From an optimization exercise on the open Yosys and OpenROAD flow, aimed at small area and a short achievable clock period; shortcuts taken in it are not production practice.
RTL that was checked went through simulation tests only; none was proved equivalent to the original.
Not every run is shown, and edits may drop behaviour that the tests do not exercise.
Function not checked in runs 2 to 5 and 7 to 10: the RTL went through the layout flow alone.
Power is estimated from default activity; no workload was simulated.

run_1/clock_tree.png
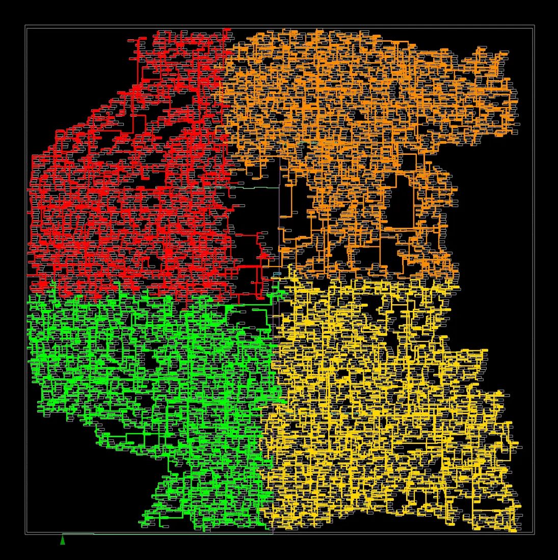
run_1/layer_met3.png
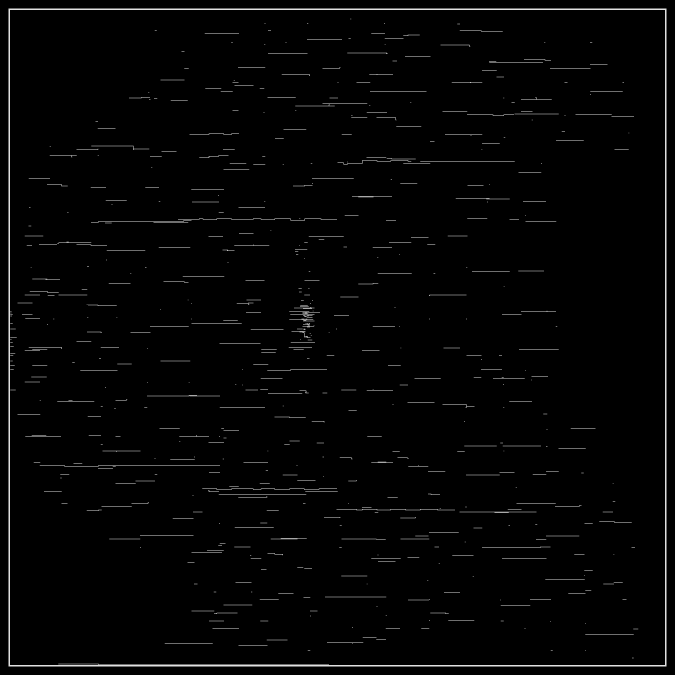
run_1/chip.png
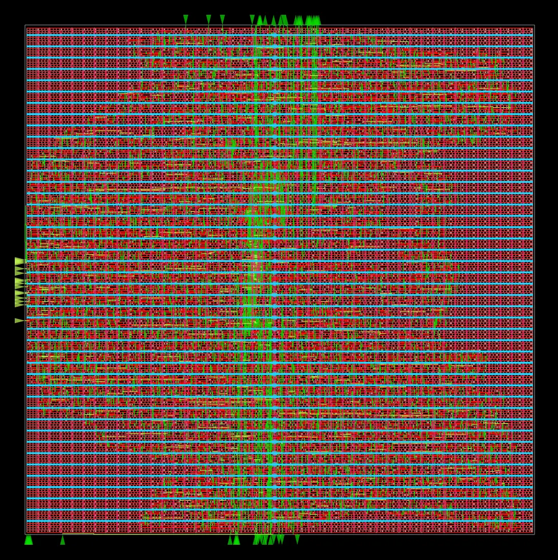
run_1/flops_by_reg.png
Other sequential cells in the stronger grey, the rest of the logic in the fainter grey.
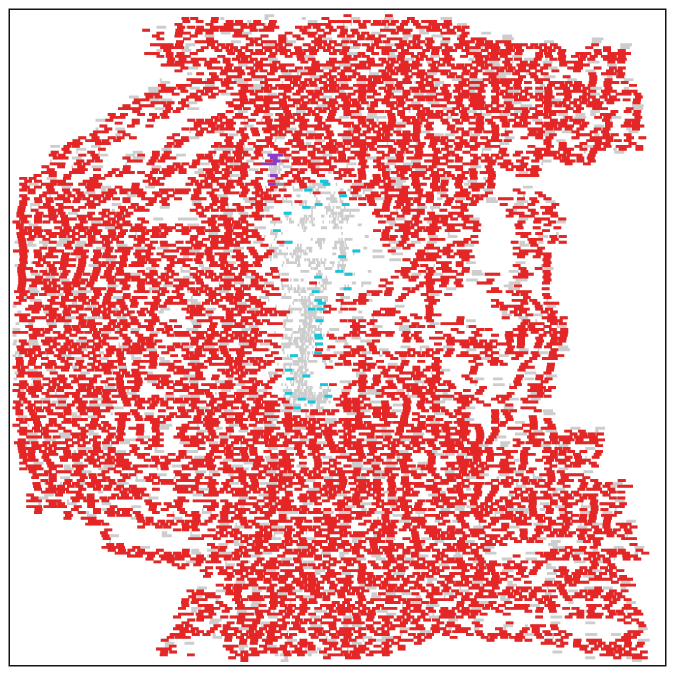
$ cat design/flow/run.sh
#!/bin/bash
# synth_recipe.tcl (not shown) runs the flow's synth.tcl, then flattens the netlist and writes it again
# the make line also repeats each setting of config.mk as NAME=value (left out here)
make -C /OpenROAD-flow-scripts/flow DESIGN_CONFIG=/design/flow/config.mk WORK_HOME=/design/flow/orfs CLKGATE_MAP_FILE= SYNTH_SCRIPT=/design/flow/synth_recipe.tcl finish
$ cat design/flow/config.mk
export PLATFORM = sky130hd
export DESIGN_NAME = lowp2
export DESIGN_NICKNAME = lowp2
export VERILOG_FILES = /design/flow/design.v
export SDC_FILE = /design/flow/constraint.sdc
export NUM_CORES = 4
export LEC_CHECK = 0
export CAP_MARGIN = 20
export CORE_MARGIN = 2
export CORE_UTILIZATION = 40
export SLEW_MARGIN = 20
$ cat design/flow/constraint.sdc
create_clock -name core_clock -period 18.0 [get_ports {clock_in}]
set_input_delay 3.6000 -clock core_clock [delete_from_list [all_inputs] [get_ports {clock_in}]]
set_output_delay 3.6000 -clock core_clock [all_outputs]
set_load 0.01 [all_outputs]
$ cat design/flow/design.v
module lowp2(signal_in,
             signal_out,
             time_constant,
             clock_in,
             reset,
             enable);
input                 enable;
input  signed [27:0]  signal_in;
output signed [27:0]  signal_out;
input  signed [4:0]   time_constant;
input                 clock_in;
input                 reset;
localparam N = 256;
reg  [28*N-1:0] sr;         
reg  [7:0]      cnt;        
reg             full;       
reg  [35:0]     sum;        
wire [27:0] oldest = sr[28*N-1 -: 28];
wire [35:0] drop   = full ? {{8{oldest[27]}}, oldest} : 36'd0;
wire [35:0] base   = sum - drop;
always @(posedge clock_in) begin
    sr <= {sr[28*N-29:0], signal_in};
end
always @(posedge clock_in) begin
    if (reset) begin
        cnt  <= 8'd0;
        full <= 1'b0;
        sum  <= 36'd0;
    end else begin
        cnt  <= cnt + 8'd1;
        if (cnt == 8'd255) full <= 1'b1;
        sum  <= base + {{8{signal_in[27]}}, signal_in};
    end
end
assign signal_out = sum[35:8];
endmodule
==> metrics.csv, run 1 <==
stage;metric;value;unit
sta;hold slack;263;ps
setup_path;Startpoint Class;input pin;
synth;Seq/Total Area, Yosys;97.3;%
clock_tree;post-cts repair resize count;0;
clock_tree;CTS max path bufs;4;
global_routing;first-pass GRT wire length;275;mm
synth;Post-synth EDFFs;0;
synth;Top FF cell, synth;dfxtp_1;
sta;worst slew pin tran;752;ps
min_path;worst min path class;flop to flop;
cells_and_area;fin nets;8584;
setup_path;CP peak stage delay;800;ps
clock_tree;postcts setup bufs;0;
synth;Ys Warns;1;
setup_path;WS Path Type;input pin to flop;
synth;dominant cell type by area after synthesis;dfxtp_1;
synth;post-synthesis register bit count;7213;
setup_path;Worst Path Required;18870;ps
sta;Total Neg Setup Slack;0;ps
synth;asr flop ratio synth;0;%
cells_and_area;share of cells above drive strength 1;11.4;%
die;core footprint;369000;sq um
power_and_ir_drop;Leak;71.5;nW
clock_tree;hold_buf cts;0;
routing;initial drt markers;1918;
setup_path;CP cell instances;clkdlybuf4s50_1 -> inv_1 -> fa_1 -> inv_1 -> ha_1 -> o211ai_1 -> o211ai_1 -> a41oi_2 -> a21oi_2 -> a31oi_1 -> o21ai_1 -> mux2_2;
outcome;status;no timing/DRC/antenna violations;
sta;Final Slew Violations;0;
synth;Avg Cell Area, Syn;19.0;sq um
setup_path;Critical Path Fanout Max;5;
global_routing;GRT Residual Overflow;0;
routing;Via density;3.63;
cells_and_area;commonest cells after routing, fill and taps aside;dfxtp_1, clkbuf_16, clkbuf_1;
synth;post-synth top area share;97.3;%
die;IO Count;64;
setup_path;Setup crit end kind;flop;
cells_and_area;P&R area growth vs syn;19.2;%
sta;Final Hold Fails;0;
sta;clk_skew;62.8;ps
cells_and_area;most common cell after layout, fill and taps aside;dfxtp_1;
sta;Period Utilization, post-route;36.8;%
setup_path;Critical-path top delay cell;clkdlybuf4s50_1;
global_routing;largest net degree at the start of global routing;59;
power_and_ir_drop;Final Power;30.7;mW
die;# rows;223;
clock_tree;CTS tree;done;
global_routing;initial antenna violation count;13;
sta;RSZ-0062 raised after global routing;no;
synth;Yosys cell types;59;
synth;syn_nets;7934;
routing;WL/cell;11.9;microns
die;Starting Density;40.2;%
clock_tree;clk latency of the worst-skew pair;1020;ps
placed_design;GPL Wtd Cong;0.759;
global_routing;vias in the first global route;53100;
sta;fin crit period;6630;ps
placed_design;Port Buffer Count;57;
flow_run;max cap viols;0;
routing;first-pass detailed-route iteration total;5;
global_routing;total track usage;8.87;%
placed_design;Detail Placement HPWL;81.8;mm
clock_tree;Reg clk slew, reported paths;60;ps
sta;worst relative slew slack;49.8;%
routing;DR DRC count;0;
sta;Max Freq;151;MHz
routing;Routed WL;166;mm
power_and_ir_drop;peak supply drop;0.131;mV
cells_and_area;multi-input logic area;3220;sq um
synth;Area contributors post-synth;dfxtp_1, fa_1, inv_1;
routing;total number of vias;50600;
synth;mapped cell area;148000;sq um
sta;Final Setup Violations;0;
synth;Syn Inst Count;7825;
routing;ANT nets after route;0;
cells_and_area;Layout fillers;30200;
setup_path;crit path DAT;7500;ps
cells_and_area;FF/Latch Area;144000;sq um
die;die area;376000;sq um
power_and_ir_drop;Pwr Density;173;nW/um^2
## Picture notes: clock_tree.png
clk root buf: clkbuf_16
FFs & Latches: 7213
TritonCTS Buffers: 640
# clock sinks: 7213
number of H-tree levels: 6

## Picture notes: layer_met3.png
- nets with wire on the layer: 147
- main direction: horizontal
- wire length on this layer: 8390 microns
- share of all routed wire: 5.1%

## Picture notes: chip.png
DIE WIDTH: 613 microns
fin cells: 13900
fin area: 177000 sq um
post-layout util: 48.0%
Chip Height: 613 microns

## Picture notes: flops_by_reg.png
- red: sr (sequential cells 7168; where spread over the die)
- cyan: sum (sequential cells 36; where centre)
- purple: cnt (sequential cells 8; where north)
- not coloured: 1

-- run 1: Yosys cell counts, drive strengths merged (13+ instances only) --
| cell type | n |
|---|---|
| inv | 140 |
| buf | 34 |
| nand3 | 15 |
| clkbuf | 18 |
| nor2 | 62 |
| xnor2 | 13 |
| xor2 | 14 |
| and2 | 28 |
| dfxtp | 7213 |
| nand2 | 32 |
| a21oi | 39 |
| ha | 38 |
| fa | 35 |
| o21ai | 27 |
-- run 1: logic make-up after synthesis --
kind of cell,Yosys count,synth area share [%]
AO/OA/AOI/OAI,121,0.528
XOR/XNOR,27,0.159
AND/OR/NAND/NOR,193,0.644
flip-flops,7213,97.3
buffers and inverters,192,0.568
multiplexers,6,0.0455
adder cells (fa/ha/maj),73,0.792
-- run 1: power breakdown --
part	total, mW	internal [mW]	leakage, nW	switching [mW]
sequential	16.2	16.2	58.6	0.0596
clock	13.7	8.00	10.7	5.69
combinational	0.790	0.291	2.13	0.499
-- run 1: critical path, delay by kind of cell --
family                     cells  cell delay, ps
adders and majority gates      2             930
muxes                          1             350
AOI/OAI and AO/OA              6            1610
buffers and inverters          3            1010
-- run 1: metal layers --
layer	GRT usage (%)	part of all wire, %	vias up
met5	0	0	-
met1	12.4	50	23700
li1	-	-	25500
met3	2.45	5.1	526
met2	12.7	41	870
met4	4.39	4.0	0
-- run 1: path summary, 6_finish.rpt --
| path | slack (ps) | depth (start not counted) | end | start |
|---|---|---|---|---|
| worst max-delay path | 11370 | 12 | sum[30] | signal_in[3] |
| worst min-delay path | 260 | 0 | sr[1956] | sr[1928] |
| worst max register to register | 14230 | 12 | sum[30] | full |
| worst min register to register | 260 | 0 | sr[1956] | sr[1928] |
-- run 1: through the flow --
stage	worst slack (ps)	instance area, sq um	instances	util (%)
final	11370	177000	13900	48.0
after global routing	11350	177000	13900	47.9
after CTS	11500	177000	13900	47.9
after detailed placement	10400	155000	12800	42.0
after global placement	10400	155000	12800	42.0
after floorplan	11700	148000	7825	-
-- run 1: flip-flops by register name (all words and copies together), names as in the netlist --
signal	cells
sr	7168
full	1
sum	36
cnt	8
-- run 1: layout make-up --
| class | instances | share of cell area (%) |
|---|---|---|
| Tap cell | 4950 | 3.50 |
| Multi-Input combinational cell | 420 | 1.82 |
| Antenna cell | 4 | 0.00566 |
| Clock inverter | 245 | 2.13 |
| Sequential cell | 7213 | 81.6 |
| Timing Repair Buffer | 60 | 0.332 |
| Inverter | 140 | 0.297 |
| Clock buffer | 915 | 10.3 |
==> inputs of run 2 (changes only) <==
==> design/flow/design.v (replaced) <==
module lowp2(signal_in,
             signal_out,
             time_constant,
             clock_in,
             reset,
             enable);
input                 enable;
input  signed [27:0]  signal_in;
output signed [27:0]  signal_out;
input  signed [4:0]   time_constant;
input                 clock_in;
input                 reset;
localparam N = 256;
localparam W = 36;
reg  [28*(N-1)-1:0] sr;     
reg  [27:0]     last;       
reg  [7:0]      cnt;        
reg             full;       
reg  [W-1:0]    sum;        
wire            full_next = ~reset & (full | (cnt == 8'd255));
wire [W-1:0] base = sum - {{(W-28){last[27]}}, last};
wire [W-1:0] a = {{(W-28){signal_in[27]}}, signal_in};
wire [W-1:0] p0 = a ^ base;
wire [W-1:0] g0 = a & base;
wire [W-1:0] gl [0:6];
wire [W-1:0] pl [0:6];
assign gl[0] = g0;
assign pl[0] = p0;
genvar l, i;
generate
    for (l = 0; l < 6; l = l + 1) begin : lev
        for (i = 0; i < W; i = i + 1) begin : bt
            if (i >= (1 << l)) begin : mix
                assign gl[l+1][i] = gl[l][i] | (pl[l][i] & gl[l][i - (1 << l)]);
                assign pl[l+1][i] = pl[l][i] & pl[l][i - (1 << l)];
            end else begin : pass
                assign gl[l+1][i] = gl[l][i];
                assign pl[l+1][i] = pl[l][i];
            end
        end
    end
endgenerate
wire [W-1:0] nsum = p0 ^ {gl[6][W-2:0], 1'b0};
always @(posedge clock_in) begin
    sr   <= {sr[28*(N-2)-1:0], signal_in};
    last <= full_next ? sr[28*(N-1)-1 -: 28] : 28'd0;
end
always @(posedge clock_in) begin
    if (reset) begin
        cnt  <= 8'd0;
        full <= 1'b0;
        sum  <= {W{1'b0}};
    end else begin
        cnt  <= cnt + 8'd1;
        full <= full_next;
        sum  <= nsum;
    end
end
assign signal_out = sum[W-1:8];
endmodule
==> metrics.csv, run 2 <==
stage;metric;value;unit;change
outcome;status;no timing/DRC/antenna violations;;
clock_tree;CTS max path bufs;4;;unchanged
power_and_ir_drop;switch share;21.1;%;+0.72 points
global_routing;total track usage;8.96;%;+0.082 points
power_and_ir_drop;peak supply drop;0.107;mV;-19%
synth;Yosys cell types;64;;+8.5%
power_and_ir_drop;clock power share;43.7;%;-0.9 points
routing;WL/cell;11.9;microns;+0.44%
setup_path;Critical-path top delay cell;clkdlybuf4s50_1;;
min_path;min-delay src;sr[3385];;
clock_tree;post-cts repair resize count;0;;unchanged
min_path;Hold Path Depth;0;;unchanged
placed_design;Detail Placement HPWL;83.2;mm;+1.8%
power_and_ir_drop;Comb power frac;4.9;%;+2.3 points
cells_and_area;biggest regs;sr (7140), sum (36), last (28);;
synth;top cells by count, synth;dfxtp_1, ha_1, nor2_1, a21oi_1, inv_1;;
synth;syn_nets;7970;;+0.45%
global_routing;largest net degree at the start of global routing;46;;-22%
synth;post-synthesis register bit count;7213;;unchanged
synth;asr flop ratio synth;0;%;unchanged
sta;worst slew pin tran;661;ps;-91.1 ps
clock_tree;# clock sinks;7213;;unchanged
placed_design;Port Buffer Count;57;;unchanged
setup_path;Setup crit end kind;flop;;
die;Starting Density;40.3;%;about the same
setup_path;Startpoint Class;input pin;;
cells_and_area;commonest cells after routing, fill and taps aside;dfxtp_1, clkbuf_16, clkbuf_1;;
clock_tree;CTS tree;done;;
die;IO Count;64;;unchanged
sta;setup ws final;11550;ps;+183 ps
cells_and_area;most common cell after layout, fill and taps aside;dfxtp_1;;
sta;worst relative slew slack;55.6;%;+5.7 points
setup_path;WS Path Type;input pin to flop;;
synth;dominant cell type by area after synthesis;dfxtp_1;;
synth;count leader, synth;dfxtp_1;;
clock_tree;TritonCTS Buffers;639;;-0.16%
clock_tree;hold_buf cts;0;;unchanged
cells_and_area;P&R area growth vs syn;19.3;%;
placed_design;GPL Wtd Cong;0.760;;+0.12%
sta;Final Hold Fails;0;;unchanged
global_routing;GRT Residual Overflow;0;;unchanged
sta;Final Slew Violations;0;;unchanged
power_and_ir_drop;Pwr Density;178;nW/um^2;+2.5%
sta;fin crit period;6450;ps;-183 ps
sta;clk_skew;43.0;ps;-19.8 ps
synth;Syn Inst Count;7860;;+0.45%
power_and_ir_drop;P_int;24.9;mW;+2.0%
global_routing;vias in the first global route;53900;;+1.6%
min_path;Hold Crit Endpoint;sr[3413];;
setup_path;crit path DAT;7380;ps;-120 ps
synth;Top FF cell, synth;dfxtp_1;;
power_and_ir_drop;part of the power in registers;51.4;%;-1.4 points
min_path;worst min path class;flop to flop;;
synth;mapped cell area;149000;sq um;+0.25%
cells_and_area;fin nets;8630;;+0.54%
sta;Period Utilization, post-route;35.8;%;-1.0 points
sta;Total Neg Setup Slack;0;ps;unchanged
global_routing;initial antenna violation count;9;;-4
sta;Max Freq;155;MHz;+2.8%
die;# rows;223;;unchanged
cells_and_area;Largest register FFs;7140;;-0.39%
power_and_ir_drop;Leak;71.6;nW;+0.16%
synth;Seq/Total Area, Yosys;97.0;%;-0.24 points
cells_and_area;Reg with most FFs;sr;;
placed_design;Setup WS pre-CTS;10360;ps;-46.7 ps
synth;Area contributors post-synth;dfxtp_1, ha_1, a21oi_1;;
setup_path;R2R setup slack;12440;ps;-1790 ps
-- run 2: cell count changes after synthesis, sizes merged, moves of 13 or more --
cell   delta
xnor2    +21
o21a     +13
inv      -93
fa       -33
a21o     +17
a21oi    +31
ha       +34
-- run 2: power groups by stage --
stage                     logic (mW)  registers [mW]  clock network (mW)
after global routing            1.74            16.2                14.9
after detailed placement        1.58            16.6                   0
final                           1.56            16.2                13.8
after floorplan                 1.10            16.6                   0
after global placement          1.61            16.6                   0
after CTS                       1.59            16.2                14.2
-- run 2: layout make-up --
type | instances | area, sq um | share of cell area (%)
clock buffer | 930 | 18600 | 10.4
multi-input combinational | 558 | 3990 | 2.25
antenna | 3 | 7.51 | 0.00423
clock inverter | 230 | 3700 | 2.09
tap | 4950 | 6190 | 3.49
inverter | 47 | 176 | 0.0993
timing repair buffer | 61 | 596 | 0.335
sequential | 7213 | 144000 | 81.3
-- run 2: kinds of logic (layout without fill, tap and decap cells) --
family	count (synthesis)	after routing	share of synthesized area, %
multiplexers	1	1	0.00757
buffers and inverters	89	1268	0.295
AO/OA/AOI/OAI	219	219	0.996
AND/OR/NAND/NOR	204	204	0.682
adder cells (fa/ha/maj)	74	74	0.632
XOR/XNOR	60	60	0.362
other	0	3	0
flip-flops	7213	7213	97.0
-- run 2: how the worst max path moves through the flow --
| stage | to | slack [ps] | depth (start not counted) | start |
|---|---|---|---|---|
| 5_1_grt | sum[35] | 11310 | 12 | signal_in[1] |
| 3_5_place_dp | sum[35] | 10360 | 12 | signal_in[1] |
| 6_report | sum[35] | 11550 | 12 | signal_in[2] |
| 2_1_floorplan | sum[34] | 11940 | 10 | signal_in[10] |
| 4_1_cts | sum[35] | 11450 | 12 | signal_in[1] |
| 3_3_place_gp | sum[35] | 10300 | 12 | signal_in[1] |
-- run 2: per-layer routing --
| layer | share of wire [%] | track usage, % |
|---|---|---|
| met4 | 3.4 | 4.02 |
| met5 | 0 | 0 |
| met3 | 5.0 | 2.49 |
| met2 | 41 | 13.0 |
| met1 | 51 | 12.4 |
-- run 2: stage by stage --
| stage | std cells | power, mW | util (%) | area, sq um | hold WS [ps] |
|---|---|---|---|---|---|
| floorplan | 7860 | 17.7 | - | 149000 | 310 |
| global placement | 12800 | 18.2 | 42.0 | 155000 | 310 |
| detailed placement | 12800 | 18.2 | 42.0 | 155000 | 312 |
| CTS | 14000 | 32.1 | 48.0 | 178000 | 278 |
| global route | 14000 | 32.9 | 48.0 | 178000 | 282 |
| finish | 14000 | 31.6 | 48.0 | 178000 | 286 |
-- run 2: critical path, delay by kind of cell --
kind / cells / cell delay (ps)
xor+xnor: 1 / 410
fa+ha+maj: 1 / 470
simple gates: 2 / 180
buf+inv: 2 / 840
compound gates: 6 / 1840
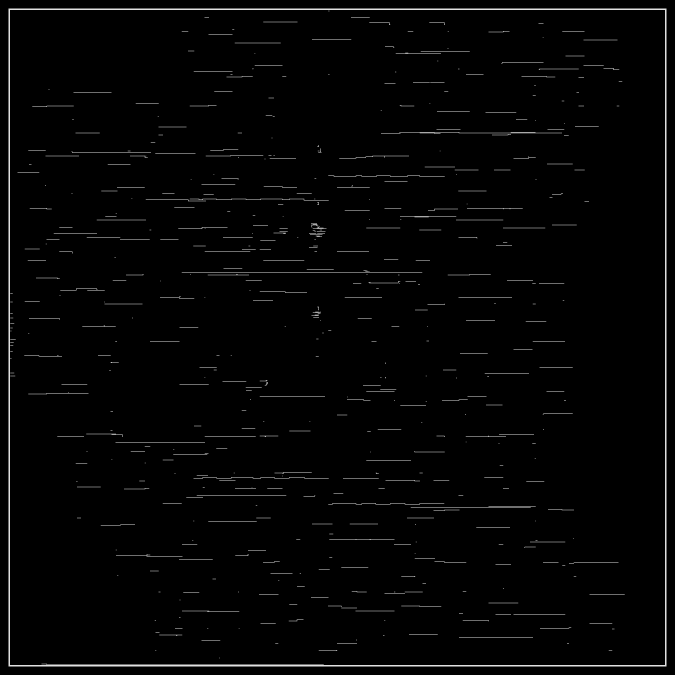
run_2/layer_met3.png
- main direction: horizontal
- share of all routed wire: 5.0%

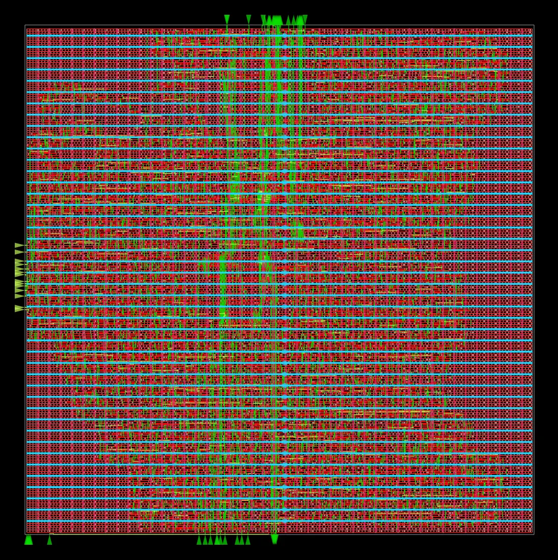
run_2/chip.png
die area: 377000 sq um
Routed WL: 167 mm

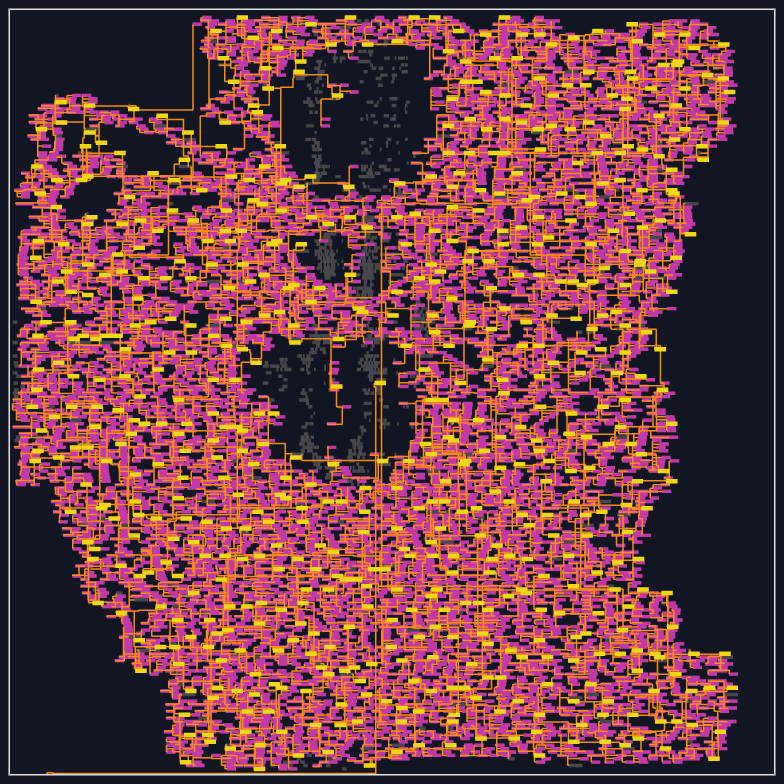
run_2/clk_routes.png
- yellow: clock drivers (count 639)
- orange: clock wires (length 67.6 mm)
- magenta: flip-flops (count 7213)
- flops lie: spread over the die
- routed clock nets: 640

==> inputs of run 3 (changes only) <==
==> design/flow/flow/run.sh (new file) <==
#!/bin/bash
# The standard layout (standard.sh), with changes to how it is made:
#  - ports are buffered with buf_4 instead of the delay buffer buffer_ports picks by default;
#  - CTS inserts no dummy loads and clusters more sinks per leaf buffer;
#  - timing repair aims for a setup margin, so that it sizes the few paths through the
#    adder and the ports for speed (the SDC and its clock period are the standard flow's, unchanged).
set -euo pipefail
CTS="-sink_clustering_enable -repair_clock_nets -dont_use_dummy_load"
CTS="$CTS"
bash standard.sh \
  "BUFFER_PORTS_ARGS=-buffer_cell sky130_fd_sc_hd__buf_4" \
  "CTS_ARGS=$CTS" \
  "SETUP_SLACK_MARGIN=0" \
  finish > standard_make.log 2>&1
==> design/flow/standard.sh (new file) <==
#!/bin/bash
# synth_recipe.tcl (not shown) runs the flow's synth.tcl, then flattens the netlist and writes it again
# the make line also repeats each setting of config.mk as NAME=value (left out here)
make -C /OpenROAD-flow-scripts/flow DESIGN_CONFIG=/design/flow/config.mk WORK_HOME=/design/flow/orfs CLKGATE_MAP_FILE= SYNTH_SCRIPT=/design/flow/synth_recipe.tcl "${@:-finish}"
--- a/design/flow/config.mk
+++ b/design/flow/config.mk
@@ -7,5 +7,6 @@
 export LEC_CHECK = 0
 export CAP_MARGIN = 20
 export CORE_MARGIN = 2
-export CORE_UTILIZATION = 40
+export CORE_UTILIZATION = 70
+export PLACE_DENSITY = 0.78
 export SLEW_MARGIN = 20
removed: design/flow/run.sh
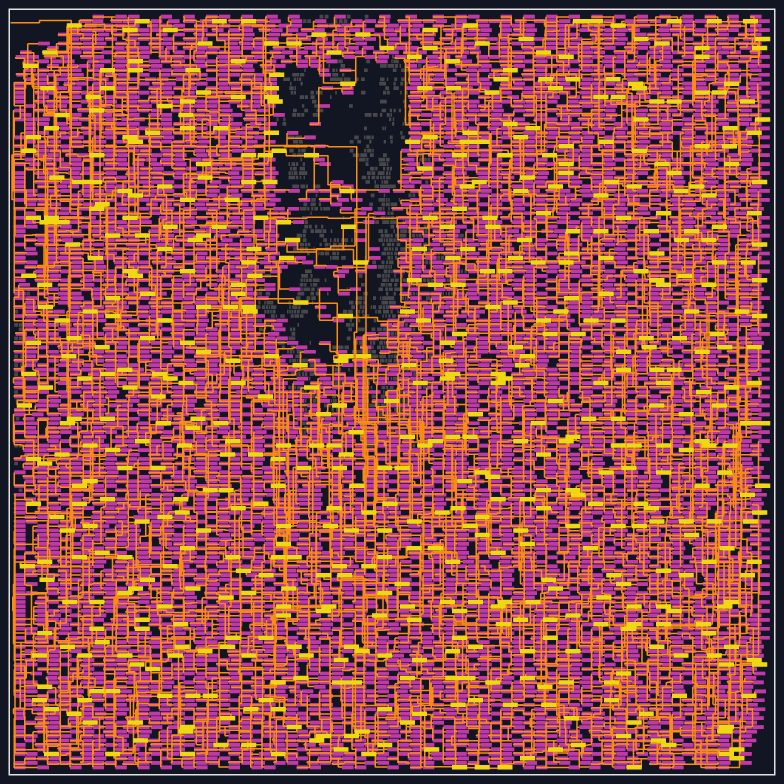
run_3/clk_routes.png
clock power share: 38.9%
clk_skew: 89.3 ps
Clock net power: 11.3 mW

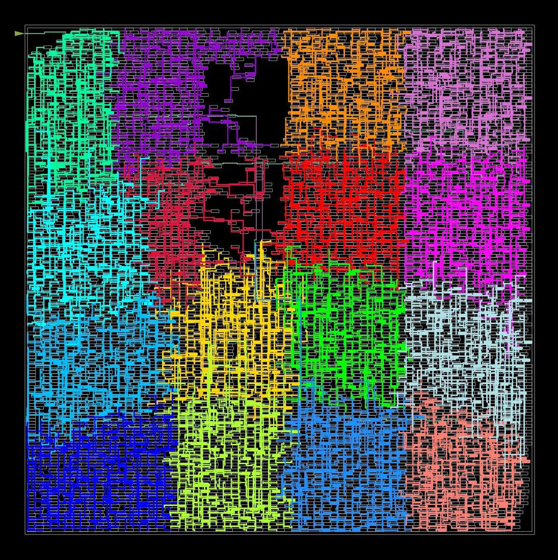
run_3/clock_tree.png
TritonCTS Buffers: 605

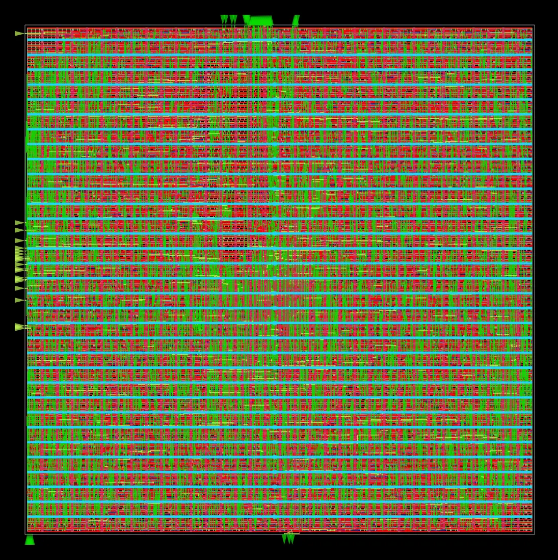
run_3/chip.png
# rows: 169
die area: 216000 sq um
DIE WIDTH: 465 microns

==> metrics.csv, run 3 <==
stage;metric;value;unit;change
outcome;status;no timing/DRC/antenna violations;;
flow_run;max cap viols;0;;
cells_and_area;Reg with most FFs;sr;;
power_and_ir_drop;Pwr Density;174;nW/um^2;-2.4%
sta;Max Freq;169;MHz;+8.9%
setup_path;R2R setup slack;12400;ps;-40 ps
power_and_ir_drop;peak supply drop;0.174;mV;+63%
synth;Area contributors post-synth;dfxtp_1, ha_1, a21oi_1;;
placed_design;Port Buffer Count;57;;unchanged
power_and_ir_drop;Leak;68.2;nW;-4.7%
setup_path;Setup crit end kind;flop;;
synth;mapped cell area;149000;sq um;unchanged
synth;Avg Cell Area, Syn;18.9;sq um;
clock_tree;# clock sinks;7213;;unchanged
sta;fin crit period;5920;ps;-529 ps
global_routing;total track usage;24.5;%;+16 points
cells_and_area;P&R area growth vs syn;12.7;%;
synth;post-synthesis register bit count;7213;;unchanged
synth;Seq/Total Area, Yosys;97.0;%;unchanged
sta;worst slew pin tran;625;ps;-36.5 ps
cells_and_area;fin nets;8594;;-0.42%
global_routing;largest net degree at the start of global routing;46;;unchanged
cells_and_area;commonest cells after routing, fill and taps aside;dfxtp_1, clkbuf_16, ha_1;;
synth;Top FF cell, synth;dfxtp_1;;
sta;worst relative slew slack;58.3;%;+2.8 points
global_routing;initial antenna violation count;17;;+8
sta;Total Neg Setup Slack;0;ps;unchanged
global_routing;vias in the first global route;62400;;+16%
setup_path;WS Path Type;input pin to flop;;
cells_and_area;biggest regs;sr (7140), sum (36), last (28);;
clock_tree;post-cts repair resize count;0;;unchanged
die;Starting Density;70.3;%;+30 points
clock_tree;CTS max path bufs;4;;unchanged
synth;top cells by count, synth;dfxtp_1, ha_1, nor2_1, a21oi_1, inv_1;;
synth;Yosys cell types;64;;unchanged
synth;dominant cell type by area after synthesis;dfxtp_1;;
sta;Final Hold Fails;0;;unchanged
synth;syn_nets;7970;;unchanged
synth;asr flop ratio synth;0;%;unchanged
placed_design;GPL Wtd Cong;0.798;;+4.9%
routing;WL/cell;22.8;microns;+91%
setup_path;Startpoint Class;input pin;;
min_path;worst min path class;flop to flop;;
global_routing;GRT Residual Overflow;0;;unchanged
sta;hold slack;268;ps;-17.9 ps
setup_path;crit path DAT;6800;ps;-580 ps
clock_tree;CTS tree;done;;
placed_design;Detail Placement HPWL;94.4;mm;+13%
routing;Routed WL;258;mm;+54%
cells_and_area;Largest register FFs;7140;;unchanged
sta;Final Slew Violations;0;;unchanged
sta;Period Utilization, post-route;32.9;%;-2.9 points
cells_and_area;most common cell after layout, fill and taps aside;dfxtp_1;;
die;IO Count;64;;unchanged
synth;Syn Inst Count;7860;;unchanged
synth;count leader, synth;dfxtp_1;;
clock_tree;hold_buf cts;0;;unchanged
==> run 3: cell count changes in the layout (fill, tap and decap cells not counted), moves of 10 or more <==
cell,delta
clkinvlp_4,-10
clkbuf_1,-147
bufinv_16,-62
clkdlybuf4s50_1,-56
clkinv_8,-18
inv_16,-14
clkbuf_8,-141
clkbuf_16,-37
buf_4,+55
clkinv_2,-90
clkinv_16,-20
==> run 3: layer usage <==
metal  part of all wire [%]  vias up  track usage, %
met5                      0        -               0
met4                    3.4        0            8.98
met3                    2.8      477            4.11
met2                     55      951            45.7
met1                     39    26000            28.2
li1                       -    25300               -
==> run 3: cells by family (layout without fill, tap and decap cells) <==
group / after synthesis / count (layout) / share of synthesized area [%]
AOI/OAI and AO/OA: 219 / 219 / 0.996
xor gates and xnor gates: 60 / 60 / 0.362
adders and majority gates: 74 / 74 / 0.632
buffers and inverters: 89 / 711 / 0.295
DFF: 7213 / 7213 / 97.0
muxes: 1 / 1 / 0.00757
other: 0 / 2 / 0
and+or+nand+nor: 204 / 204 / 0.682
==> run 3: through the flow <==
stage	power, mW	instances	area, sq um	utilization, %	worst slack [ps]
6_report	29.1	11300	168000	79.2	12080
3_5_place_dp	18.1	10700	153000	72.1	11150
3_3_place_gp	18.1	10700	153000	72.1	11110
2_1_floorplan	17.7	7860	149000	-	11940
4_1_cts	29.3	11300	168000	79.2	12130
5_1_grt	30.0	11300	168000	79.2	12030
==> run 3: path summary, 6_finish.rpt <==
kind,startpoint,endpoint,depth (start not counted)
hold / removal,sr[6707],sr[6735],0
setup / recovery,signal_in[2],sum[35],11
hold reg to reg,sr[6707],sr[6735],0
setup reg to reg,last[0],sum[35],22
==> run 3: layout make-up <==
type | instances | area, sq um
sequential | 7213 | 144000
fill | 9520 | 44000
clock buffer | 605 | 15100
multi-input combinational | 558 | 3990
tap | 2821 | 3530
timing repair buffer | 59 | 443
inverter | 47 | 176
antenna | 2 | 5.00
==> run 3: worst max-delay path, cell delays in order <==
cell and delay [ps]:
buf_4 160, ha_1 400, o21ai_0 220, nor2_1 120, a41oi_1 440, o221ai_1 320
a41oi_1 600, o2111ai_1 260, a21oi_1 190, xnor3_1 400, nor2_1 80
==> run 3: where the power goes <==
group | total (mW) | internal [mW] | switching (mW)
Sequential | 16.3 | 16.2 | 0.0905
Clock | 11.3 | 5.93 | 5.39
Combinational | 1.52 | 0.610 | 0.905
==> inputs of run 4 (changes only) <==
==> design/flow/design.v (replaced) <==
module lowp2(signal_in,
             signal_out,
             time_constant,
             clock_in,
             reset,
             enable);
input                 enable;
input  signed [27:0]  signal_in;
output signed [27:0]  signal_out;
input  signed [4:0]   time_constant;
input                 clock_in;
input                 reset;
localparam N = 256;
localparam W = 36;
reg  [28*(N-1)-1:0] sr;     
reg  [27:0]     last;       
reg  [7:0]      cnt;        
reg             full;       
reg  [W-1:0]    sum;        
wire            full_next = ~reset & (full | (cnt == 8'd255));
wire [W-1:0] base = sum - {{(W-28){last[27]}}, last};
wire [W-1:0] nsum;
lowp2_add #(.W(W)) add (.a({{(W-28){signal_in[27]}}, signal_in}), .b(base), .y(nsum));
always @(posedge clock_in) begin
    sr   <= {sr[28*(N-2)-1:0], signal_in};
    last <= full_next ? sr[28*(N-1)-1 -: 28] : 28'd0;
end
always @(posedge clock_in) begin
    if (reset) begin
        cnt  <= 8'd0;
        full <= 1'b0;
        sum  <= {W{1'b0}};
    end else begin
        cnt  <= cnt + 8'd1;
        full <= full_next;
        sum  <= nsum;
    end
end
assign signal_out = sum[W-1:8];
endmodule
module lowp2_add #(parameter W = 36) (a, b, y);
input  [W-1:0] a;
input  [W-1:0] b;
output [W-1:0] y;
localparam L = $clog2(W);
wire [W-1:0] gl [0:L];
wire [W-1:0] pl [0:L];
assign gl[0] = a & b;
assign pl[0] = a ^ b;
genvar l, i;
generate
    for (l = 0; l < L; l = l + 1) begin : lev
        for (i = 0; i < W; i = i + 1) begin : bt
            if (i >= (1 << l)) begin : mix
                assign gl[l+1][i] = gl[l][i] | (pl[l][i] & gl[l][i - (1 << l)]);
                assign pl[l+1][i] = pl[l][i] & pl[l][i - (1 << l)];
            end else begin : pass
                assign gl[l+1][i] = gl[l][i];
                assign pl[l+1][i] = pl[l][i];
            end
        end
    end
endgenerate
assign y = pl[0] ^ {gl[L][W-2:0], 1'b0};
endmodule
--- a/design/flow/flow/run.sh
+++ b/design/flow/flow/run.sh
@@ -6,9 +6,9 @@
 #    adder and the ports for speed (the SDC and its clock period are the standard flow's, unchanged).
 set -euo pipefail
 CTS="-sink_clustering_enable -repair_clock_nets -dont_use_dummy_load"
-CTS="$CTS"
+CTS="$CTS -sink_clustering_size 20 -sink_clustering_max_diameter 60"
 bash standard.sh \
   "BUFFER_PORTS_ARGS=-buffer_cell sky130_fd_sc_hd__buf_4" \
   "CTS_ARGS=$CTS" \
-  "SETUP_SLACK_MARGIN=0" \
+  "SETUP_SLACK_MARGIN=13.8" \
   finish > standard_make.log 2>&1
--- a/design/flow/config.mk
+++ b/design/flow/config.mk
@@ -10,3 +10,5 @@
 export CORE_UTILIZATION = 70
 export PLACE_DENSITY = 0.78
 export SLEW_MARGIN = 20
+export SYNTH_HIERARCHICAL = 1
+export SYNTH_MINIMUM_KEEP_SIZE = 0
==> metrics.csv, run 4 <==
stage;metric;value;unit;change
synth;top cells by count, synth;dfxtp_1, a21oi_1, ha_1, nand2_1, inv_1;;
synth;post-synthesis register bit count;7213;;unchanged
synth;dominant cell type by area after synthesis;dfxtp_1;;
die;DIE WIDTH;466;microns;+0.17%
synth;Yosys cell types;70;;+9.4%
placed_design;Detail Placement HPWL;114;mm;+21%
synth;mux cell area share after synthesis;0;%;-0.0076 points
clock_tree;number of H-tree levels;5;;
synth;Syn Inst Count;7950;;+1.1%
outcome;status;aborted with a tool error;;
clock_tree;CTS max path bufs;4;;unchanged
clock_tree;hold_buf cts;0;;unchanged
synth;Ys Warns;8;;
synth;Synth Area in Compound Gates;0.985;%;-0.011 points
synth;Top FF cell, synth;dfxtp_1;;
outcome;Log Error;[ERROR DPL-0033] detailed placement checks failed during check placement.;;
outcome;Fail Step;clock tree synthesis (4_1_cts);;
placed_design;Port Buffer Count;57;;unchanged
synth;Avg Cell Area, Syn;18.8;sq um;-0.79%
clock_tree;TritonCTS Buffers;416;;-31%
synth;mapped cell area;149000;sq um;+0.34%
clock_tree;post-cts repair resize count;206;;+206
synth;asr flop ratio synth;0;%;unchanged
synth;post-synthesis adder-cell area fraction;0.622;%;-0.011 points
synth;Area contributors post-synth;dfxtp_1, ha_1, xnor2_1;;
clock_tree;postcts setup bufs;40;;
synth;Simple-Gate Fraction of Synth Area;0.903;%;+0.22 points
placed_design;Setup WS pre-CTS;11810;ps;+662 ps
clock_tree;clk root buf;clkbuf_16;;
synth;post-synth top area share;96.7;%;
synth;syn_nets;8059;;+1.1%
placed_design;GPL Wtd Cong;0.745;;-6.6%
synth;largest family of logic cells by synthesized area;compound AO/OA/AOI/OAI gates;;
die;# rows;169;;unchanged
die;Chip Height;466;microns;
synth;Post-synth EDFFs;0;;
synth;XOR/XNOR Fraction of Synth Area;0.422;%;+0.060 points
die;IO Count;64;;unchanged
clock_tree;# clock sinks;7213;;unchanged
synth;count leader, synth;dfxtp_1;;
synth;Seq/Total Area, Yosys;96.7;%;-0.33 points
die;Starting Density;70.4;%;+0.10 points
-- run 4: cell count changes after synthesis, moves of 5 or more --
cell | before | now
a21o_1 | 27 | 17
clkbuf_1 | 14 | 26
nor2b_1 | 14 | 40
a21oi_1 | 67 | 78
a31oi_1 | 6 | 12
nand2_1 | 31 | 60
xnor2_1 | 34 | 45
a211oi_1 | 12 | 4
o21a_1 | 16 | 9
inv_1 | 47 | 52
o21ai_1 | 2 | 9
a211oi_2 | 0 | 5
nand4_1 | 6 | 19
nor2_1 | 68 | 46
-- run 4: cells by family after synthesis --
kind of cell / after synthesis
adder cells (fa/ha/maj): 73
XOR/XNOR: 72
flip-flops: 7213
buffers and inverters: 115
AO/OA/AOI/OAI: 223
AND/OR/NAND/NOR: 254
-- run 4: worst max-delay path by stage --
stage                      start  slack, ps  endpoint  depth (start not counted)
floorplan           signal_in[6]      12630   sum[31]                          9
global placement    signal_in[0]      11840   sum[32]                         12
detailed placement  signal_in[0]      11810   sum[32]                         12
-- run 4: power by group through the flow --
stage / Sequential, mW / Clock (mW) / Combinational (mW)
after floorplan: 16.6 / 0 / 1.43
after detailed placement: 16.6 / 0 / 2.00
after global placement: 16.6 / 0 / 2.05
-- run 4: metrics by stage --
stage / instance area (sq um) / hold WS, ps / instances / utilization, %
after global placement: 153000 / 310 / 10800 / 72.2
after floorplan: 150000 / 310 / 7950 / -
after detailed placement: 153000 / 312 / 10800 / 72.2
==> inputs of run 5 (changes only) <==
--- a/design/flow/config.mk
+++ b/design/flow/config.mk
@@ -7,8 +7,8 @@
 export LEC_CHECK = 0
 export CAP_MARGIN = 20
 export CORE_MARGIN = 2
-export CORE_UTILIZATION = 70
-export PLACE_DENSITY = 0.78
+export CORE_UTILIZATION = 62
+export PLACE_DENSITY = 0.72
 export SLEW_MARGIN = 20
 export SYNTH_HIERARCHICAL = 1
 export SYNTH_MINIMUM_KEEP_SIZE = 0
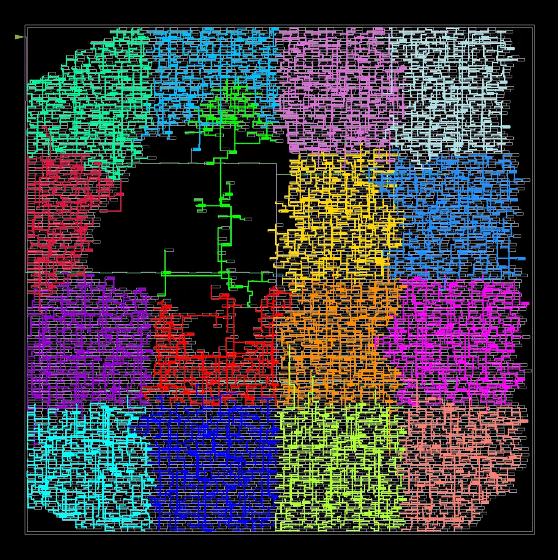
run_5/clock_tree.png
TritonCTS Buffers: 421
number of H-tree levels: 5

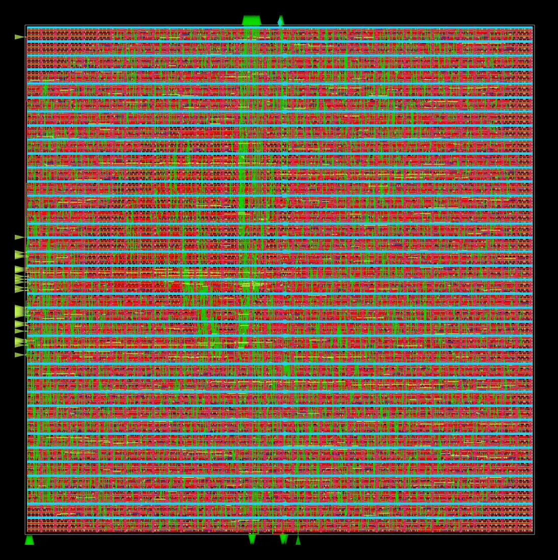
run_5/chip.png
# rows: 180
Chip Height: 495 microns

==> metrics.csv, run 5 <==
stage;metric;value;unit;change
outcome;status;no timing/DRC/antenna violations;;
setup_path;worst r2r src;last[0];;
sta;worst relative slew slack;53.9;%;
sta;worst slew pin tran;683;ps;
synth;syn_nets;8059;;unchanged
synth;Syn Inst Count;7950;;unchanged
setup_path;Bufs and invs on worst path;1;;
setup_path;CP Depth;1;;
clock_tree;hold_buf cts;0;;unchanged
synth;Ys Warns;8;;unchanged
cells_and_area;share of cells above drive strength 1;8.26;%;
placed_design;GPL Wtd Cong;0.748;;+0.34%
routing;Via density;4.30;;
setup_path;Startpoint Class;flop;;
setup_path;CP delay by family, top;flip-flops;;
routing;Routed WL;182;mm;
sta;Total Neg Setup Slack;0;ps;
cells_and_area;fin cells;11600;;
clock_tree;clk latency of the worst-skew pair;950;ps;
synth;asr flop ratio synth;0;%;unchanged
global_routing;GRT met1 Usage;21.5;%;
power_and_ir_drop;peak supply drop;0.111;mV;
clock_tree;CTS tree;done;;
setup_path;crit path DAT;1430;ps;
synth;Seq/Total Area, Yosys;96.7;%;unchanged
die;IO Count;64;;unchanged
synth;Post-synth EDFFs;0;;unchanged
setup_path;Critical Path Fanout Max;2;;
clock_tree;clk root buf;clkbuf_16;;
synth;top cells by count, synth;dfxtp_1, a21oi_1, ha_1, nand2_1, inv_1;;
setup_path;R2R setup slack;13230;ps;
cells_and_area;P&R area growth vs syn;10.9;%;
synth;count leader, synth;dfxtp_1;;
synth;post-synthesis register bit count;7213;;unchanged
die;Starting Density;62.2;%;-8.2 points
cells_and_area;biggest regs;sr (7140), sum (36), last (28);;
global_routing;total track usage;15.0;%;
synth;Area contributors post-synth;dfxtp_1, ha_1, xnor2_1;;
clock_tree;# clock sinks;7213;;unchanged
sta;Max Freq;199;MHz;
sta;RSZ-0062 raised after global routing;yes;;
synth;Yosys cell types;70;;unchanged
sta;Final Slew Violations;0;;
placed_design;Port Buffer Count;57;;unchanged
setup_path;worst reg2reg path depth;18;;
synth;dominant cell type by area after synthesis;dfxtp_1;;
sta;clk_skew;129;ps;
clock_tree;Reg clk slew, reported paths;80;ps;
synth;mapped cell area;149000;sq um;unchanged
sta;fin crit period;5030;ps;
setup_path;CP peak stage delay;400;ps;
global_routing;GRT Residual Overflow;0;;
global_routing;Most Crowded Layer GR;met2;;
synth;Avg Cell Area, Syn;18.8;sq um;unchanged
clock_tree;CTS max path bufs;4;;unchanged
setup_path;CP cell instances;buf_6;;
placed_design;Cells after DPL;11100;;+3.4%
synth;post-synth top area share;96.7;%;unchanged
setup_path;Worst Path Required;14400;ps;
die;DIE WIDTH;495;microns;+6.2%
sta;Final Hold Fails;0;;
cells_and_area;commonest cells after routing, fill and taps aside;dfxtp_1, clkbuf_16, a21oi_1;;
setup_path;CP endpoint;signal_out[20];;
setup_path;WS Path Type;flop to output port;;
global_routing;first-pass GRT wire length;291;mm;
routing;DR DRC count;0;;
placed_design;Detail Placement HPWL;87.6;mm;-23%
synth;Top FF cell, synth;dfxtp_1;;
cells_and_area;Largest register FFs;7140;;
routing;WL/cell;15.6;microns;
global_routing;initial antenna violation count;7;;
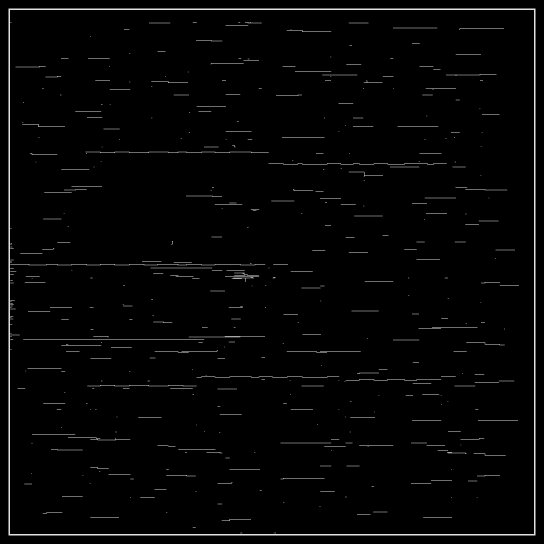
run_5/layer_met3.png
- share of all routed wire: 3.1%
- wire length on this layer: 5570 microns
- nets with wire on the layer: 125
- main direction: horizontal

## run 5: cell counts after synthesis
No cell type changed its count.
## run 5: final cells by class
class	count	area, sq um
flip-flops and latches	7213	144000
fillers	14700	74500
clock buffers	421	10500
multi-input cells	622	5330
well taps	3185	3990
repair buffers	106	1080
inverters	52	195
diodes	6	15.0
## run 5: power breakdown
| group | total [mW] | leakage, nW | switching (mW) | internal [mW] |
|---|---|---|---|---|
| Sequential | 16.2 | 58.6 | 0.0813 | 16.2 |
| Clock | 8.69 | 5.19 | 4.56 | 4.14 |
| Combinational | 2.67 | 2.70 | 1.46 | 1.21 |
## run 5: logic make-up after synthesis
logic type,share of synthesized area [%]
AO/OA/AOI/OAI,0.985
buffers and inverters,0.374
AND/OR/NAND/NOR,0.903
adder cells (fa/ha/maj),0.622
flip-flops,96.7
XOR/XNOR,0.422
## run 5: through the flow
stage	cell area [sq um]	worst slack (ps)	power (mW)	utilization (%)	hold slack (ps)
3_5_place_dp	154000	11860	18.6	64.0	312
4_1_cts	165000	12850	27.7	68.9	225
2_1_floorplan	150000	12630	18.0	-	310
6_report	166000	12970	27.6	69.0	226
3_3_place_gp	154000	11840	18.7	64.0	310
5_1_grt	166000	12870	28.6	69.0	223
## run 5: timing repair
| action | CTS | global route |
|---|---|---|
| gates resized for setup | 201 | 34 |
| setup endpoints to repair | 76 | 58 |
| buffers inserted | 36 | 13 |
| pin swaps | 38 | 29 |
| hold endpoints to repair | 0 | 0 |
## run 5: metal layers
metal  vias up  wire length (microns)
li1      25300                      -
met1     23700                  89000
met2       599                  80700
met3       402                   5570
met4         0                   6150
met5         -                      0
## run 5: worst min path at each step
| stage | start | to | slack (ps) | cells after the start |
|---|---|---|---|---|
| floorplan | sr[972] | sr[1000] | 310 | 0 |
| global placement | sr[2035] | sr[2063] | 310 | 0 |
| detailed placement | sr[1023] | sr[1051] | 310 | 0 |
| CTS | sr[7055] | sr[7083] | 220 | 0 |
| global route | sr[7055] | sr[7083] | 220 | 0 |
| finish | sr[7055] | sr[7083] | 230 | 0 |
==> inputs of run 6 (changes only) <==
--- a/design/flow/design.v
+++ b/design/flow/design.v
@@ -42,7 +42,7 @@
 input  [W-1:0] a;
 input  [W-1:0] b;
 output [W-1:0] y;
-localparam L = $clog2(W);
+localparam L = 6;                   
 wire [W-1:0] gl [0:L];
 wire [W-1:0] pl [0:L];
 assign gl[0] = a & b;
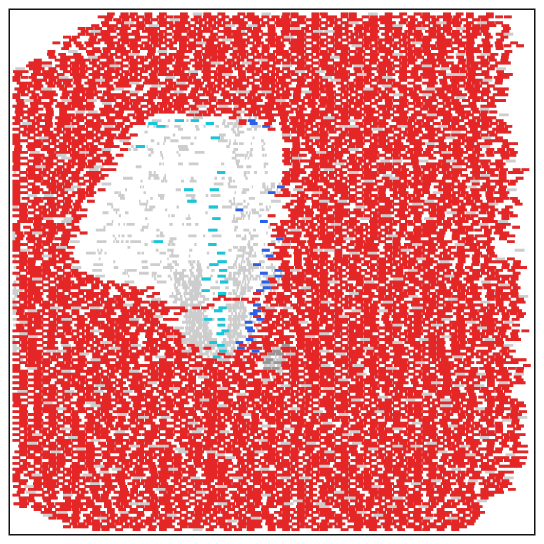
run_6/flops_by_reg.png
Other sequential cells in the stronger grey, the rest of the logic in the fainter grey.
- blue: last (sequential cells 28; where centre)
- cyan: sum (sequential cells 36; where centre)
- red: sr (sequential cells 7140; where spread over the die)
- not coloured: 9

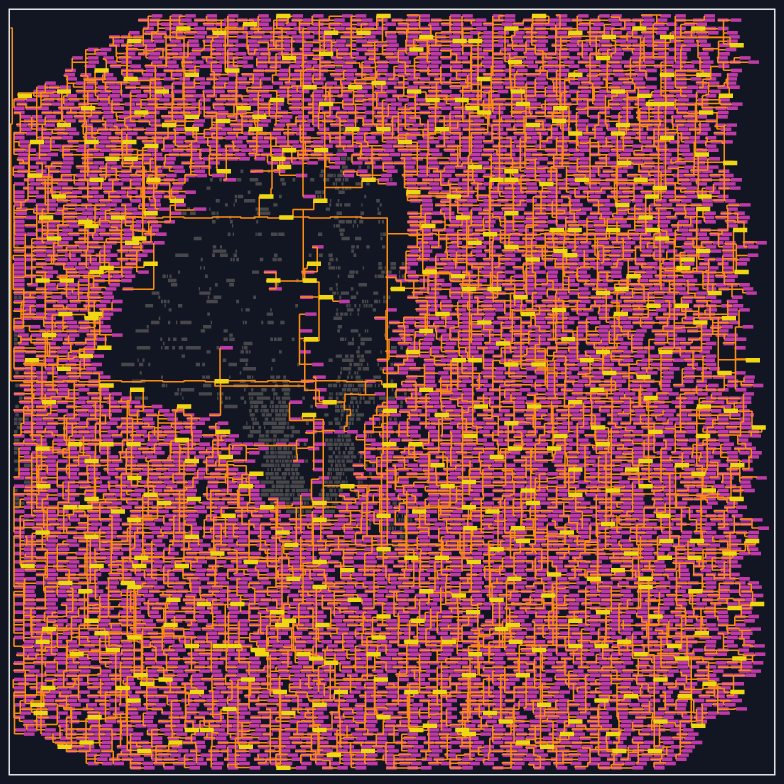
run_6/clk_routes.png
- magenta: flip-flops (count 7213)
- orange: clock wires (length 60.9 mm)
- yellow: clock drivers (count 421)
- routed clock nets: 422
- flops lie: spread over the die

==> metrics.csv, run 6 <==
stage;metric;value;unit;change
synth;Post-synth EDFFs;0;;unchanged
clock_tree;hold_buf cts;0;;unchanged
sta;RSZ-0062 raised after global routing;yes;;
placed_design;GPL Wtd Cong;0.748;;unchanged
min_path;min-delay src;sr[7055];;
synth;Yosys cell types;70;;unchanged
outcome;status;no timing/DRC/antenna violations;;
routing;M1 WL;89.0;mm;unchanged
clock_tree;clk latency of the worst-skew pair;950;ps;about the same
setup_path;Startpoint Class;flop;;
cells_and_area;P&R area growth vs syn;10.9;%;unchanged
routing;WL/cell;15.6;microns;unchanged
placed_design;post-placement cell area;154000;sq um;unchanged
sta;worst relative slew slack;53.9;%;unchanged
routing;Routed WL;182;mm;unchanged
synth;top cells by count, synth;dfxtp_1, a21oi_1, ha_1, nand2_1, inv_1;;
synth;post-synthesis register bit count;7213;;unchanged
synth;mapped cell area;149000;sq um;unchanged
cells_and_area;Largest register FFs;7140;;unchanged
min_path;Hold Crit Endpoint;sr[7083];;
placed_design;Detail Placement HPWL;87.6;mm;unchanged
clock_tree;CTS tree;done;;
setup_path;Critical Path Fanout Max;2;;unchanged
routing;Via density;4.30;;unchanged
setup_path;CP peak stage delay;400;ps;about the same
clock_tree;TritonCTS Buffers;421;;unchanged
routing;Top Metal Used;met4;;
die;Starting Density;62.2;%;unchanged
synth;Ys Warns;8;;unchanged
power_and_ir_drop;peak supply drop;0.111;mV;unchanged
sta;Final Slew Violations;0;;unchanged
cells_and_area;biggest regs;sr (7140), sum (36), last (28);;
sta;Total Neg Setup Slack;0;ps;unchanged
routing;DR DRC count;0;;unchanged
sta;fin crit period;5030;ps;unchanged
die;Chip Height;495;microns;unchanged
sta;worst slew pin tran;683;ps;unchanged
setup_path;WS Path Type;flop to output port;;
cells_and_area;share of cells above drive strength 1;8.26;%;unchanged
power_and_ir_drop;part of the power in registers;58.8;%;about the same
clock_tree;# clock sinks;7213;;unchanged
placed_design;Cells after DPL;11100;;unchanged
routing;routed length on met2;80.7;mm;unchanged
global_routing;GRT Residual Overflow;0;;unchanged
synth;dominant cell type by area after synthesis;dfxtp_1;;
setup_path;CP cell instances;buf_6;;
cells_and_area;commonest cells after routing, fill and taps aside;dfxtp_1, clkbuf_16, a21oi_1;;
die;DIE WIDTH;495;microns;unchanged
cells_and_area;fin cells;11600;;unchanged
cells_and_area;fin area;166000;sq um;unchanged
synth;Avg Cell Area, Syn;18.8;sq um;unchanged
placed_design;Port Buffer Count;57;;unchanged
synth;post-synth top area share;96.7;%;unchanged
routing;met3 wire len;5.57;mm;unchanged
global_routing;total track usage;15.0;%;unchanged
setup_path;crit path DAT;1430;ps;about the same
synth;Top FF cell, synth;dfxtp_1;;
sta;Final Hold Fails;0;;unchanged
clock_tree;number of H-tree levels;5;;unchanged
global_routing;first-pass GRT wire length;291;mm;unchanged
synth;syn_nets;8059;;unchanged
synth;asr flop ratio synth;0;%;unchanged
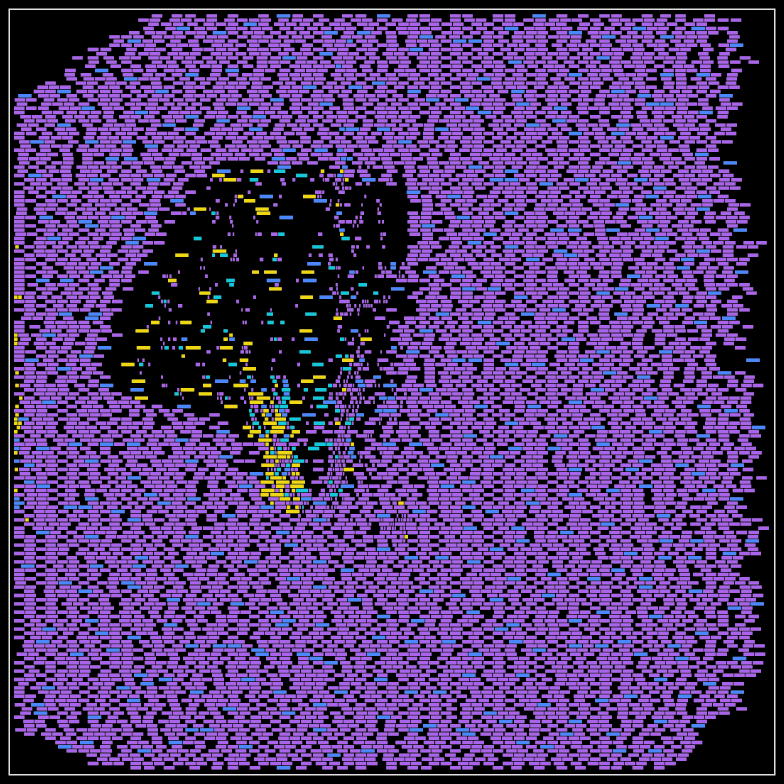
run_6/sizes.png
- yellow: _3 and _4 cells (cells 131)
- purple: _0 and _1 cells (cells 7719)
- cyan: _2 cells (cells 88)
- blue: _6 and larger (cells 476)

==> run 6: cell counts after synthesis <==
No cell type changed its count.
==> run 6: per-stage QoR <==
step                      total power [mW]  worst slack, ps  util [%]  hold slack, ps
final                                 27.6            12970      69.0             226
after detailed placement              18.6            11860      64.0             312
after CTS                             27.7            12850      68.9             225
after global routing                  28.6            12870      69.0             223
after global placement                18.7            11840      64.0             310
after floorplan                       18.0            12630         -             310
==> run 6: worst max path at each step <==
stage,cells past startpoint,slack [ps],from,endpoint
5_1_grt,1,12870,sum[28],signal_out[20]
3_3_place_gp,10,11840,signal_in[24],sum[35]
2_1_floorplan,9,12630,signal_in[6],sum[31]
6_report,1,12970,sum[28],signal_out[20]
3_5_place_dp,12,11860,signal_in[0],sum[24]
4_1_cts,1,12850,sum[28],signal_out[20]
==> run 6: power by group through the flow <==
stage | clock (mW) | combinational, mW | sequential, mW
2_1_floorplan | 0 | 1.43 | 16.6
3_3_place_gp | 0 | 2.07 | 16.6
3_5_place_dp | 0 | 2.04 | 16.6
4_1_cts | 8.95 | 2.54 | 16.2
5_1_grt | 9.48 | 2.90 | 16.3
6_report | 8.69 | 2.67 | 16.2
==> run 6: what timing repair did <==
| action | 4_1_cts | 5_1_grt |
|---|---|---|
| buffers inserted | 36 | 13 |
| resized for setup | 201 | 34 |
| setup endpoints to repair | 76 | 58 |
| pin swaps | 38 | 29 |
==> run 6: cells by family after synthesis <==
kind of cell,Yosys count,synth area share [%]
AOI/OAI and AO/OA,223,0.985
xor gates and xnor gates,72,0.422
adders and majority gates,73,0.622
buffers and inverters,115,0.374
DFF,7213,96.7
and+or+nand+nor,254,0.903
==> run 6: metal layers <==
layer / vias to the layer above / global-route usage, %
li1: 25300 / -
met1: 23700 / 21.5
met2: 599 / 23.1
met3: 402 / 2.63
met4: 0 / 5.59
met5: - / 0
==> run 6: layout make-up <==
cell class | instances | area [sq um]
tap | 3185 | 3990
inverter | 52 | 195
fill | 14700 | 74500
multi-input combinational | 622 | 5330
timing repair buffer | 106 | 1080
sequential | 7213 | 144000
antenna | 6 | 15.0
clock buffer | 421 | 10500
==> inputs of run 7 (changes only) <==
--- a/design/flow/design.v
+++ b/design/flow/design.v
@@ -16,9 +16,10 @@
 reg  [27:0]     last;       
 reg  [7:0]      cnt;        
 reg             full;       
-reg  [W-1:0]    sum;        
+reg  [W-1:0]    sumn;       
+reg  [27:0]     outq;       
 wire            full_next = ~reset & (full | (cnt == 8'd255));
-wire [W-1:0] base = sum - {{(W-28){last[27]}}, last};
+wire [W-1:0] base = ~sumn - {{(W-28){last[27]}}, last};
 wire [W-1:0] nsum;
 lowp2_add #(.W(W)) add (.a({{(W-28){signal_in[27]}}, signal_in}), .b(base), .y(nsum));
 always @(posedge clock_in) begin
@@ -29,20 +30,22 @@
     if (reset) begin
         cnt  <= 8'd0;
         full <= 1'b0;
-        sum  <= {W{1'b0}};
+        sumn <= {W{1'b1}};
+        outq <= 28'd0;
     end else begin
         cnt  <= cnt + 8'd1;
         full <= full_next;
-        sum  <= nsum;
+        sumn <= ~nsum;
+        outq <= nsum[W-1:8];
     end
 end
-assign signal_out = sum[W-1:8];
+assign signal_out = outq;
 endmodule
 module lowp2_add #(parameter W = 36) (a, b, y);
 input  [W-1:0] a;
 input  [W-1:0] b;
 output [W-1:0] y;
-localparam L = 6;                   
+localparam L = $clog2(W);
 wire [W-1:0] gl [0:L];
 wire [W-1:0] pl [0:L];
 assign gl[0] = a & b;
--- a/design/flow/flow/run.sh
+++ b/design/flow/flow/run.sh
@@ -6,7 +6,7 @@
 #    adder and the ports for speed (the SDC and its clock period are the standard flow's, unchanged).
 set -euo pipefail
 CTS="-sink_clustering_enable -repair_clock_nets -dont_use_dummy_load"
-CTS="$CTS -sink_clustering_size 20 -sink_clustering_max_diameter 60"
+CTS="$CTS -sink_clustering_size 28 -sink_clustering_max_diameter 50"
 bash standard.sh \
   "BUFFER_PORTS_ARGS=-buffer_cell sky130_fd_sc_hd__buf_4" \
   "CTS_ARGS=$CTS" \
==> metrics.csv, run 7 <==
stage;metric;value;unit;change
setup_path;Startpoint Class;input pin;;
placed_design;GPL Wtd Cong;0.748;;about the same
cells_and_area;fin cells;11700;;+0.82%
clock_tree;Reg clk slew, reported paths;100;ps;
global_routing;Most Crowded Layer GR;met2;;
setup_path;Setup crit end kind;flop;;
cells_and_area;P&R area growth vs syn;10.9;%;about the same
cells_and_area;Largest register FFs;7140;;unchanged
setup_path;WS Path Type;input pin to flop;;
sta;Final Slew Violations;0;;unchanged
clock_tree;CTS max path bufs;4;;
synth;mapped cell area;150000;sq um;+0.43%
routing;Via density;4.32;;+0.44%
setup_path;Critical-path top delay cell;fa_2;;
sta;clk_skew;106;ps;
power_and_ir_drop;Final Power;27.9;mW;+1.2%
power_and_ir_drop;Comb power frac;10.7;%;
placed_design;Detail Placement HPWL;87.8;mm;+0.33%
power_and_ir_drop;Pwr Density;168;nW/um^2;
power_and_ir_drop;Leak;67.1;nW;
sta;Final Hold Fails;0;;unchanged
global_routing;largest net degree at the start of global routing;46;;
placed_design;Cells after DPL;11200;;+1.0%
clock_tree;clk latency of the worst-skew pair;960;ps;about the same
routing;first-pass detailed-route iteration total;5;;
sta;worst slew pin tran;943;ps;+260 ps
setup_path;CP peak stage delay;350;ps;-50 ps
routing;WL/cell;16.7;microns;+7.0%
setup_path;crit path DAT;5830;ps;+4400 ps
die;Starting Density;62.4;%;+0.15 points
synth;Yosys cell types;65;;-7.1%
clock_tree;clk root buf;clkbuf_16;;
die;# rows;180;;
power_and_ir_drop;part of the power in registers;58.6;%;-0.2 points
sta;Total Neg Setup Slack;0;ps;unchanged
sta;Period Utilization, post-route;28.1;%;
die;DIE WIDTH;496;microns;+0.21%
min_path;worst min path class;flop to flop;;
sta;RSZ-0062 raised after global routing;yes;;
cells_and_area;Reg with most FFs;sr;;
cells_and_area;biggest regs;sr (7140), sumn (36);;
global_routing;initial antenna violation count;3;;
synth;asr flop ratio synth;0;%;unchanged
routing;Routed WL;196;mm;+7.9%
synth;Area contributors post-synth;dfxtp_1, ha_1, a21oi_1;;
placed_design;Port Buffer Count;57;;unchanged
global_routing;GRT met1 Usage;23.1;%;+1.6 points
synth;Avg Cell Area, Syn;18.7;sq um;-0.62%
global_routing;GRT Residual Overflow;0;;unchanged
synth;count leader, synth;dfxtp_1;;
global_routing;met2 capacity usage during global routing;26.3;%;+3.2 points
global_routing;vias in the first global route;55400;;
synth;Post-synth EDFFs;0;;unchanged
setup_path;Critical Path Fanout Max;3;;+1
clock_tree;CTS tree;done;;
power_and_ir_drop;clock power share;30.8;%;
synth;Seq/Total Area, Yosys;96.7;%;
clock_tree;number of H-tree levels;5;;unchanged
routing;initial drt markers;2247;;
power_and_ir_drop;peak supply drop;0.122;mV;+9.6%
cells_and_area;share of cells above drive strength 1;8.35;%;+0.091 points
routing;total number of vias;50600;;
outcome;status;no timing/DRC/antenna violations;;
synth;Ys Warns;8;;unchanged
sta;hold slack;249;ps;+22.7 ps
power_and_ir_drop;switch share;22.6;%;
routing;DR DRC count;0;;unchanged
synth;Top FF cell, synth;dfxtp_1;;
synth;post-synth top area share;96.7;%;about the same
setup_path;Worst Path Required;18770;ps;
synth;Syn Inst Count;8034;;
cells_and_area;commonest cells after routing, fill and taps aside;dfxtp_1, clkbuf_16, inv_1;;
sta;fin crit period;5060;ps;+30.1 ps
power_and_ir_drop;P_int;21.6;mW;
die;core footprint;241000;sq um;
global_routing;total track usage;16.3;%;+1.3 points
synth;post-synthesis register bit count;7241;;+0.39%
global_routing;first-pass GRT wire length;316;mm;+8.6%
cells_and_area;most common cell after layout, fill and taps aside;dfxtp_1;;
cells_and_area;fin nets;8625;;
setup_path;CP cell instances;buf_12 -> ha_4 -> inv_2 -> fa_2 -> nand2b_4 -> a21oi_4 -> o21ai_4 -> a31oi_4 -> buf_12 -> a31oi_4 -> o21ai_2 -> xor2_1 -> nor2b_4 -> inv_2;;
flow_run;max cap viols;0;;
clock_tree;TritonCTS Buffers;405;;-3.8%
sta;worst relative slew slack;37.1;%;-17 points
routing;ANT nets after route;0;;
die;die area;246000;sq um;
global_routing;M3 GR Usage;2.67;%;+0.040 points
synth;top cells by count, synth;dfxtp_1, inv_1, a21oi_1, ha_1, nand2_1;;
synth;syn_nets;8143;;+1.0%
sta;Final Setup Violations;0;;
die;IO Count;64;;
synth;dominant cell type by area after synthesis;dfxtp_1;;
sta;Max Freq;197;MHz;
clock_tree;hold_buf cts;0;;unchanged
clock_tree;# clock sinks;7241;;+0.39%
power_and_ir_drop;switching power;6.32;mW;
## run 7: cell types whose count changed after synthesis, sizes merged, moves of 4 or more
cell | before | now
a211oi | 9 | 5
nor2 | 46 | 51
dfxtp | 7213 | 7241
nor2b | 40 | 35
buf | 34 | 6
inv | 52 | 115
xor2 | 27 | 35
nand2b | 7 | 18
a21oi | 81 | 90
xnor2 | 45 | 35
## run 7: logic make-up (layout without fill, tap and decap cells)
kind of cell / count (synthesis) / after routing / synth area share [%]
fa+ha+maj: 73 / 73 / 0.619
flops: 7241 / 7241 / 96.7
xor+xnor: 70 / 70 / 0.409
compound gates: 231 / 231 / 0.977
mux: 2 / 2 / 0.0133
other cells: 0 / 1 / 0
buf+inv: 149 / 629 / 0.381
simple gates: 268 / 268 / 0.950
## run 7: final timing paths
path	depth (start not counted)	endpoint	slack, ps	start
hold / removal	0	sr[6144]	250	sr[6116]
setup / recovery	14	sumn[32]	12940	signal_in[0]
hold reg to reg	0	sr[6144]	250	sr[6116]
setup reg to reg	21	sumn[35]	13250	sumn[0]
## run 7: power groups by stage
stage | Combinational (mW) | Clock [mW] | Sequential [mW]
after global routing | 3.26 | 9.37 | 16.4
final | 2.98 | 8.60 | 16.4
after global placement | 2.24 | 0 | 16.7
after CTS | 2.77 | 8.85 | 16.4
after floorplan | 1.45 | 0 | 16.7
after detailed placement | 2.20 | 0 | 16.7
## run 7: final cells by class
| cell class | count | area (sq um) |
|---|---|---|
| flip-flops and latches | 7241 | 145000 |
| fillers | 14100 | 74200 |
| clock buffers | 405 | 10100 |
| multi-input cells | 644 | 5690 |
| well taps | 3185 | 3990 |
| repair buffers | 109 | 1080 |
| inverters | 115 | 432 |
| diodes | 1 | 2.50 |
## run 7: timing repair
item | 4_1_cts | 5_1_grt
pin swaps | 56 | 41
endpoints found under the hold margin | 0 | 0
endpoints found under the setup margin | 86 | 88
gates resized for setup | 228 | 65
setup buffers | 27 | 24
## run 7: metal layers
metal / vias to the layer above / share of wire, %
li1: 25600 / -
met1: 24200 / 48
met2: 513 / 47
met3: 366 / 2.7
met4: 0 / 2.3
met5: - / 0
## run 7: critical path: cells and delay by family
family / cells / cell delay [ps]
buffers and inverters: 4 / 320
AOI/OAI and AO/OA: 5 / 830
and+or+nand+nor: 2 / 350
adders and majority gates: 2 / 500
xor gates and xnor gates: 1 / 210
## run 7: per-stage QoR
| stage | utilization (%) | instance area [sq um] | setup WS [ps] |
|---|---|---|---|
| 3_3_place_gp | 64.3 | 155000 | 11600 |
| 4_1_cts | 68.9 | 166000 | 12880 |
| 6_report | 69.2 | 166000 | 12940 |
| 5_1_grt | 69.2 | 166000 | 12890 |
| 2_1_floorplan | - | 150000 | 12540 |
| 3_5_place_dp | 64.3 | 155000 | 11590 |
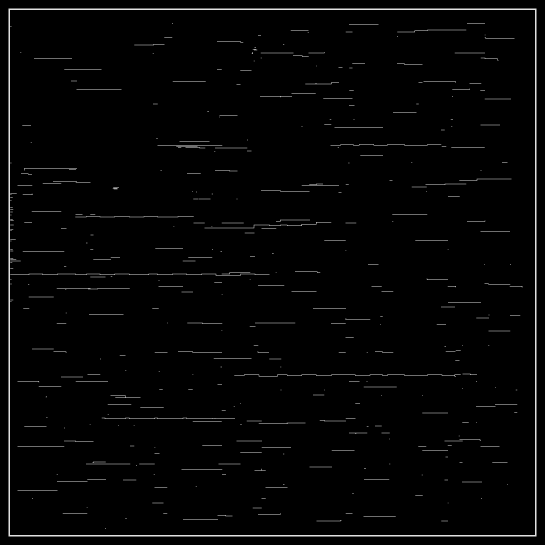
run_7/layer_met3.png
- main direction: horizontal
- wire length on this layer: 5220 microns
- share of all routed wire: 2.7%
- nets with wire on the layer: 100

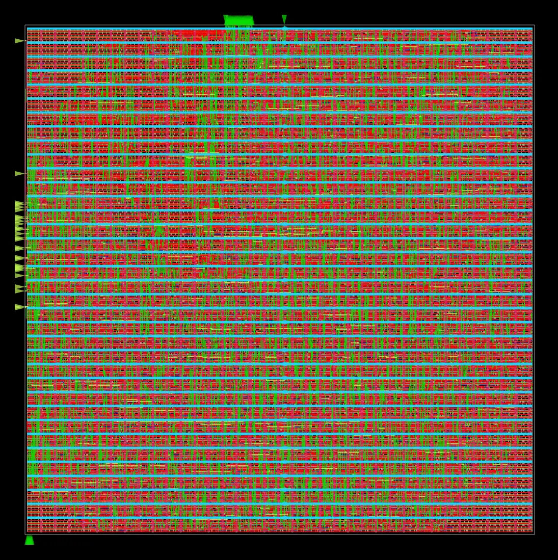
run_7/chip.png
fin area: 166000 sq um
Chip Height: 496 microns

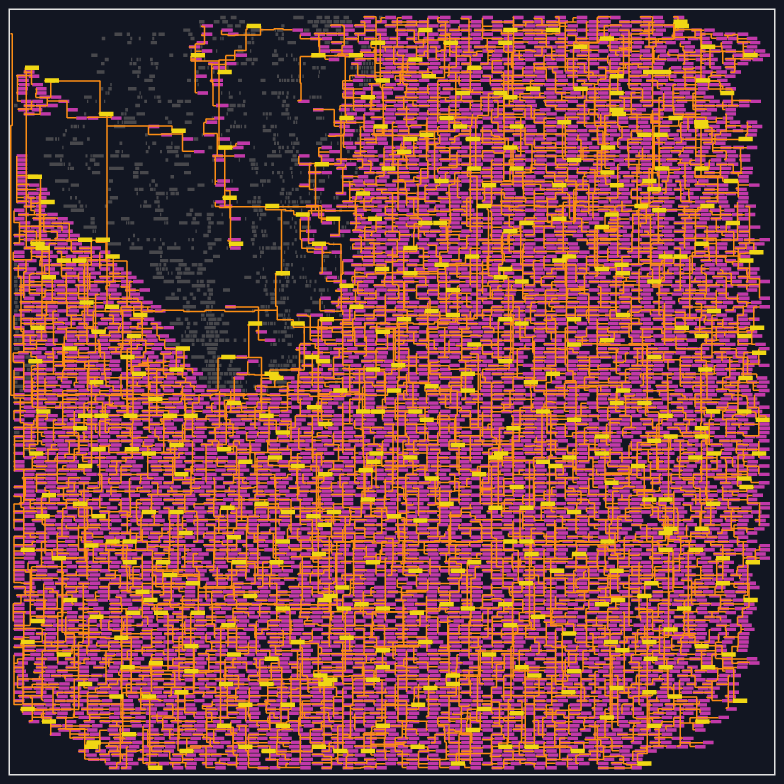
run_7/clk_routes.png
- magenta: flip-flops (count 7241)
- yellow: clock drivers (count 405)
- orange: clock wires (length 62.5 mm)
- routed clock nets: 406

run_7/sizes.png
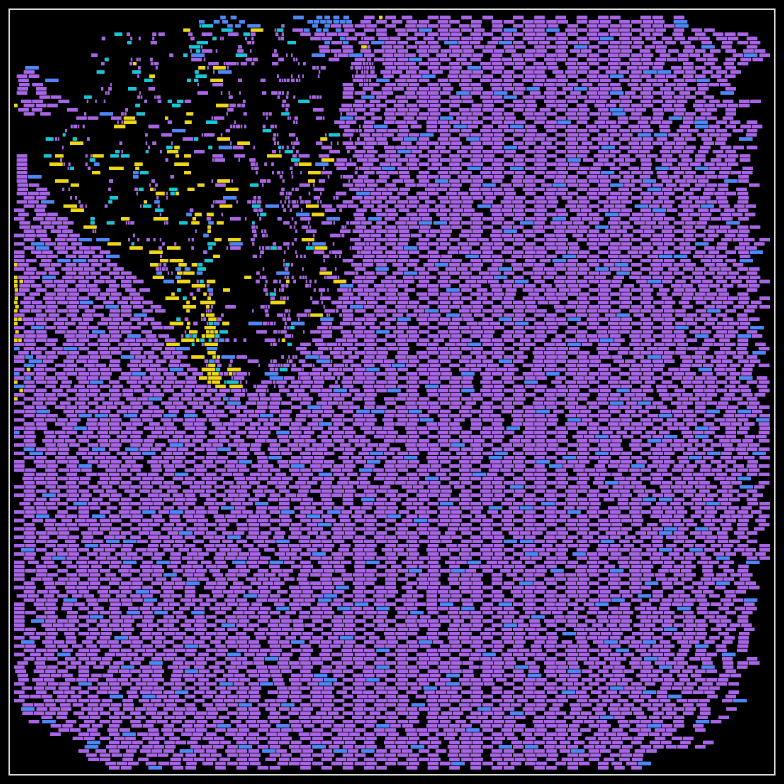

==> inputs of run 8 (changes only) <==
--- a/design/flow/design.v
+++ b/design/flow/design.v
@@ -45,7 +45,7 @@
 input  [W-1:0] a;
 input  [W-1:0] b;
 output [W-1:0] y;
-localparam L = $clog2(W);
+localparam L = 6;                   
 wire [W-1:0] gl [0:L];
 wire [W-1:0] pl [0:L];
 assign gl[0] = a & b;
--- a/design/flow/flow/run.sh
+++ b/design/flow/flow/run.sh
@@ -6,7 +6,7 @@
 #    adder and the ports for speed (the SDC and its clock period are the standard flow's, unchanged).
 set -euo pipefail
 CTS="-sink_clustering_enable -repair_clock_nets -dont_use_dummy_load"
-CTS="$CTS -sink_clustering_size 28 -sink_clustering_max_diameter 50"
+CTS="$CTS -sink_clustering_size 20 -sink_clustering_max_diameter 60 -sink_clustering_buffer sky130_fd_sc_hd__clkbuf_8"
 bash standard.sh \
   "BUFFER_PORTS_ARGS=-buffer_cell sky130_fd_sc_hd__buf_4" \
   "CTS_ARGS=$CTS" \
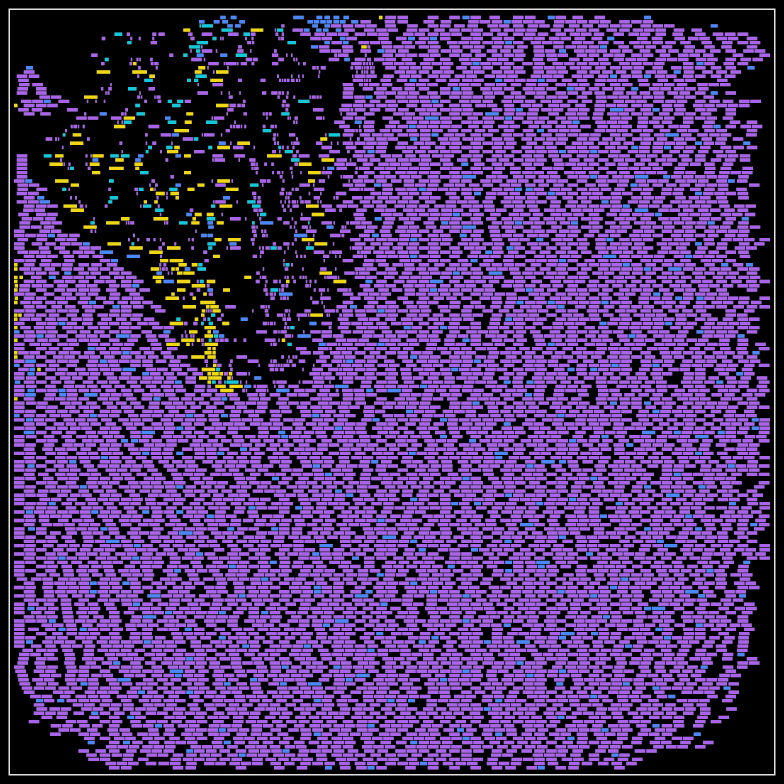
run_8/sizes.png
- purple: _0 and _1 cells (cells 7802)
- cyan: _2 cells (cells 87)
- blue: _6 and larger (cells 478)
- yellow: _3 and _4 cells (cells 160)

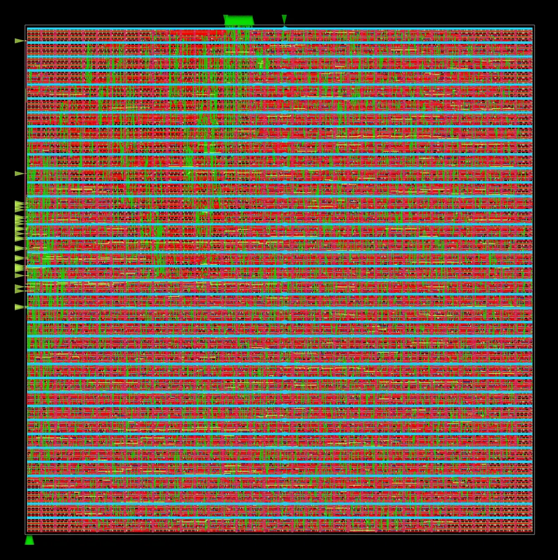
run_8/chip.png
DIE WIDTH: 496 microns
Routed WL: 168 mm
die area: 246000 sq um
fin area: 163000 sq um

==> metrics.csv, run 8 <==
stage;metric;value;unit;change
global_routing;GRT Residual Overflow;0;;unchanged
routing;Via density;4.24;;-1.9%
synth;Syn Inst Count;8034;;unchanged
sta;Total Neg Setup Slack;0;ps;unchanged
clock_tree;# clock sinks;7241;;unchanged
routing;first-pass detailed-route iteration total;5;;unchanged
cells_and_area;Largest register FFs;7140;;unchanged
sta;clk_skew;112;ps;+5.52 ps
sta;fin crit period;5130;ps;+66.8 ps
global_routing;vias in the first global route;51600;;-6.8%
routing;ANT nets after route;0;;unchanged
power_and_ir_drop;peak supply drop;0.112;mV;-7.9%
synth;syn_nets;8143;;unchanged
synth;post-synthesis register bit count;7241;;unchanged
sta;setup ws final;12870;ps;-66.8 ps
global_routing;total track usage;13.9;%;-2.4 points
synth;Area contributors post-synth;dfxtp_1, ha_1, a21oi_1;;
global_routing;first-pass GRT wire length;274;mm;-13%
synth;mapped cell area;150000;sq um;unchanged
cells_and_area;share of cells above drive strength 1;8.50;%;+0.15 points
placed_design;Setup WS pre-CTS;11590;ps;unchanged
sta;RSZ-0062 raised after global routing;yes;;
placed_design;Port Buffer Count;57;;unchanged
synth;count leader, synth;dfxtp_1;;
cells_and_area;P&R area growth vs syn;8.42;%;
clock_tree;TritonCTS Buffers;422;;+4.2%
sta;Max Freq;195;MHz;-1.3%
outcome;status;no timing/DRC/antenna violations;;
flow_run;max cap viols;0;;unchanged
cells_and_area;fin nets;8638;;+0.15%
setup_path;Startpoint Class;input pin;;
synth;top cells by count, synth;dfxtp_1, inv_1, a21oi_1, ha_1, nand2_1;;
synth;Top FF cell, synth;dfxtp_1;;
clock_tree;clk root buf;clkbuf_16;;
clock_tree;number of H-tree levels;5;;unchanged
synth;dominant cell type by area after synthesis;dfxtp_1;;
sta;Final Slew Violations;0;;unchanged
sta;Final Hold Fails;0;;unchanged
synth;Avg Cell Area, Syn;18.7;sq um;unchanged
placed_design;GPL Wtd Cong;0.748;;unchanged
synth;Seq/Total Area, Yosys;96.7;%;unchanged
sta;worst relative slew slack;36.1;%;-1.0 points
setup_path;WS Path Type;input pin to flop;;
die;Starting Density;62.4;%;unchanged
synth;Ys Warns;8;;unchanged
cells_and_area;Layout fillers;15100;;+6.9%
cells_and_area;Reg with most FFs;sr;;
global_routing;largest net degree at the start of global routing;46;;unchanged
setup_path;Critical Path Fanout Max;3;;unchanged
die;core footprint;241000;sq um;unchanged
synth;Yosys cell types;65;;unchanged
power_and_ir_drop;Leak;65.4;nW;-2.6%
cells_and_area;commonest cells after routing, fill and taps aside;dfxtp_1, clkbuf_8, inv_1;;
sta;worst slew pin tran;959;ps;+15.7 ps
clock_tree;CTS tree;done;;
synth;post-synth top area share;96.7;%;unchanged
clock_tree;CTS max path bufs;4;;unchanged
setup_path;Setup crit end kind;flop;;
power_and_ir_drop;Pwr Density;160;nW/um^2;-4.8%
sta;Final Setup Violations;0;;unchanged
routing;WL/cell;14.3;microns;-14%
setup_path;crit path DAT;5880;ps;+50 ps
sta;Period Utilization, post-route;28.5;%;+0.37 points
clock_tree;clk latency of the worst-skew pair;910;ps;-50 ps
synth;Post-synth EDFFs;0;;unchanged
cells_and_area;most common cell after layout, fill and taps aside;dfxtp_1;;
die;IO Count;64;;unchanged
routing;initial drt markers;1866;;-17%
synth;asr flop ratio synth;0;%;unchanged
cells_and_area;biggest regs;sr (7140), sumn (36);;
clock_tree;Reg clk slew, reported paths;110;ps;about the same
min_path;worst min path class;flop to flop;;
global_routing;initial antenna violation count;6;;+3
placed_design;post-placement cell area;155000;sq um;unchanged
setup_path;Worst Path Required;18750;ps;-20 ps
clock_tree;hold_buf cts;0;;unchanged
die;# rows;180;;unchanged
placed_design;Detail Placement HPWL;87.8;mm;unchanged
sta;hold slack;279;ps;+30.8 ps
routing;DR DRC count;0;;unchanged
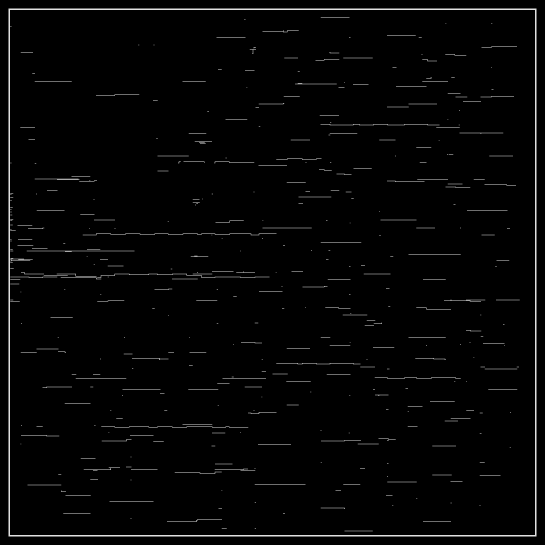
run_8/layer_met3.png
M3 GR Usage: 2.62%
total number of vias: 49700

==> run 8: changes by cell type in the layout (fill, tap and decap cells not counted), moves of 3 or more <==
cell,delta
a21oi_2,-4
clkbuf_16,-356
buf_4,-4
ha_2,-4
ha_4,+3
a21oi_4,+3
clkbuf_8,+373
==> run 8: layout make-up <==
class / count / area, sq um / share of cell area [%]
clock buffer: 422 / 6360 / 3.91
multi-input combinational: 644 / 5750 / 3.53
antenna: 1 / 2.50 / 0.00154
timing repair buffer: 105 / 1050 / 0.646
inverter: 115 / 432 / 0.265
sequential: 7241 / 145000 / 89.2
tap: 3185 / 3990 / 2.45
==> run 8: timing repair <==
item / CTS / global route
buffers inserted: 25 / 22
resized for setup: 242 / 62
pin swaps: 51 / 36
endpoints found under the setup margin: 86 / 88
hold endpoints to repair: 0 / 0
==> run 8: critical path, stage by stage <==
cell and delay (ps):
buf_12 100, ha_4 140, inv_2 40, fa_2 350
nand2b_4 160, a21oi_4 190, o21ai_4 110, a31oi_4 210
buf_12 140, buf_6 90, a31oi_4 100, o21ai_2 200
xor2_1 210, nor2b_4 190, inv_2 40
==> run 8: metal layers <==
metal	routed length [microns]	share of wire (%)	GRT usage (%)	up-vias
met2	68700	41	19.8	544
li1	-	-	-	25500
met4	4700	2.8	4.84	0
met1	89200	53	21.3	23200
met3	5450	3.2	2.62	389
met5	0	0	0	-
==> run 8: logic make-up after synthesis <==
logic type      Yosys count  share of synthesized area [%]
flops                  7241                           96.7
simple gates            268                          0.950
compound gates          231                          0.977
buf+inv                 149                          0.381
fa+ha+maj                73                          0.619
xor+xnor                 70                          0.409
mux                       2                         0.0133
==> run 8: worst paths after layout <==
path / from / end / slack (ps) / cells past startpoint
hold reg to reg: sr[1593] / sr[1621] / 280 / 0
hold / removal: sr[1593] / sr[1621] / 280 / 0
setup / recovery: signal_in[0] / sumn[32] / 12870 / 15
setup reg to reg: last[1] / sumn[28] / 13260 / 20
==> run 8: power breakdown <==
part           leakage, nW  switching, mW  internal [mW]  total, mW
clock network         3.29           4.24           2.37       6.61
logic                 3.22           1.64           1.38       3.02
registers             58.9         0.0826           16.3       16.3
==> run 8: stage by stage <==
stage	instances	utilization, %	power, mW
3_3_place_gp	11200	64.3	19.0
6_report	11700	67.6	26.0
3_5_place_dp	11200	64.3	18.9
2_1_floorplan	8034	-	18.1
5_1_grt	11700	67.6	27.1
4_1_cts	11700	67.4	26.0
==> inputs of run 9 (changes only) <==
--- a/design/flow/design.v
+++ b/design/flow/design.v
@@ -20,8 +20,9 @@
 reg  [27:0]     outq;       
 wire            full_next = ~reset & (full | (cnt == 8'd255));
 wire [W-1:0] base = ~sumn - {{(W-28){last[27]}}, last};
-wire [W-1:0] nsum;
-lowp2_add #(.W(W)) add (.a({{(W-28){signal_in[27]}}, signal_in}), .b(base), .y(nsum));
+wire [W-1:0] nsum, nsumn;
+lowp2_add #(.W(W)) add (.a({{(W-28){signal_in[27]}}, signal_in}), .b(base), .clr(reset),
+                        .y(nsum), .yn(nsumn));
 always @(posedge clock_in) begin
     sr   <= {sr[28*(N-2)-1:0], signal_in};
     last <= full_next ? sr[28*(N-1)-1 -: 28] : 28'd0;
@@ -30,26 +31,28 @@
     if (reset) begin
         cnt  <= 8'd0;
         full <= 1'b0;
-        sumn <= {W{1'b1}};
-        outq <= 28'd0;
     end else begin
         cnt  <= cnt + 8'd1;
         full <= full_next;
-        sumn <= ~nsum;
-        outq <= nsum[W-1:8];
     end
+end
+always @(posedge clock_in) begin
+    sumn <= nsumn;
+    outq <= nsum[W-1:8];
 end
 assign signal_out = outq;
 endmodule
-module lowp2_add #(parameter W = 36) (a, b, y);
+module lowp2_add #(parameter W = 36) (a, b, clr, y, yn);
 input  [W-1:0] a;
 input  [W-1:0] b;
+input          clr;
 output [W-1:0] y;
+output [W-1:0] yn;
 localparam L = 6;                   
 wire [W-1:0] gl [0:L];
 wire [W-1:0] pl [0:L];
-assign gl[0] = a & b;
-assign pl[0] = a ^ b;
+assign gl[0] = a & b & {W{~clr}};
+assign pl[0] = (a ^ b) & {W{~clr}};
 genvar l, i;
 generate
     for (l = 0; l < L; l = l + 1) begin : lev
@@ -64,5 +67,6 @@
         end
     end
 endgenerate
-assign y = pl[0] ^ {gl[L][W-2:0], 1'b0};
+assign y  = pl[0] ^ {gl[L][W-2:0], 1'b0};
+assign yn = ~y;
 endmodule
--- a/design/flow/flow/run.sh
+++ b/design/flow/flow/run.sh
@@ -6,7 +6,7 @@
 #    adder and the ports for speed (the SDC and its clock period are the standard flow's, unchanged).
 set -euo pipefail
 CTS="-sink_clustering_enable -repair_clock_nets -dont_use_dummy_load"
-CTS="$CTS -sink_clustering_size 20 -sink_clustering_max_diameter 60 -sink_clustering_buffer sky130_fd_sc_hd__clkbuf_8"
+CTS="$CTS -sink_clustering_size 28 -sink_clustering_max_diameter 50"
 bash standard.sh \
   "BUFFER_PORTS_ARGS=-buffer_cell sky130_fd_sc_hd__buf_4" \
   "CTS_ARGS=$CTS" \
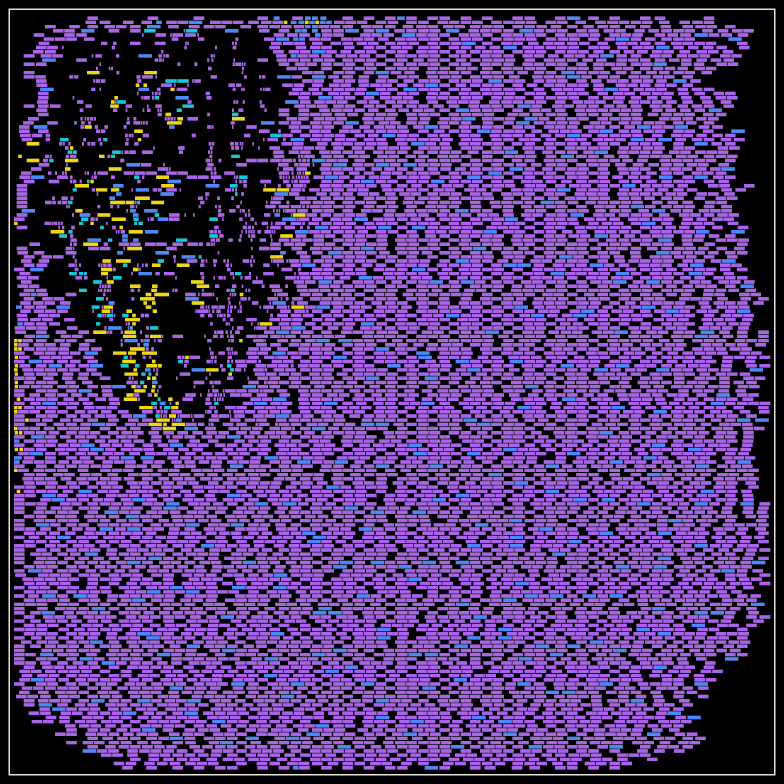
run_9/sizes.png
- cyan: _2 cells (cells 72)
- purple: _0 and _1 cells (cells 7877)
- blue: _6 and larger (cells 456)
- yellow: _3 and _4 cells (cells 143)

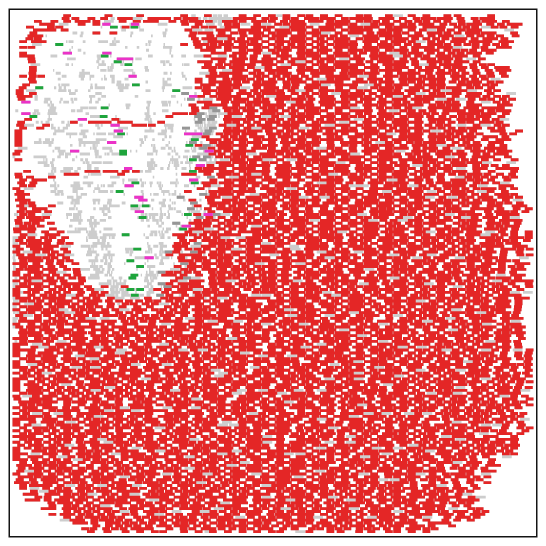
run_9/flops_by_reg.png
Other sequential cells in the stronger grey, the rest of the logic in the fainter grey.
sequential share of cell area: 87.2%
Seq group: 16.4 mW
FF/Latch Area: 145000 sq um
post-layout util: 69.1%

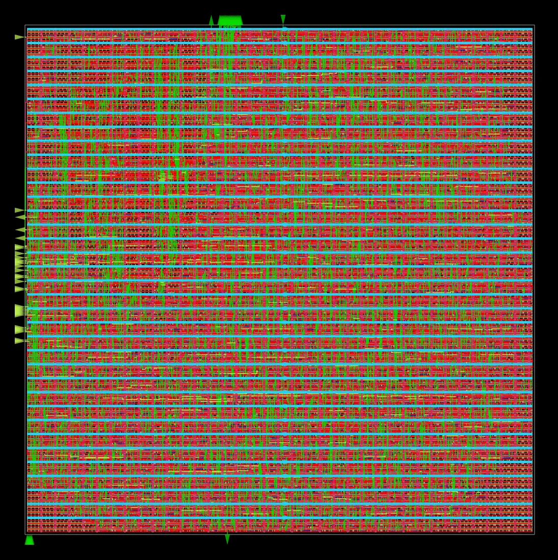
run_9/chip.png
Routed WL: 194 mm
die area: 246000 sq um

==> metrics.csv, run 9 <==
stage;metric;value;unit;change
sta;RSZ-0062 raised after global routing;yes;;
routing;DR DRC count;0;;unchanged
setup_path;CP cell instances;buf_8 -> ha_4 -> nor2b_4 -> ha_4 -> or2_4 -> a32o_2 -> buf_4 -> buf_6 -> a32oi_4 -> a21oi_4 -> o21ai_4 -> o21ai_2 -> xor2_1 -> buf_4 -> and2_4;;
setup_path;Critical Path Fanout Max;3;;unchanged
power_and_ir_drop;Final Power;27.3;mW;+5.1%
clock_tree;clk latency of the worst-skew pair;950;ps;+40 ps
outcome;status;no timing/DRC/antenna violations;;
sta;worst relative slew slack;42.2;%;+6.2 points
flow_run;max cap viols;0;;unchanged
routing;Via density;4.34;;+2.4%
cells_and_area;fin nets;8659;;+0.24%
sta;clk_skew;118;ps;+5.85 ps
global_routing;Most Crowded Layer GR;met2;;
sta;worst slew pin tran;857;ps;-101 ps
clock_tree;number of H-tree levels;5;;unchanged
power_and_ir_drop;switch share;22.3;%;-0.69 points
placed_design;Port Buffer Count;57;;unchanged
synth;syn_nets;8176;;+0.41%
cells_and_area;fin cells;11700;;+0.23%
setup_path;Critical-path top delay cell;a32o_2;;
clock_tree;clk root buf;clkbuf_16;;
sta;Max Freq;186;MHz;-4.4%
global_routing;total track usage;15.9;%;+2.0 points
setup_path;Worst Path Required;18730;ps;-20 ps
clock_tree;Reg clk slew, reported paths;100;ps;about the same
placed_design;Setup WS pre-CTS;11390;ps;-204 ps
power_and_ir_drop;Leak;67.1;nW;+2.7%
placed_design;GPL Wtd Cong;0.745;;-0.44%
synth;Ys Warns;8;;unchanged
setup_path;Startpoint Class;input pin;;
die;Starting Density;62.4;%;about the same
power_and_ir_drop;switching power;6.08;mW;+1.9%
setup_path;Bufs and invs on worst path;4;;-1
routing;WL/cell;16.5;microns;+15%
power_and_ir_drop;P_int;21.2;mW;+6.0%
cells_and_area;multi-input logic area;5720;sq um;-0.46%
setup_path;CP peak stage delay;260;ps;-90 ps
global_routing;GRT Residual Overflow;0;;unchanged
clock_tree;CTS tree;done;;
die;core footprint;241000;sq um;about the same
die;IO Count;64;;unchanged
cells_and_area;share of cells above drive strength 1;7.85;%;-0.65 points
global_routing;GRT met1 Usage;22.9;%;+1.6 points
global_routing;initial antenna violation count;8;;+2
synth;mapped cell area;150000;sq um;+0.18%
sta;Final Slew Violations;0;;unchanged
sta;fin crit period;5370;ps;+238 ps
clock_tree;# clock sinks;7241;;unchanged
clock_tree;CTS max path bufs;4;;unchanged
setup_path;WS Path Type;input pin to flop;;
power_and_ir_drop;part of the power in registers;60.0;%;-2.9 points
power_and_ir_drop;Comb power frac;8.5;%;-3.1 points
cells_and_area;P&R area growth vs syn;10.7;%;
setup_path;CP delay by family, top;compound AO/OA/AOI/OAI gates;;
routing;initial drt markers;2341;;+25%
routing;ANT nets after route;0;;unchanged
cells_and_area;biggest regs;sr (7140), sumn (36);;
placed_design;Detail Placement HPWL;88.9;mm;+1.1%
die;DIE WIDTH;496;microns;about the same
-- run 9: power by group through the flow --
stage / clock network [mW] / registers (mW) / logic [mW]
global route: 9.37 / 16.4 / 2.54
detailed placement: 0 / 16.7 / 1.85
floorplan: 0 / 16.7 / 1.23
CTS: 8.84 / 16.4 / 2.11
global placement: 0 / 16.7 / 1.89
finish: 8.61 / 16.4 / 2.31
-- run 9: timing repair --
action / in CTS / in global routing
setup endpoints to repair: 87 / 87
hold buffers: 0 / 0
buffers inserted: 25 / 17
cloned: 0 / 1
pin swaps: 47 / 45
hold endpoints to repair: 0 / 0
resized for setup: 158 / 84
-- run 9: metrics by stage --
step | cell area (sq um) | util, %
final | 166000 | 69.1
after CTS | 166000 | 68.8
after detailed placement | 155000 | 64.3
after global placement | 155000 | 64.3
after global routing | 166000 | 69.1
after floorplan | 151000 | -
-- run 9: path summary, 6_finish.rpt --
check             cells past startpoint  slack, ps       end          from
setup / recovery                     15      12630  outq[24]  signal_in[1]
hold / removal                        0        240  sr[4018]      sr[3990]
hold reg to reg                       0        240  sr[4018]      sr[3990]
setup reg to reg                     19      13150  outq[26]       last[0]
-- run 9: layout make-up --
| class | instances | area share [%] |
|---|---|---|
| multi-input cells | 691 | 3.44 |
| inverters | 107 | 0.244 |
| diodes | 7 | 0.0105 |
| flip-flops and latches | 7241 | 87.2 |
| repair buffers | 103 | 0.611 |
| clock buffers | 406 | 6.11 |
| well taps | 3185 | 2.40 |
-- run 9: routing by layer --
| layer | share of wire (%) | up-vias |
|---|---|---|
| li1 | - | 25800 |
| met1 | 50 | 24300 |
| met2 | 45 | 575 |
| met3 | 2.9 | 375 |
| met4 | 2.5 | 0 |
| met5 | 0 | - |
run_9/layer_met3.png
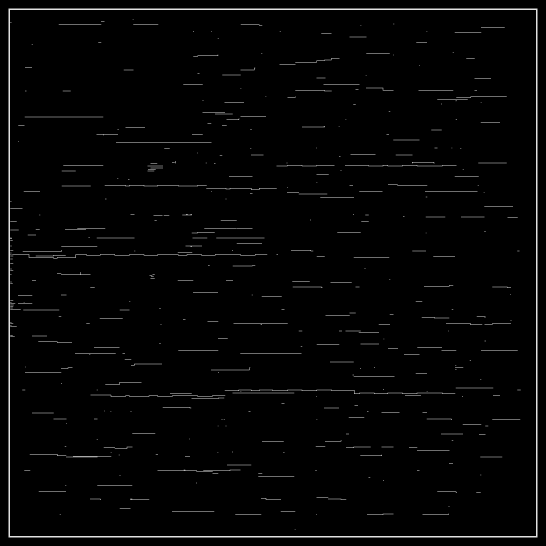

==> inputs of run 10 (changes only) <==
==> design/flow/flow/run.sh (replaced) <==
#!/bin/bash
# The standard layout (standard.sh), with changes to how it is made:
#  - ports are buffered with buf_4 instead of the delay buffer buffer_ports picks by default;
#  - CTS inserts no dummy loads, and drives up to 20 flip-flops from each clkbuf_8 leaf;
#  - timing repair aims for a setup margin, so that it sizes the few paths through the
#    adder and the ports for speed (the SDC and its clock period are the standard flow's, unchanged);
#  - synthesis leaves full/half adders to ABC instead of mapping them to fa/ha cells
#    (registers are untouched: same names, same cells).
set -euo pipefail
CTS="-sink_clustering_enable -repair_clock_nets -dont_use_dummy_load"
CTS="$CTS -sink_clustering_size 20 -sink_clustering_max_diameter 60"
CTS="$CTS -sink_clustering_buffer sky130_fd_sc_hd__clkbuf_8"
bash standard.sh \
  "ADDER_MAP_FILE=" \
  "BUFFER_PORTS_ARGS=-buffer_cell sky130_fd_sc_hd__buf_4" \
  "CTS_ARGS=$CTS" \
  "SETUP_SLACK_MARGIN=13.8" \
  finish > standard_make.log 2>&1
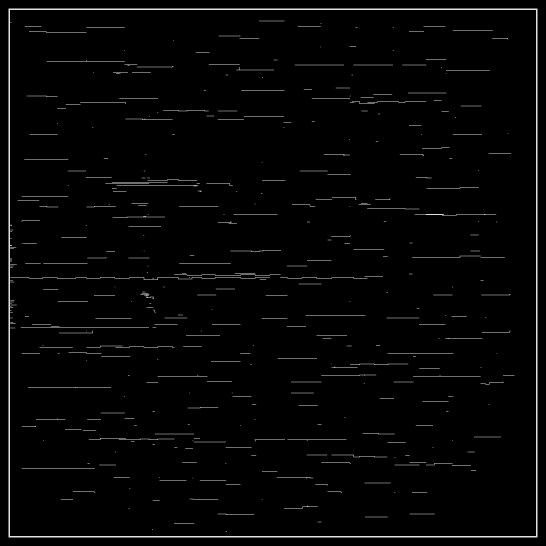
run_10/layer_met3.png
M3 GR Usage: 3.05%
Routed WL: 163 mm

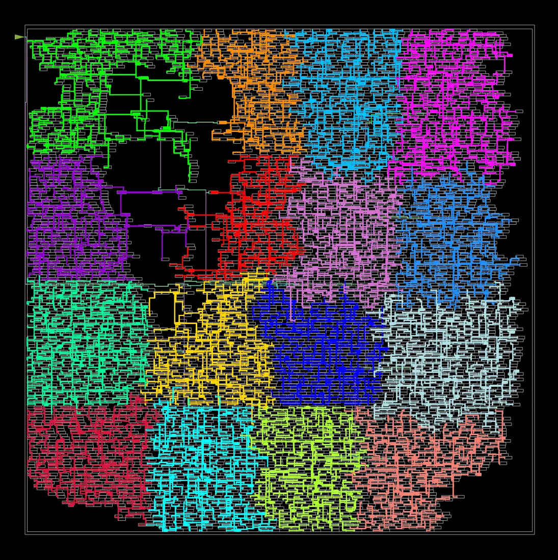
run_10/clock_tree.png
TritonCTS Buffers: 419
FFs & Latches: 7241

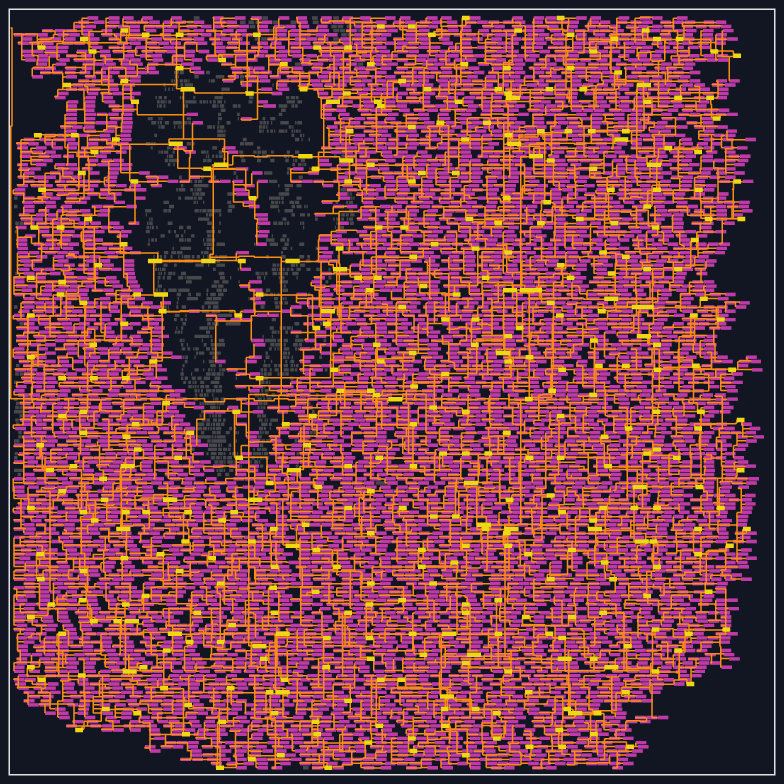
run_10/clk_routes.png
- orange: clock wires (length 57.9 mm)
- yellow: clock drivers (count 419)
- magenta: flip-flops (count 7241)
- flops lie: spread over the die
- routed clock nets: 420

==> metrics.csv, run 10 <==
stage;metric;value;unit;change
sta;worst relative slew slack;36.7;%;-5.6 points
placed_design;Detail Placement HPWL;86.7;mm;-2.4%
global_routing;largest net degree at the start of global routing;81;;
cells_and_area;Layout fillers;15100;;
outcome;status;no timing/DRC/antenna violations;;
sta;Final Slew Violations;0;;unchanged
clock_tree;Reg clk slew, reported paths;110;ps;about the same
global_routing;GRT Residual Overflow;0;;unchanged
flow_run;max cap viols;0;;unchanged
routing;DR DRC count;0;;unchanged
global_routing;vias in the first global route;51400;;
die;IO Count;64;;unchanged
sta;Period Utilization, post-route;28.7;%;
placed_design;post-placement cell area;155000;sq um;about the same
die;die area;246000;sq um;about the same
clock_tree;number of H-tree levels;5;;unchanged
cells_and_area;share of cells above drive strength 1;7.92;%;+0.068 points
power_and_ir_drop;peak supply drop;0.101;mV;
clock_tree;CTS tree;done;;
cells_and_area;biggest regs;sr (7140), sumn (36);;
sta;fin crit period;5170;ps;-199 ps
die;core footprint;241000;sq um;unchanged
routing;Via density;4.27;;-1.6%
global_routing;total track usage;13.4;%;-2.5 points
setup_path;Startpoint Class;input pin;;
clock_tree;# clock sinks;7241;;unchanged
setup_path;WS Path Type;input pin to flop;;
synth;Ys Warns;8;;unchanged
sta;RSZ-0062 raised after global routing;yes;;
clock_tree;clk root buf;clkbuf_16;;
sta;Max Freq;193;MHz;+3.8%
die;DIE WIDTH;496;microns;about the same
setup_path;Setup crit start;signal_in[6];;
clock_tree;hold_buf cts;0;;unchanged
min_path;min-delay src;sr[4591];;
cells_and_area;P&R area growth vs syn;7.96;%;
routing;WL/cell;13.9;microns;-16%
cells_and_area;fin area;162000;sq um;-2.5%
sta;clk_skew;108;ps;-9.56 ps
placed_design;Port Buffer Count;57;;unchanged
global_routing;initial antenna violation count;6;;-2
placed_design;Setup WS pre-CTS;11500;ps;+109 ps
die;Starting Density;62.4;%;about the same
synth;syn_nets;8118;;-0.71%
setup_path;worst r2r src;sumn[2];;
sta;worst slew pin tran;943;ps;+85.7 ps
synth;mapped cell area;150000;sq um;about the same
placed_design;GPL Wtd Cong;0.748;;+0.48%
routing;initial drt markers;2067;;-12%
routing;ANT nets after route;0;;unchanged
clock_tree;clk latency of the worst-skew pair;940;ps;about the same
cells_and_area;fin nets;8588;;-0.82%
cells_and_area;most common cell after layout, fill and taps aside;dfxtp_1;;
power_and_ir_drop;Leak;64.7;nW;-3.6%
setup_path;Critical Path Fanout Max;4;;+1
clock_tree;CTS max path bufs;4;;unchanged
[run 10: metrics by stage]
stage	power (mW)	utilization [%]	instances
floorplan	17.6	-	8082
global placement	18.0	64.2	11300
detailed placement	18.0	64.2	11300
CTS	24.7	67.2	11700
global route	25.5	67.3	11700
finish	24.5	67.4	11700
[run 10: what timing repair did]
action                                  in CTS  in global routing
setup buffers                               20                 11
pin swaps                                   31                 26
endpoints found under the setup margin      89                 87
resized for setup                          164                 46
[run 10: critical path, stage by stage]
cell and delay, ps:
buf_12 120, xnor2_4 120, or4_4 610, a211o_4 330, buf_6 130, nand2_4 70
a21oi_4 80, o311a_4 330, nor2_4 120, buf_12 130, xor2_4 190, inv_1 60
[run 10: area by class of cell]
class | count | area, sq um | share of cell area, %
flip-flops and latches | 7241 | 145000 | 89.5
clock buffers | 419 | 6320 | 3.90
multi-input cells | 766 | 5740 | 3.54
well taps | 3185 | 3990 | 2.46
repair buffers | 88 | 892 | 0.550
inverters | 36 | 143 | 0.0880
diodes | 8 | 20.0 | 0.0123
[run 10: report_power, final]
| part | switching [mW] | internal [mW] |
|---|---|---|
| sequential | 0.148 | 16.3 |
| combinational | 0.875 | 0.622 |
| clock | 4.20 | 2.36 |
[run 10: final timing paths]
kind / to / slack, ps / cells past startpoint
setup reg to reg: sumn[33] / 13210 / 19
setup / recovery: sumn[25] / 12830 / 12
hold reg to reg: sr[4619] / 260 / 0
hold / removal: sr[4619] / 260 / 0
[run 10: metal layers]
| layer | track usage [%] | up-vias | part of all wire, % |
|---|---|---|---|
| met5 | 0 | - | 0 |
| met1 | 20.4 | 23500 | 53 |
| met2 | 19.0 | 618 | 40 |
| met3 | 3.05 | 340 | 4.0 |
| li1 | - | 25800 | - |
| met4 | 4.54 | 0 | 2.4 |
==> inputs of run 11 (changes only) <==
--- a/design/flow/design.v
+++ b/design/flow/design.v
@@ -16,13 +16,11 @@
 reg  [27:0]     last;       
 reg  [7:0]      cnt;        
 reg             full;       
-reg  [W-1:0]    sumn;       
-reg  [27:0]     outq;       
+reg  [W-1:0]    sum;        
 wire            full_next = ~reset & (full | (cnt == 8'd255));
-wire [W-1:0] base = ~sumn - {{(W-28){last[27]}}, last};
-wire [W-1:0] nsum, nsumn;
-lowp2_add #(.W(W)) add (.a({{(W-28){signal_in[27]}}, signal_in}), .b(base), .clr(reset),
-                        .y(nsum), .yn(nsumn));
+wire [W-1:0] base = sum - {{(W-28){last[27]}}, last};
+wire [W-1:0] nsum;
+lowp2_add #(.W(W)) add (.a({{(W-28){signal_in[27]}}, signal_in}), .b(base), .y(nsum));
 always @(posedge clock_in) begin
     sr   <= {sr[28*(N-2)-1:0], signal_in};
     last <= full_next ? sr[28*(N-1)-1 -: 28] : 28'd0;
@@ -31,28 +29,24 @@
     if (reset) begin
         cnt  <= 8'd0;
         full <= 1'b0;
+        sum  <= {W{1'b0}};
     end else begin
         cnt  <= cnt + 8'd1;
         full <= full_next;
+        sum  <= nsum;
     end
 end
-always @(posedge clock_in) begin
-    sumn <= nsumn;
-    outq <= nsum[W-1:8];
-end
-assign signal_out = outq;
+assign signal_out = sum[W-1:8];
 endmodule
-module lowp2_add #(parameter W = 36) (a, b, clr, y, yn);
+module lowp2_add #(parameter W = 36) (a, b, y);
 input  [W-1:0] a;
 input  [W-1:0] b;
-input          clr;
 output [W-1:0] y;
-output [W-1:0] yn;
 localparam L = 6;                   
 wire [W-1:0] gl [0:L];
 wire [W-1:0] pl [0:L];
-assign gl[0] = a & b & {W{~clr}};
-assign pl[0] = (a ^ b) & {W{~clr}};
+assign gl[0] = a & b;
+assign pl[0] = a ^ b;
 genvar l, i;
 generate
     for (l = 0; l < L; l = l + 1) begin : lev
@@ -67,6 +61,5 @@
         end
     end
 endgenerate
-assign y  = pl[0] ^ {gl[L][W-2:0], 1'b0};
-assign yn = ~y;
+assign y = pl[0] ^ {gl[L][W-2:0], 1'b0};
 endmodule
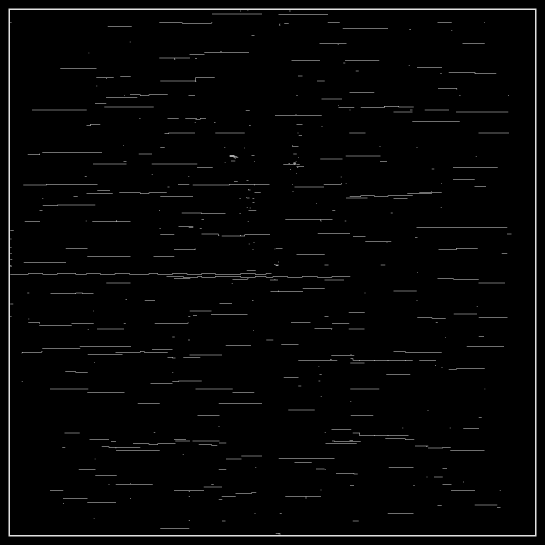
run_11/layer_met3.png
- longest straight run: 85.1 microns
- nets with wire on the layer: 108
- main direction: horizontal
- share of all routed wire: 3.7%

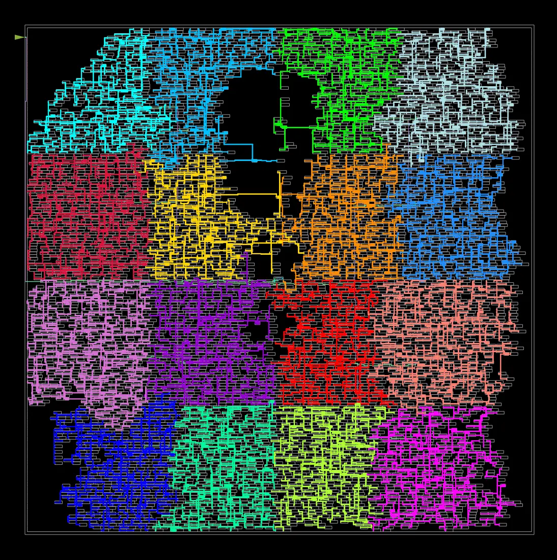
run_11/clock_tree.png
FFs & Latches: 7213

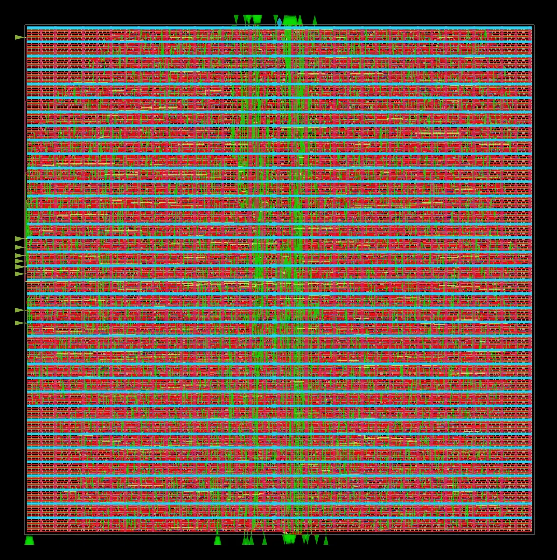
run_11/chip.png
fin area: 162000 sq um
DIE WIDTH: 495 microns
post-layout util: 67.5%
Routed WL: 160 mm

==> metrics.csv, run 11 <==
stage;metric;value;unit;change
outcome;status;no timing/DRC/antenna violations;;
sta;worst slew pin tran;1050;ps;+109 ps
placed_design;Detail Placement HPWL;82.6;mm;-4.7%
setup_path;WS Path Type;flop to output port;;
clock_tree;hold_buf cts;0;;unchanged
sta;Period Utilization, post-route;28.6;%;-0.12 points
routing;WL/cell;13.7;microns;-1.4%
placed_design;Cells after DPL;11200;;-1.2%
sta;Final Slew Violations;0;;unchanged
global_routing;total track usage;13.2;%;-0.19 points
sta;worst relative slew slack;29.8;%;-6.9 points
routing;Top Metal Used;met4;;
cells_and_area;fin nets;8531;;-0.66%
die;core footprint;240000;sq um;-0.28%
sta;clk_skew;89.1;ps;-19.2 ps
power_and_ir_drop;P_int;19.3;mW;+0.30%
setup_path;Startpoint Class;flop;;
synth;Yosys cell types;78;;
routing;DR DRC count;0;;unchanged
clock_tree;CTS max path bufs;4;;unchanged
cells_and_area;fin cells;11700;;-0.49%
setup_path;Critical Path Fanout Max;12;;+8
global_routing;GRT Residual Overflow;0;;unchanged
power_and_ir_drop;Pwr Density;151;nW/um^2;
setup_path;crit path DAT;1550;ps;
clock_tree;clk latency of the worst-skew pair;920;ps;-20 ps
setup_path;CP peak stage delay;470;ps;-140 ps
routing;ANT nets after route;0;;unchanged
flow_run;max cap viols;0;;unchanged
setup_path;R2R setup slack;12860;ps;-350 ps
cells_and_area;P&R area growth vs syn;8.31;%;
synth;syn_nets;8020;;-1.2%
power_and_ir_drop;Comb power frac;6.6;%;+0.5 points
synth;Ys Warns;8;;unchanged
routing;routed length on met2;65.4;mm;-0.27%
cells_and_area;share of cells above drive strength 1;9.08;%;+1.2 points
cells_and_area;most common cell after layout, fill and taps aside;dfxtp_1;;
routing;M1 WL;83.1;mm;-4.5%
clock_tree;Reg clk slew, reported paths;100;ps;about the same
clock_tree;number of H-tree levels;5;;unchanged
setup_path;CP delay by family, top;flip-flops;;
synth;mapped cell area;150000;sq um;-0.46%
clock_tree;CTS tree;done;;
sta;RSZ-0062 raised after global routing;yes;;
global_routing;vias in the first global route;50900;;-0.94%
power_and_ir_drop;peak supply drop;0.107;mV;+5.1%
global_routing;initial antenna violation count;11;;+5
clock_tree;clk root buf;clkbuf_16;;
clock_tree;# clock sinks;7213;;-0.39%
power_and_ir_drop;part of the power in registers;66.6;%;-0.5 points
setup_path;CP cell instances;buf_4;;
sta;fin crit period;5150;ps;-20.8 ps
die;die area;245000;sq um;-0.45%
global_routing;largest net degree at the start of global routing;54;;-33%
die;IO Count;64;;unchanged
sta;Max Freq;194;MHz;+0.40%
routing;initial drt markers;1825;;-12%
power_and_ir_drop;switch share;20.9;%;-0.50 points
clock_tree;TritonCTS Buffers;419;;unchanged
setup_path;Bufs and invs on worst path;1;;-3
power_and_ir_drop;Leak;64.8;nW;+0.22%
power_and_ir_drop;switching power;5.09;mW;-2.7%
routing;Via density;4.24;;-0.81%
setup_path;Critical-path top delay cell;dfxtp_2;;
placed_design;Port Buffer Count;57;;unchanged
cells_and_area;biggest regs;sr (7140), sum (36), last (28);;
die;Starting Density;62.3;%;-0.11 points
power_and_ir_drop;clock power share;26.8;%;about the same
-- run 11: worst register-to-register path: stages (launching register included) --
cell and delay (ps):
dfxtp_4 360, nor2b_4 120, maj3_2 310, maj3_2 330, a221oi_4 380, a31oi_2 140, maj3_2 410, a21oi_4 170
o21ai_2 80, maj3_2 390, a21boi_4 210, xnor2_4 110, xnor2_2 170, buf_4 150, nor3_1 330, o21a_1 180
o22a_1 230, a31oi_2 160, and3_4 240, o32ai_4 220, xnor2_1 100, nor2b_1 140
-- run 11: routing by layer --
layer	track usage, %	vias to the layer above
met5	0	-
met4	5.60	0
met3	2.96	360
met2	19.0	608
met1	19.5	23100
li1	-	25400
-- run 11: final cells by class --
class,instances,area [sq um]
multi-input cells,670,5550
flip-flops and latches,7213,144000
inverters,30,113
clock buffers,419,6320
fillers,15300,78100
well taps,3185,3990
repair buffers,161,1470
diodes,8,20.0
-- run 11: cells by family after synthesis --
| logic type | share of synthesized area (%) |
|---|---|
| AOI/OAI and AO/OA | 0.862 |
| xor gates and xnor gates | 0.814 |
| adders and majority gates | 0.314 |
| buffers and inverters | 0.336 |
| DFF | 96.6 |
| muxes | 0.00670 |
| and+or+nand+nor | 1.09 |
-- run 11: timing repair --
action,CTS,global route
setup endpoints to repair,75,59
hold endpoints to repair,0,0
cloned,0,0
gates resized for setup,194,70
buffers inserted,74,30
pin swaps,56,55
-- run 11: worst paths after layout --
| path | cells after the start | to | start |
|---|---|---|---|
| setup / recovery | 1 | signal_out[22] | sum[30] |
| hold / removal | 0 | sr[3042] | sr[3014] |
| setup reg to reg | 21 | sum[29] | sum[5] |
| hold reg to reg | 0 | sr[3042] | sr[3014] |
-- run 11: metrics by stage --
| stage | setup WS, ps | hold WS, ps | total power, mW | cell area, sq um |
|---|---|---|---|---|
| 3_3_place_gp | 11750 | 310 | 17.8 | 154000 |
| 3_5_place_dp | 11760 | 312 | 17.8 | 154000 |
| 6_report | 12850 | 242 | 24.4 | 162000 |
| 2_1_floorplan | 12350 | 310 | 17.5 | 150000 |
| 4_1_cts | 12710 | 241 | 24.5 | 161000 |
| 5_1_grt | 12630 | 237 | 25.4 | 162000 |
-- run 11: power by group through the flow --
stage                     registers [mW]  clock network [mW]  logic [mW]
after global routing                16.3                7.35        1.74
after detailed placement            16.6                   0        1.15
after global placement              16.6                   0        1.15
after CTS                           16.2                6.80        1.45
after floorplan                     16.6                   0       0.909
final                               16.2                6.53        1.62
==> inputs of run 12 (changes only) <==
--- a/design/flow/flow/run.sh
+++ b/design/flow/flow/run.sh
@@ -11,7 +11,6 @@
 CTS="$CTS -sink_clustering_size 20 -sink_clustering_max_diameter 60"
 CTS="$CTS -sink_clustering_buffer sky130_fd_sc_hd__clkbuf_8"
 bash standard.sh \
-  "ADDER_MAP_FILE=" \
   "BUFFER_PORTS_ARGS=-buffer_cell sky130_fd_sc_hd__buf_4" \
   "CTS_ARGS=$CTS" \
   "SETUP_SLACK_MARGIN=13.8" \
==> metrics.csv, run 12 <==
stage;metric;value;unit;change
setup_path;Worst Path Required;14400;ps;
synth;Yosys cell types;70;;-10%
global_routing;first-pass GRT wire length;263;mm;
sta;Total Neg Setup Slack;0;ps;
synth;Avg Cell Area, Syn;18.8;sq um;
power_and_ir_drop;Comb power frac;10.2;%;+3.6 points
cells_and_area;multi-input logic area;5270;sq um;-5.2%
synth;dominant cell type by area after synthesis;dfxtp_1;;
clock_tree;CTS max path bufs;4;;unchanged
min_path;worst min path class;flop to flop;;
clock_tree;# clock sinks;7213;;unchanged
die;DIE WIDTH;495;microns;about the same
die;IO Count;64;;unchanged
global_routing;GRT Residual Overflow;0;;unchanged
placed_design;Detail Placement HPWL;87.6;mm;+6.0%
die;Chip Height;495;microns;
power_and_ir_drop;part of the power in registers;64.0;%;-2.6 points
cells_and_area;fin nets;8521;;-0.12%
sta;worst relative slew slack;50.7;%;+21 points
sta;RSZ-0062 raised after global routing;yes;;
setup_path;Bufs and invs on worst path;1;;unchanged
clock_tree;hold_buf cts;0;;unchanged
sta;Final Slew Violations;0;;unchanged
setup_path;CP peak stage delay;410;ps;-60 ps
power_and_ir_drop;P_int;19.7;mW;+2.0%
synth;Seq/Total Area, Yosys;96.7;%;
routing;WL/cell;14.0;microns;+2.5%
power_and_ir_drop;Leak;64.6;nW;-0.37%
sta;Period Utilization, post-route;27.9;%;-0.70 points
die;core footprint;240000;sq um;unchanged
placed_design;Cells after DPL;11100;;-0.23%
synth;top cells by count, synth;dfxtp_1, a21oi_1, ha_1, nand2_1, inv_1;;
die;die area;245000;sq um;-0.12%
synth;Post-synth EDFFs;0;;
synth;post-synth top area share;96.7;%;
setup_path;Startpoint Class;flop;;
sta;setup ws final;12980;ps;+126 ps
setup_path;CP cell instances;buf_6;;
setup_path;crit path DAT;1420;ps;-130 ps
placed_design;Port Buffer Count;57;;unchanged
power_and_ir_drop;Pwr Density;157;nW/um^2;+4.5%
cells_and_area;P&R area growth vs syn;8.02;%;
global_routing;vias in the first global route;50500;;-0.88%
power_and_ir_drop;switch share;22.4;%;+1.6 points
synth;Ys Warns;8;;unchanged
sta;Max Freq;199;MHz;+2.5%
synth;Top FF cell, synth;dfxtp_1;;
synth;syn_nets;8059;;+0.49%
cells_and_area;fin cells;11600;;-0.75%
global_routing;largest net degree at the start of global routing;46;;-15%
die;Starting Density;62.2;%;-0.074 points
global_routing;initial antenna violation count;11;;unchanged
power_and_ir_drop;switching power;5.69;mW;+12%
routing;DR DRC count;0;;unchanged
routing;first-pass detailed-route iteration total;4;;
routing;ANT nets after route;0;;unchanged
setup_path;CP delay by family, top;flip-flops;;
cells_and_area;Reg with most FFs;sr;;
cells_and_area;Largest register FFs;7140;;
sta;fin crit period;5020;ps;-126 ps
setup_path;WS Path Type;flop to output port;;
sta;Final Setup Violations;0;;
synth;Syn Inst Count;7950;;
power_and_ir_drop;peak supply drop;0.139;mV;+30%
setup_path;Critical Path Fanout Max;2;;-10
global_routing;total track usage;13.4;%;+0.13 points
sta;clk_skew;121;ps;+32.2 ps
setup_path;Critical-path top delay cell;dfxtp_4;;
synth;count leader, synth;dfxtp_1;;
cells_and_area;most common cell after layout, fill and taps aside;dfxtp_1;;
placed_design;Setup WS pre-CTS;11860;ps;+101 ps
routing;Via density;4.23;;-0.15%
cells_and_area;commonest cells after routing, fill and taps aside;dfxtp_1, clkbuf_8, a21oi_1;;
routing;Routed WL;163;mm;+1.7%
synth;post-synthesis register bit count;7213;;
routing;initial drt markers;2011;;+10%
synth;mapped cell area;149000;sq um;-0.12%
placed_design;GPL Wtd Cong;0.748;;
clock_tree;number of H-tree levels;5;;unchanged
outcome;status;no timing/DRC/antenna violations;;
cells_and_area;FF/Latch Area;144000;sq um;about the same
clock_tree;clk root buf;clkbuf_16;;
power_and_ir_drop;clock power share;25.8;%;-1.0 points
clock_tree;Reg clk slew, reported paths;110;ps;about the same
synth;asr flop ratio synth;0;%;
sta;Final Hold Fails;0;;
sta;worst slew pin tran;730;ps;-322 ps
cells_and_area;share of cells above drive strength 1;8.20;%;-0.87 points
routing;total number of vias;49100;;
cells_and_area;biggest regs;sr (7140), sum (36), last (28);;
die;# rows;180;;
setup_path;Setup crit end kind;output port;;
clock_tree;clk latency of the worst-skew pair;910;ps;about the same
synth;Area contributors post-synth;dfxtp_1, ha_1, xnor2_1;;
cells_and_area;Layout fillers;15500;;+1.0%
flow_run;max cap viols;0;;unchanged
clock_tree;CTS tree;done;;
-- run 12: changes by cell type after synthesis, moves of 13 or more --
| cell | previous run | this run |
|---|---|---|
| xnor2_1 | 90 | 45 |
| ha_1 | 0 | 71 |
| maj3_1 | 39 | 0 |
| a21oi_1 | 41 | 78 |
| nand4_1 | 1 | 19 |
| xor2_1 | 49 | 27 |
| inv_1 | 30 | 52 |
| a31oi_1 | 25 | 12 |
-- run 12: power groups by stage --
stage | logic (mW) | clock network [mW] | registers (mW)
6_report | 2.60 | 6.54 | 16.2
4_1_cts | 2.46 | 6.80 | 16.2
3_5_place_dp | 2.04 | 0 | 16.6
3_3_place_gp | 2.07 | 0 | 16.6
2_1_floorplan | 1.43 | 0 | 16.6
5_1_grt | 2.83 | 7.35 | 16.3
-- run 12: timing repair --
action	CTS	global route
setup endpoints to repair	74	58
pin swaps	34	36
resized for setup	191	41
buffers inserted	31	14
-- run 12: cell families after synthesis --
kind of cell	count (synthesis)	share of synthesized area (%)
flops	7213	96.7
simple gates	254	0.903
compound gates	223	0.985
buf+inv	115	0.374
fa+ha+maj	73	0.622
xor+xnor	72	0.422
-- run 12: worst paths after layout --
check                                      end      from  slack (ps)  depth (start not counted)
worst max-delay path            signal_out[20]   sum[28]       12980                          1
worst min-delay path                  sr[1111]  sr[1083]         240                          0
worst max register to register         sum[35]    sum[0]       13240                         19
worst min register to register        sr[1111]  sr[1083]         240                          0
-- run 12: through the flow --
stage,hold slack [ps],total power [mW],utilization (%),area [sq um]
2_1_floorplan,310,18.0,-,150000
3_3_place_gp,310,18.7,64.0,154000
3_5_place_dp,312,18.6,64.0,154000
4_1_cts,239,25.5,67.1,161000
5_1_grt,234,26.4,67.2,161000
6_report,239,25.4,67.2,161000
-- run 12: layer usage --
metal	track usage, %	part of all wire [%]	up-vias
li1	-	-	25200
met1	20.3	53	22900
met2	18.9	40	564
met3	2.60	3.3	386
met4	5.29	3.4	0
met5	0	0	-
-- run 12: area by class of cell --
type	count	share of cell area, %
Multi-Input combinational cell	622	3.27
Timing Repair Buffer	102	0.645
Sequential cell	7213	89.6
Clock buffer	421	3.93
Inverter	52	0.121
Tap cell	3185	2.47
Antenna cell	3	0.00465
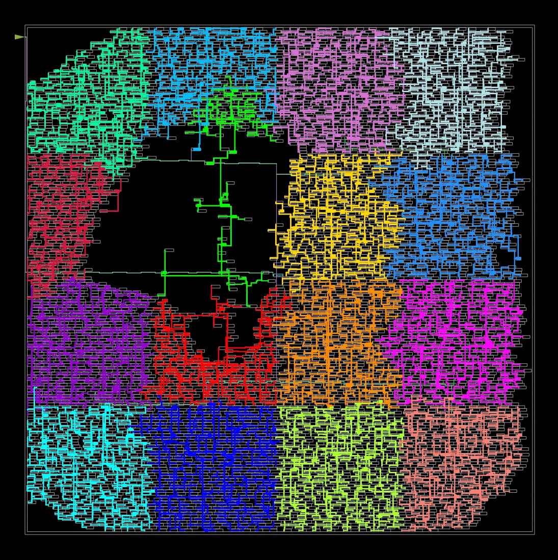
run_12/clock_tree.png
TritonCTS Buffers: 421

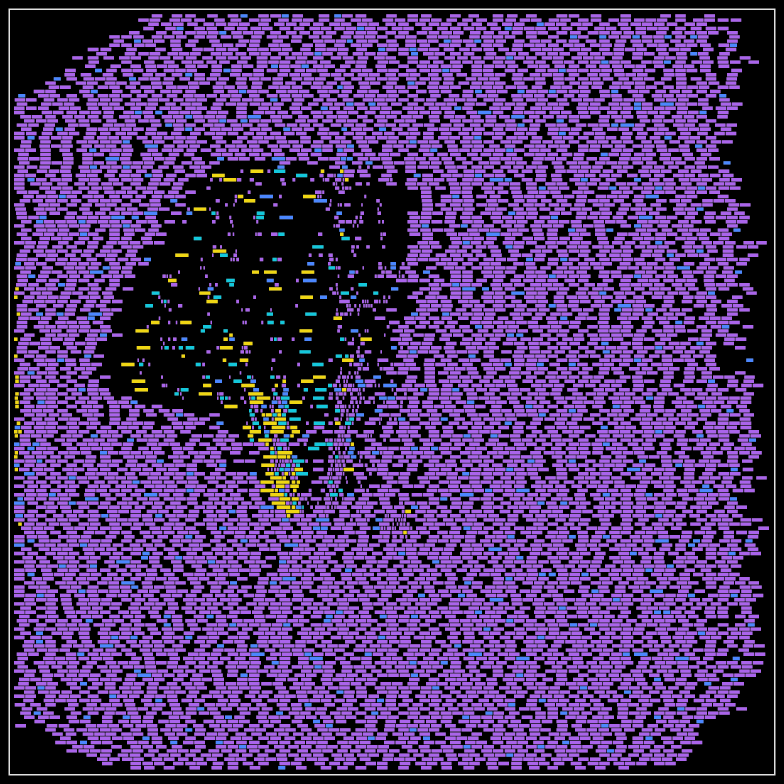
run_12/sizes.png
- blue: _6 and larger (cells 478)
- yellow: _3 and _4 cells (cells 121)
- cyan: _2 cells (cells 91)
- purple: _0 and _1 cells (cells 7720)

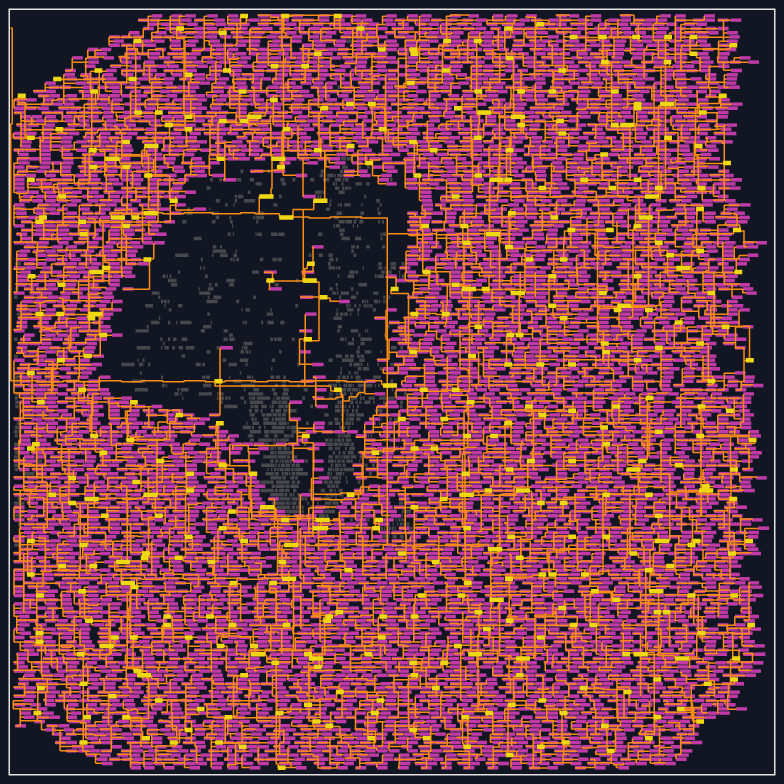
run_12/clk_routes.png
- orange: clock wires (length 57.3 mm)
- magenta: flip-flops (count 7213)
- yellow: clock drivers (count 421)
- flops lie: spread over the die

re-timing with driven ports:
The flow's constraints put no driver on any port. The routed layouts listed below were extracted and timed again, unchanged, in two steps. Step 1 (the two cells are an assumption about what drives the block):
set clk [get_ports {clock_in}]
set_driving_cell -lib_cell sky130_fd_sc_hd__clkbuf_16 $clk
set_driving_cell -lib_cell sky130_fd_sc_hd__buf_2 [delete_from_list [all_inputs] $clk]
Step 2 also shifts input and output timing later by t, the mid clock arrival at the registers, as if the neighbouring blocks saw the same clock. a / b / c = ideal / step 1 / step 2; a / b = the first two.
run | shift t [ns] | slack for setup (ns) | clock arrival spread, ns | cell pins on the clock port's net
run 1 | 1.075 | 11.368 / 11.439 / 10.363 | 0.077 / 0.077 | 1
run 2 | 1.068 | 11.551 / 11.620 / 10.552 | 0.077 / 0.078 | 1
run 3 | 1.002 | 12.080 / 12.142 / 11.140 | 0.107 / 0.107 | 1
run 5 | 0.977 | 12.965 / 12.876 / 12.075 | 0.139 / 0.140 | 1
run 6 | 0.977 | 12.965 / 12.876 / 12.075 | 0.139 / 0.140 | 1
run 7 | 1.007 | 12.935 / 12.901 / 11.954 | 0.159 / 0.160 | 1
run 8 | 0.963 | 12.868 / 12.898 / 11.935 | 0.147 / 0.146 | 1
run 9 | 1.004 | 12.631 / 12.681 / 11.677 | 0.158 / 0.158 | 1
run 10 | 0.992 | 12.829 / 12.851 / 11.878 | 0.129 / 0.129 | 1
run 11 | 0.982 | 12.850 / 12.758 / 11.991 | 0.109 / 0.109 | 1
run 12 | 0.941 | 12.976 / 12.888 / 12.075 | 0.131 / 0.131 | 1
After both steps every run listed still meets setup and hold. The setup slack of run 1, which loses most, moves by +0.071 ns with the drivers and by -1.005 ns with both steps.
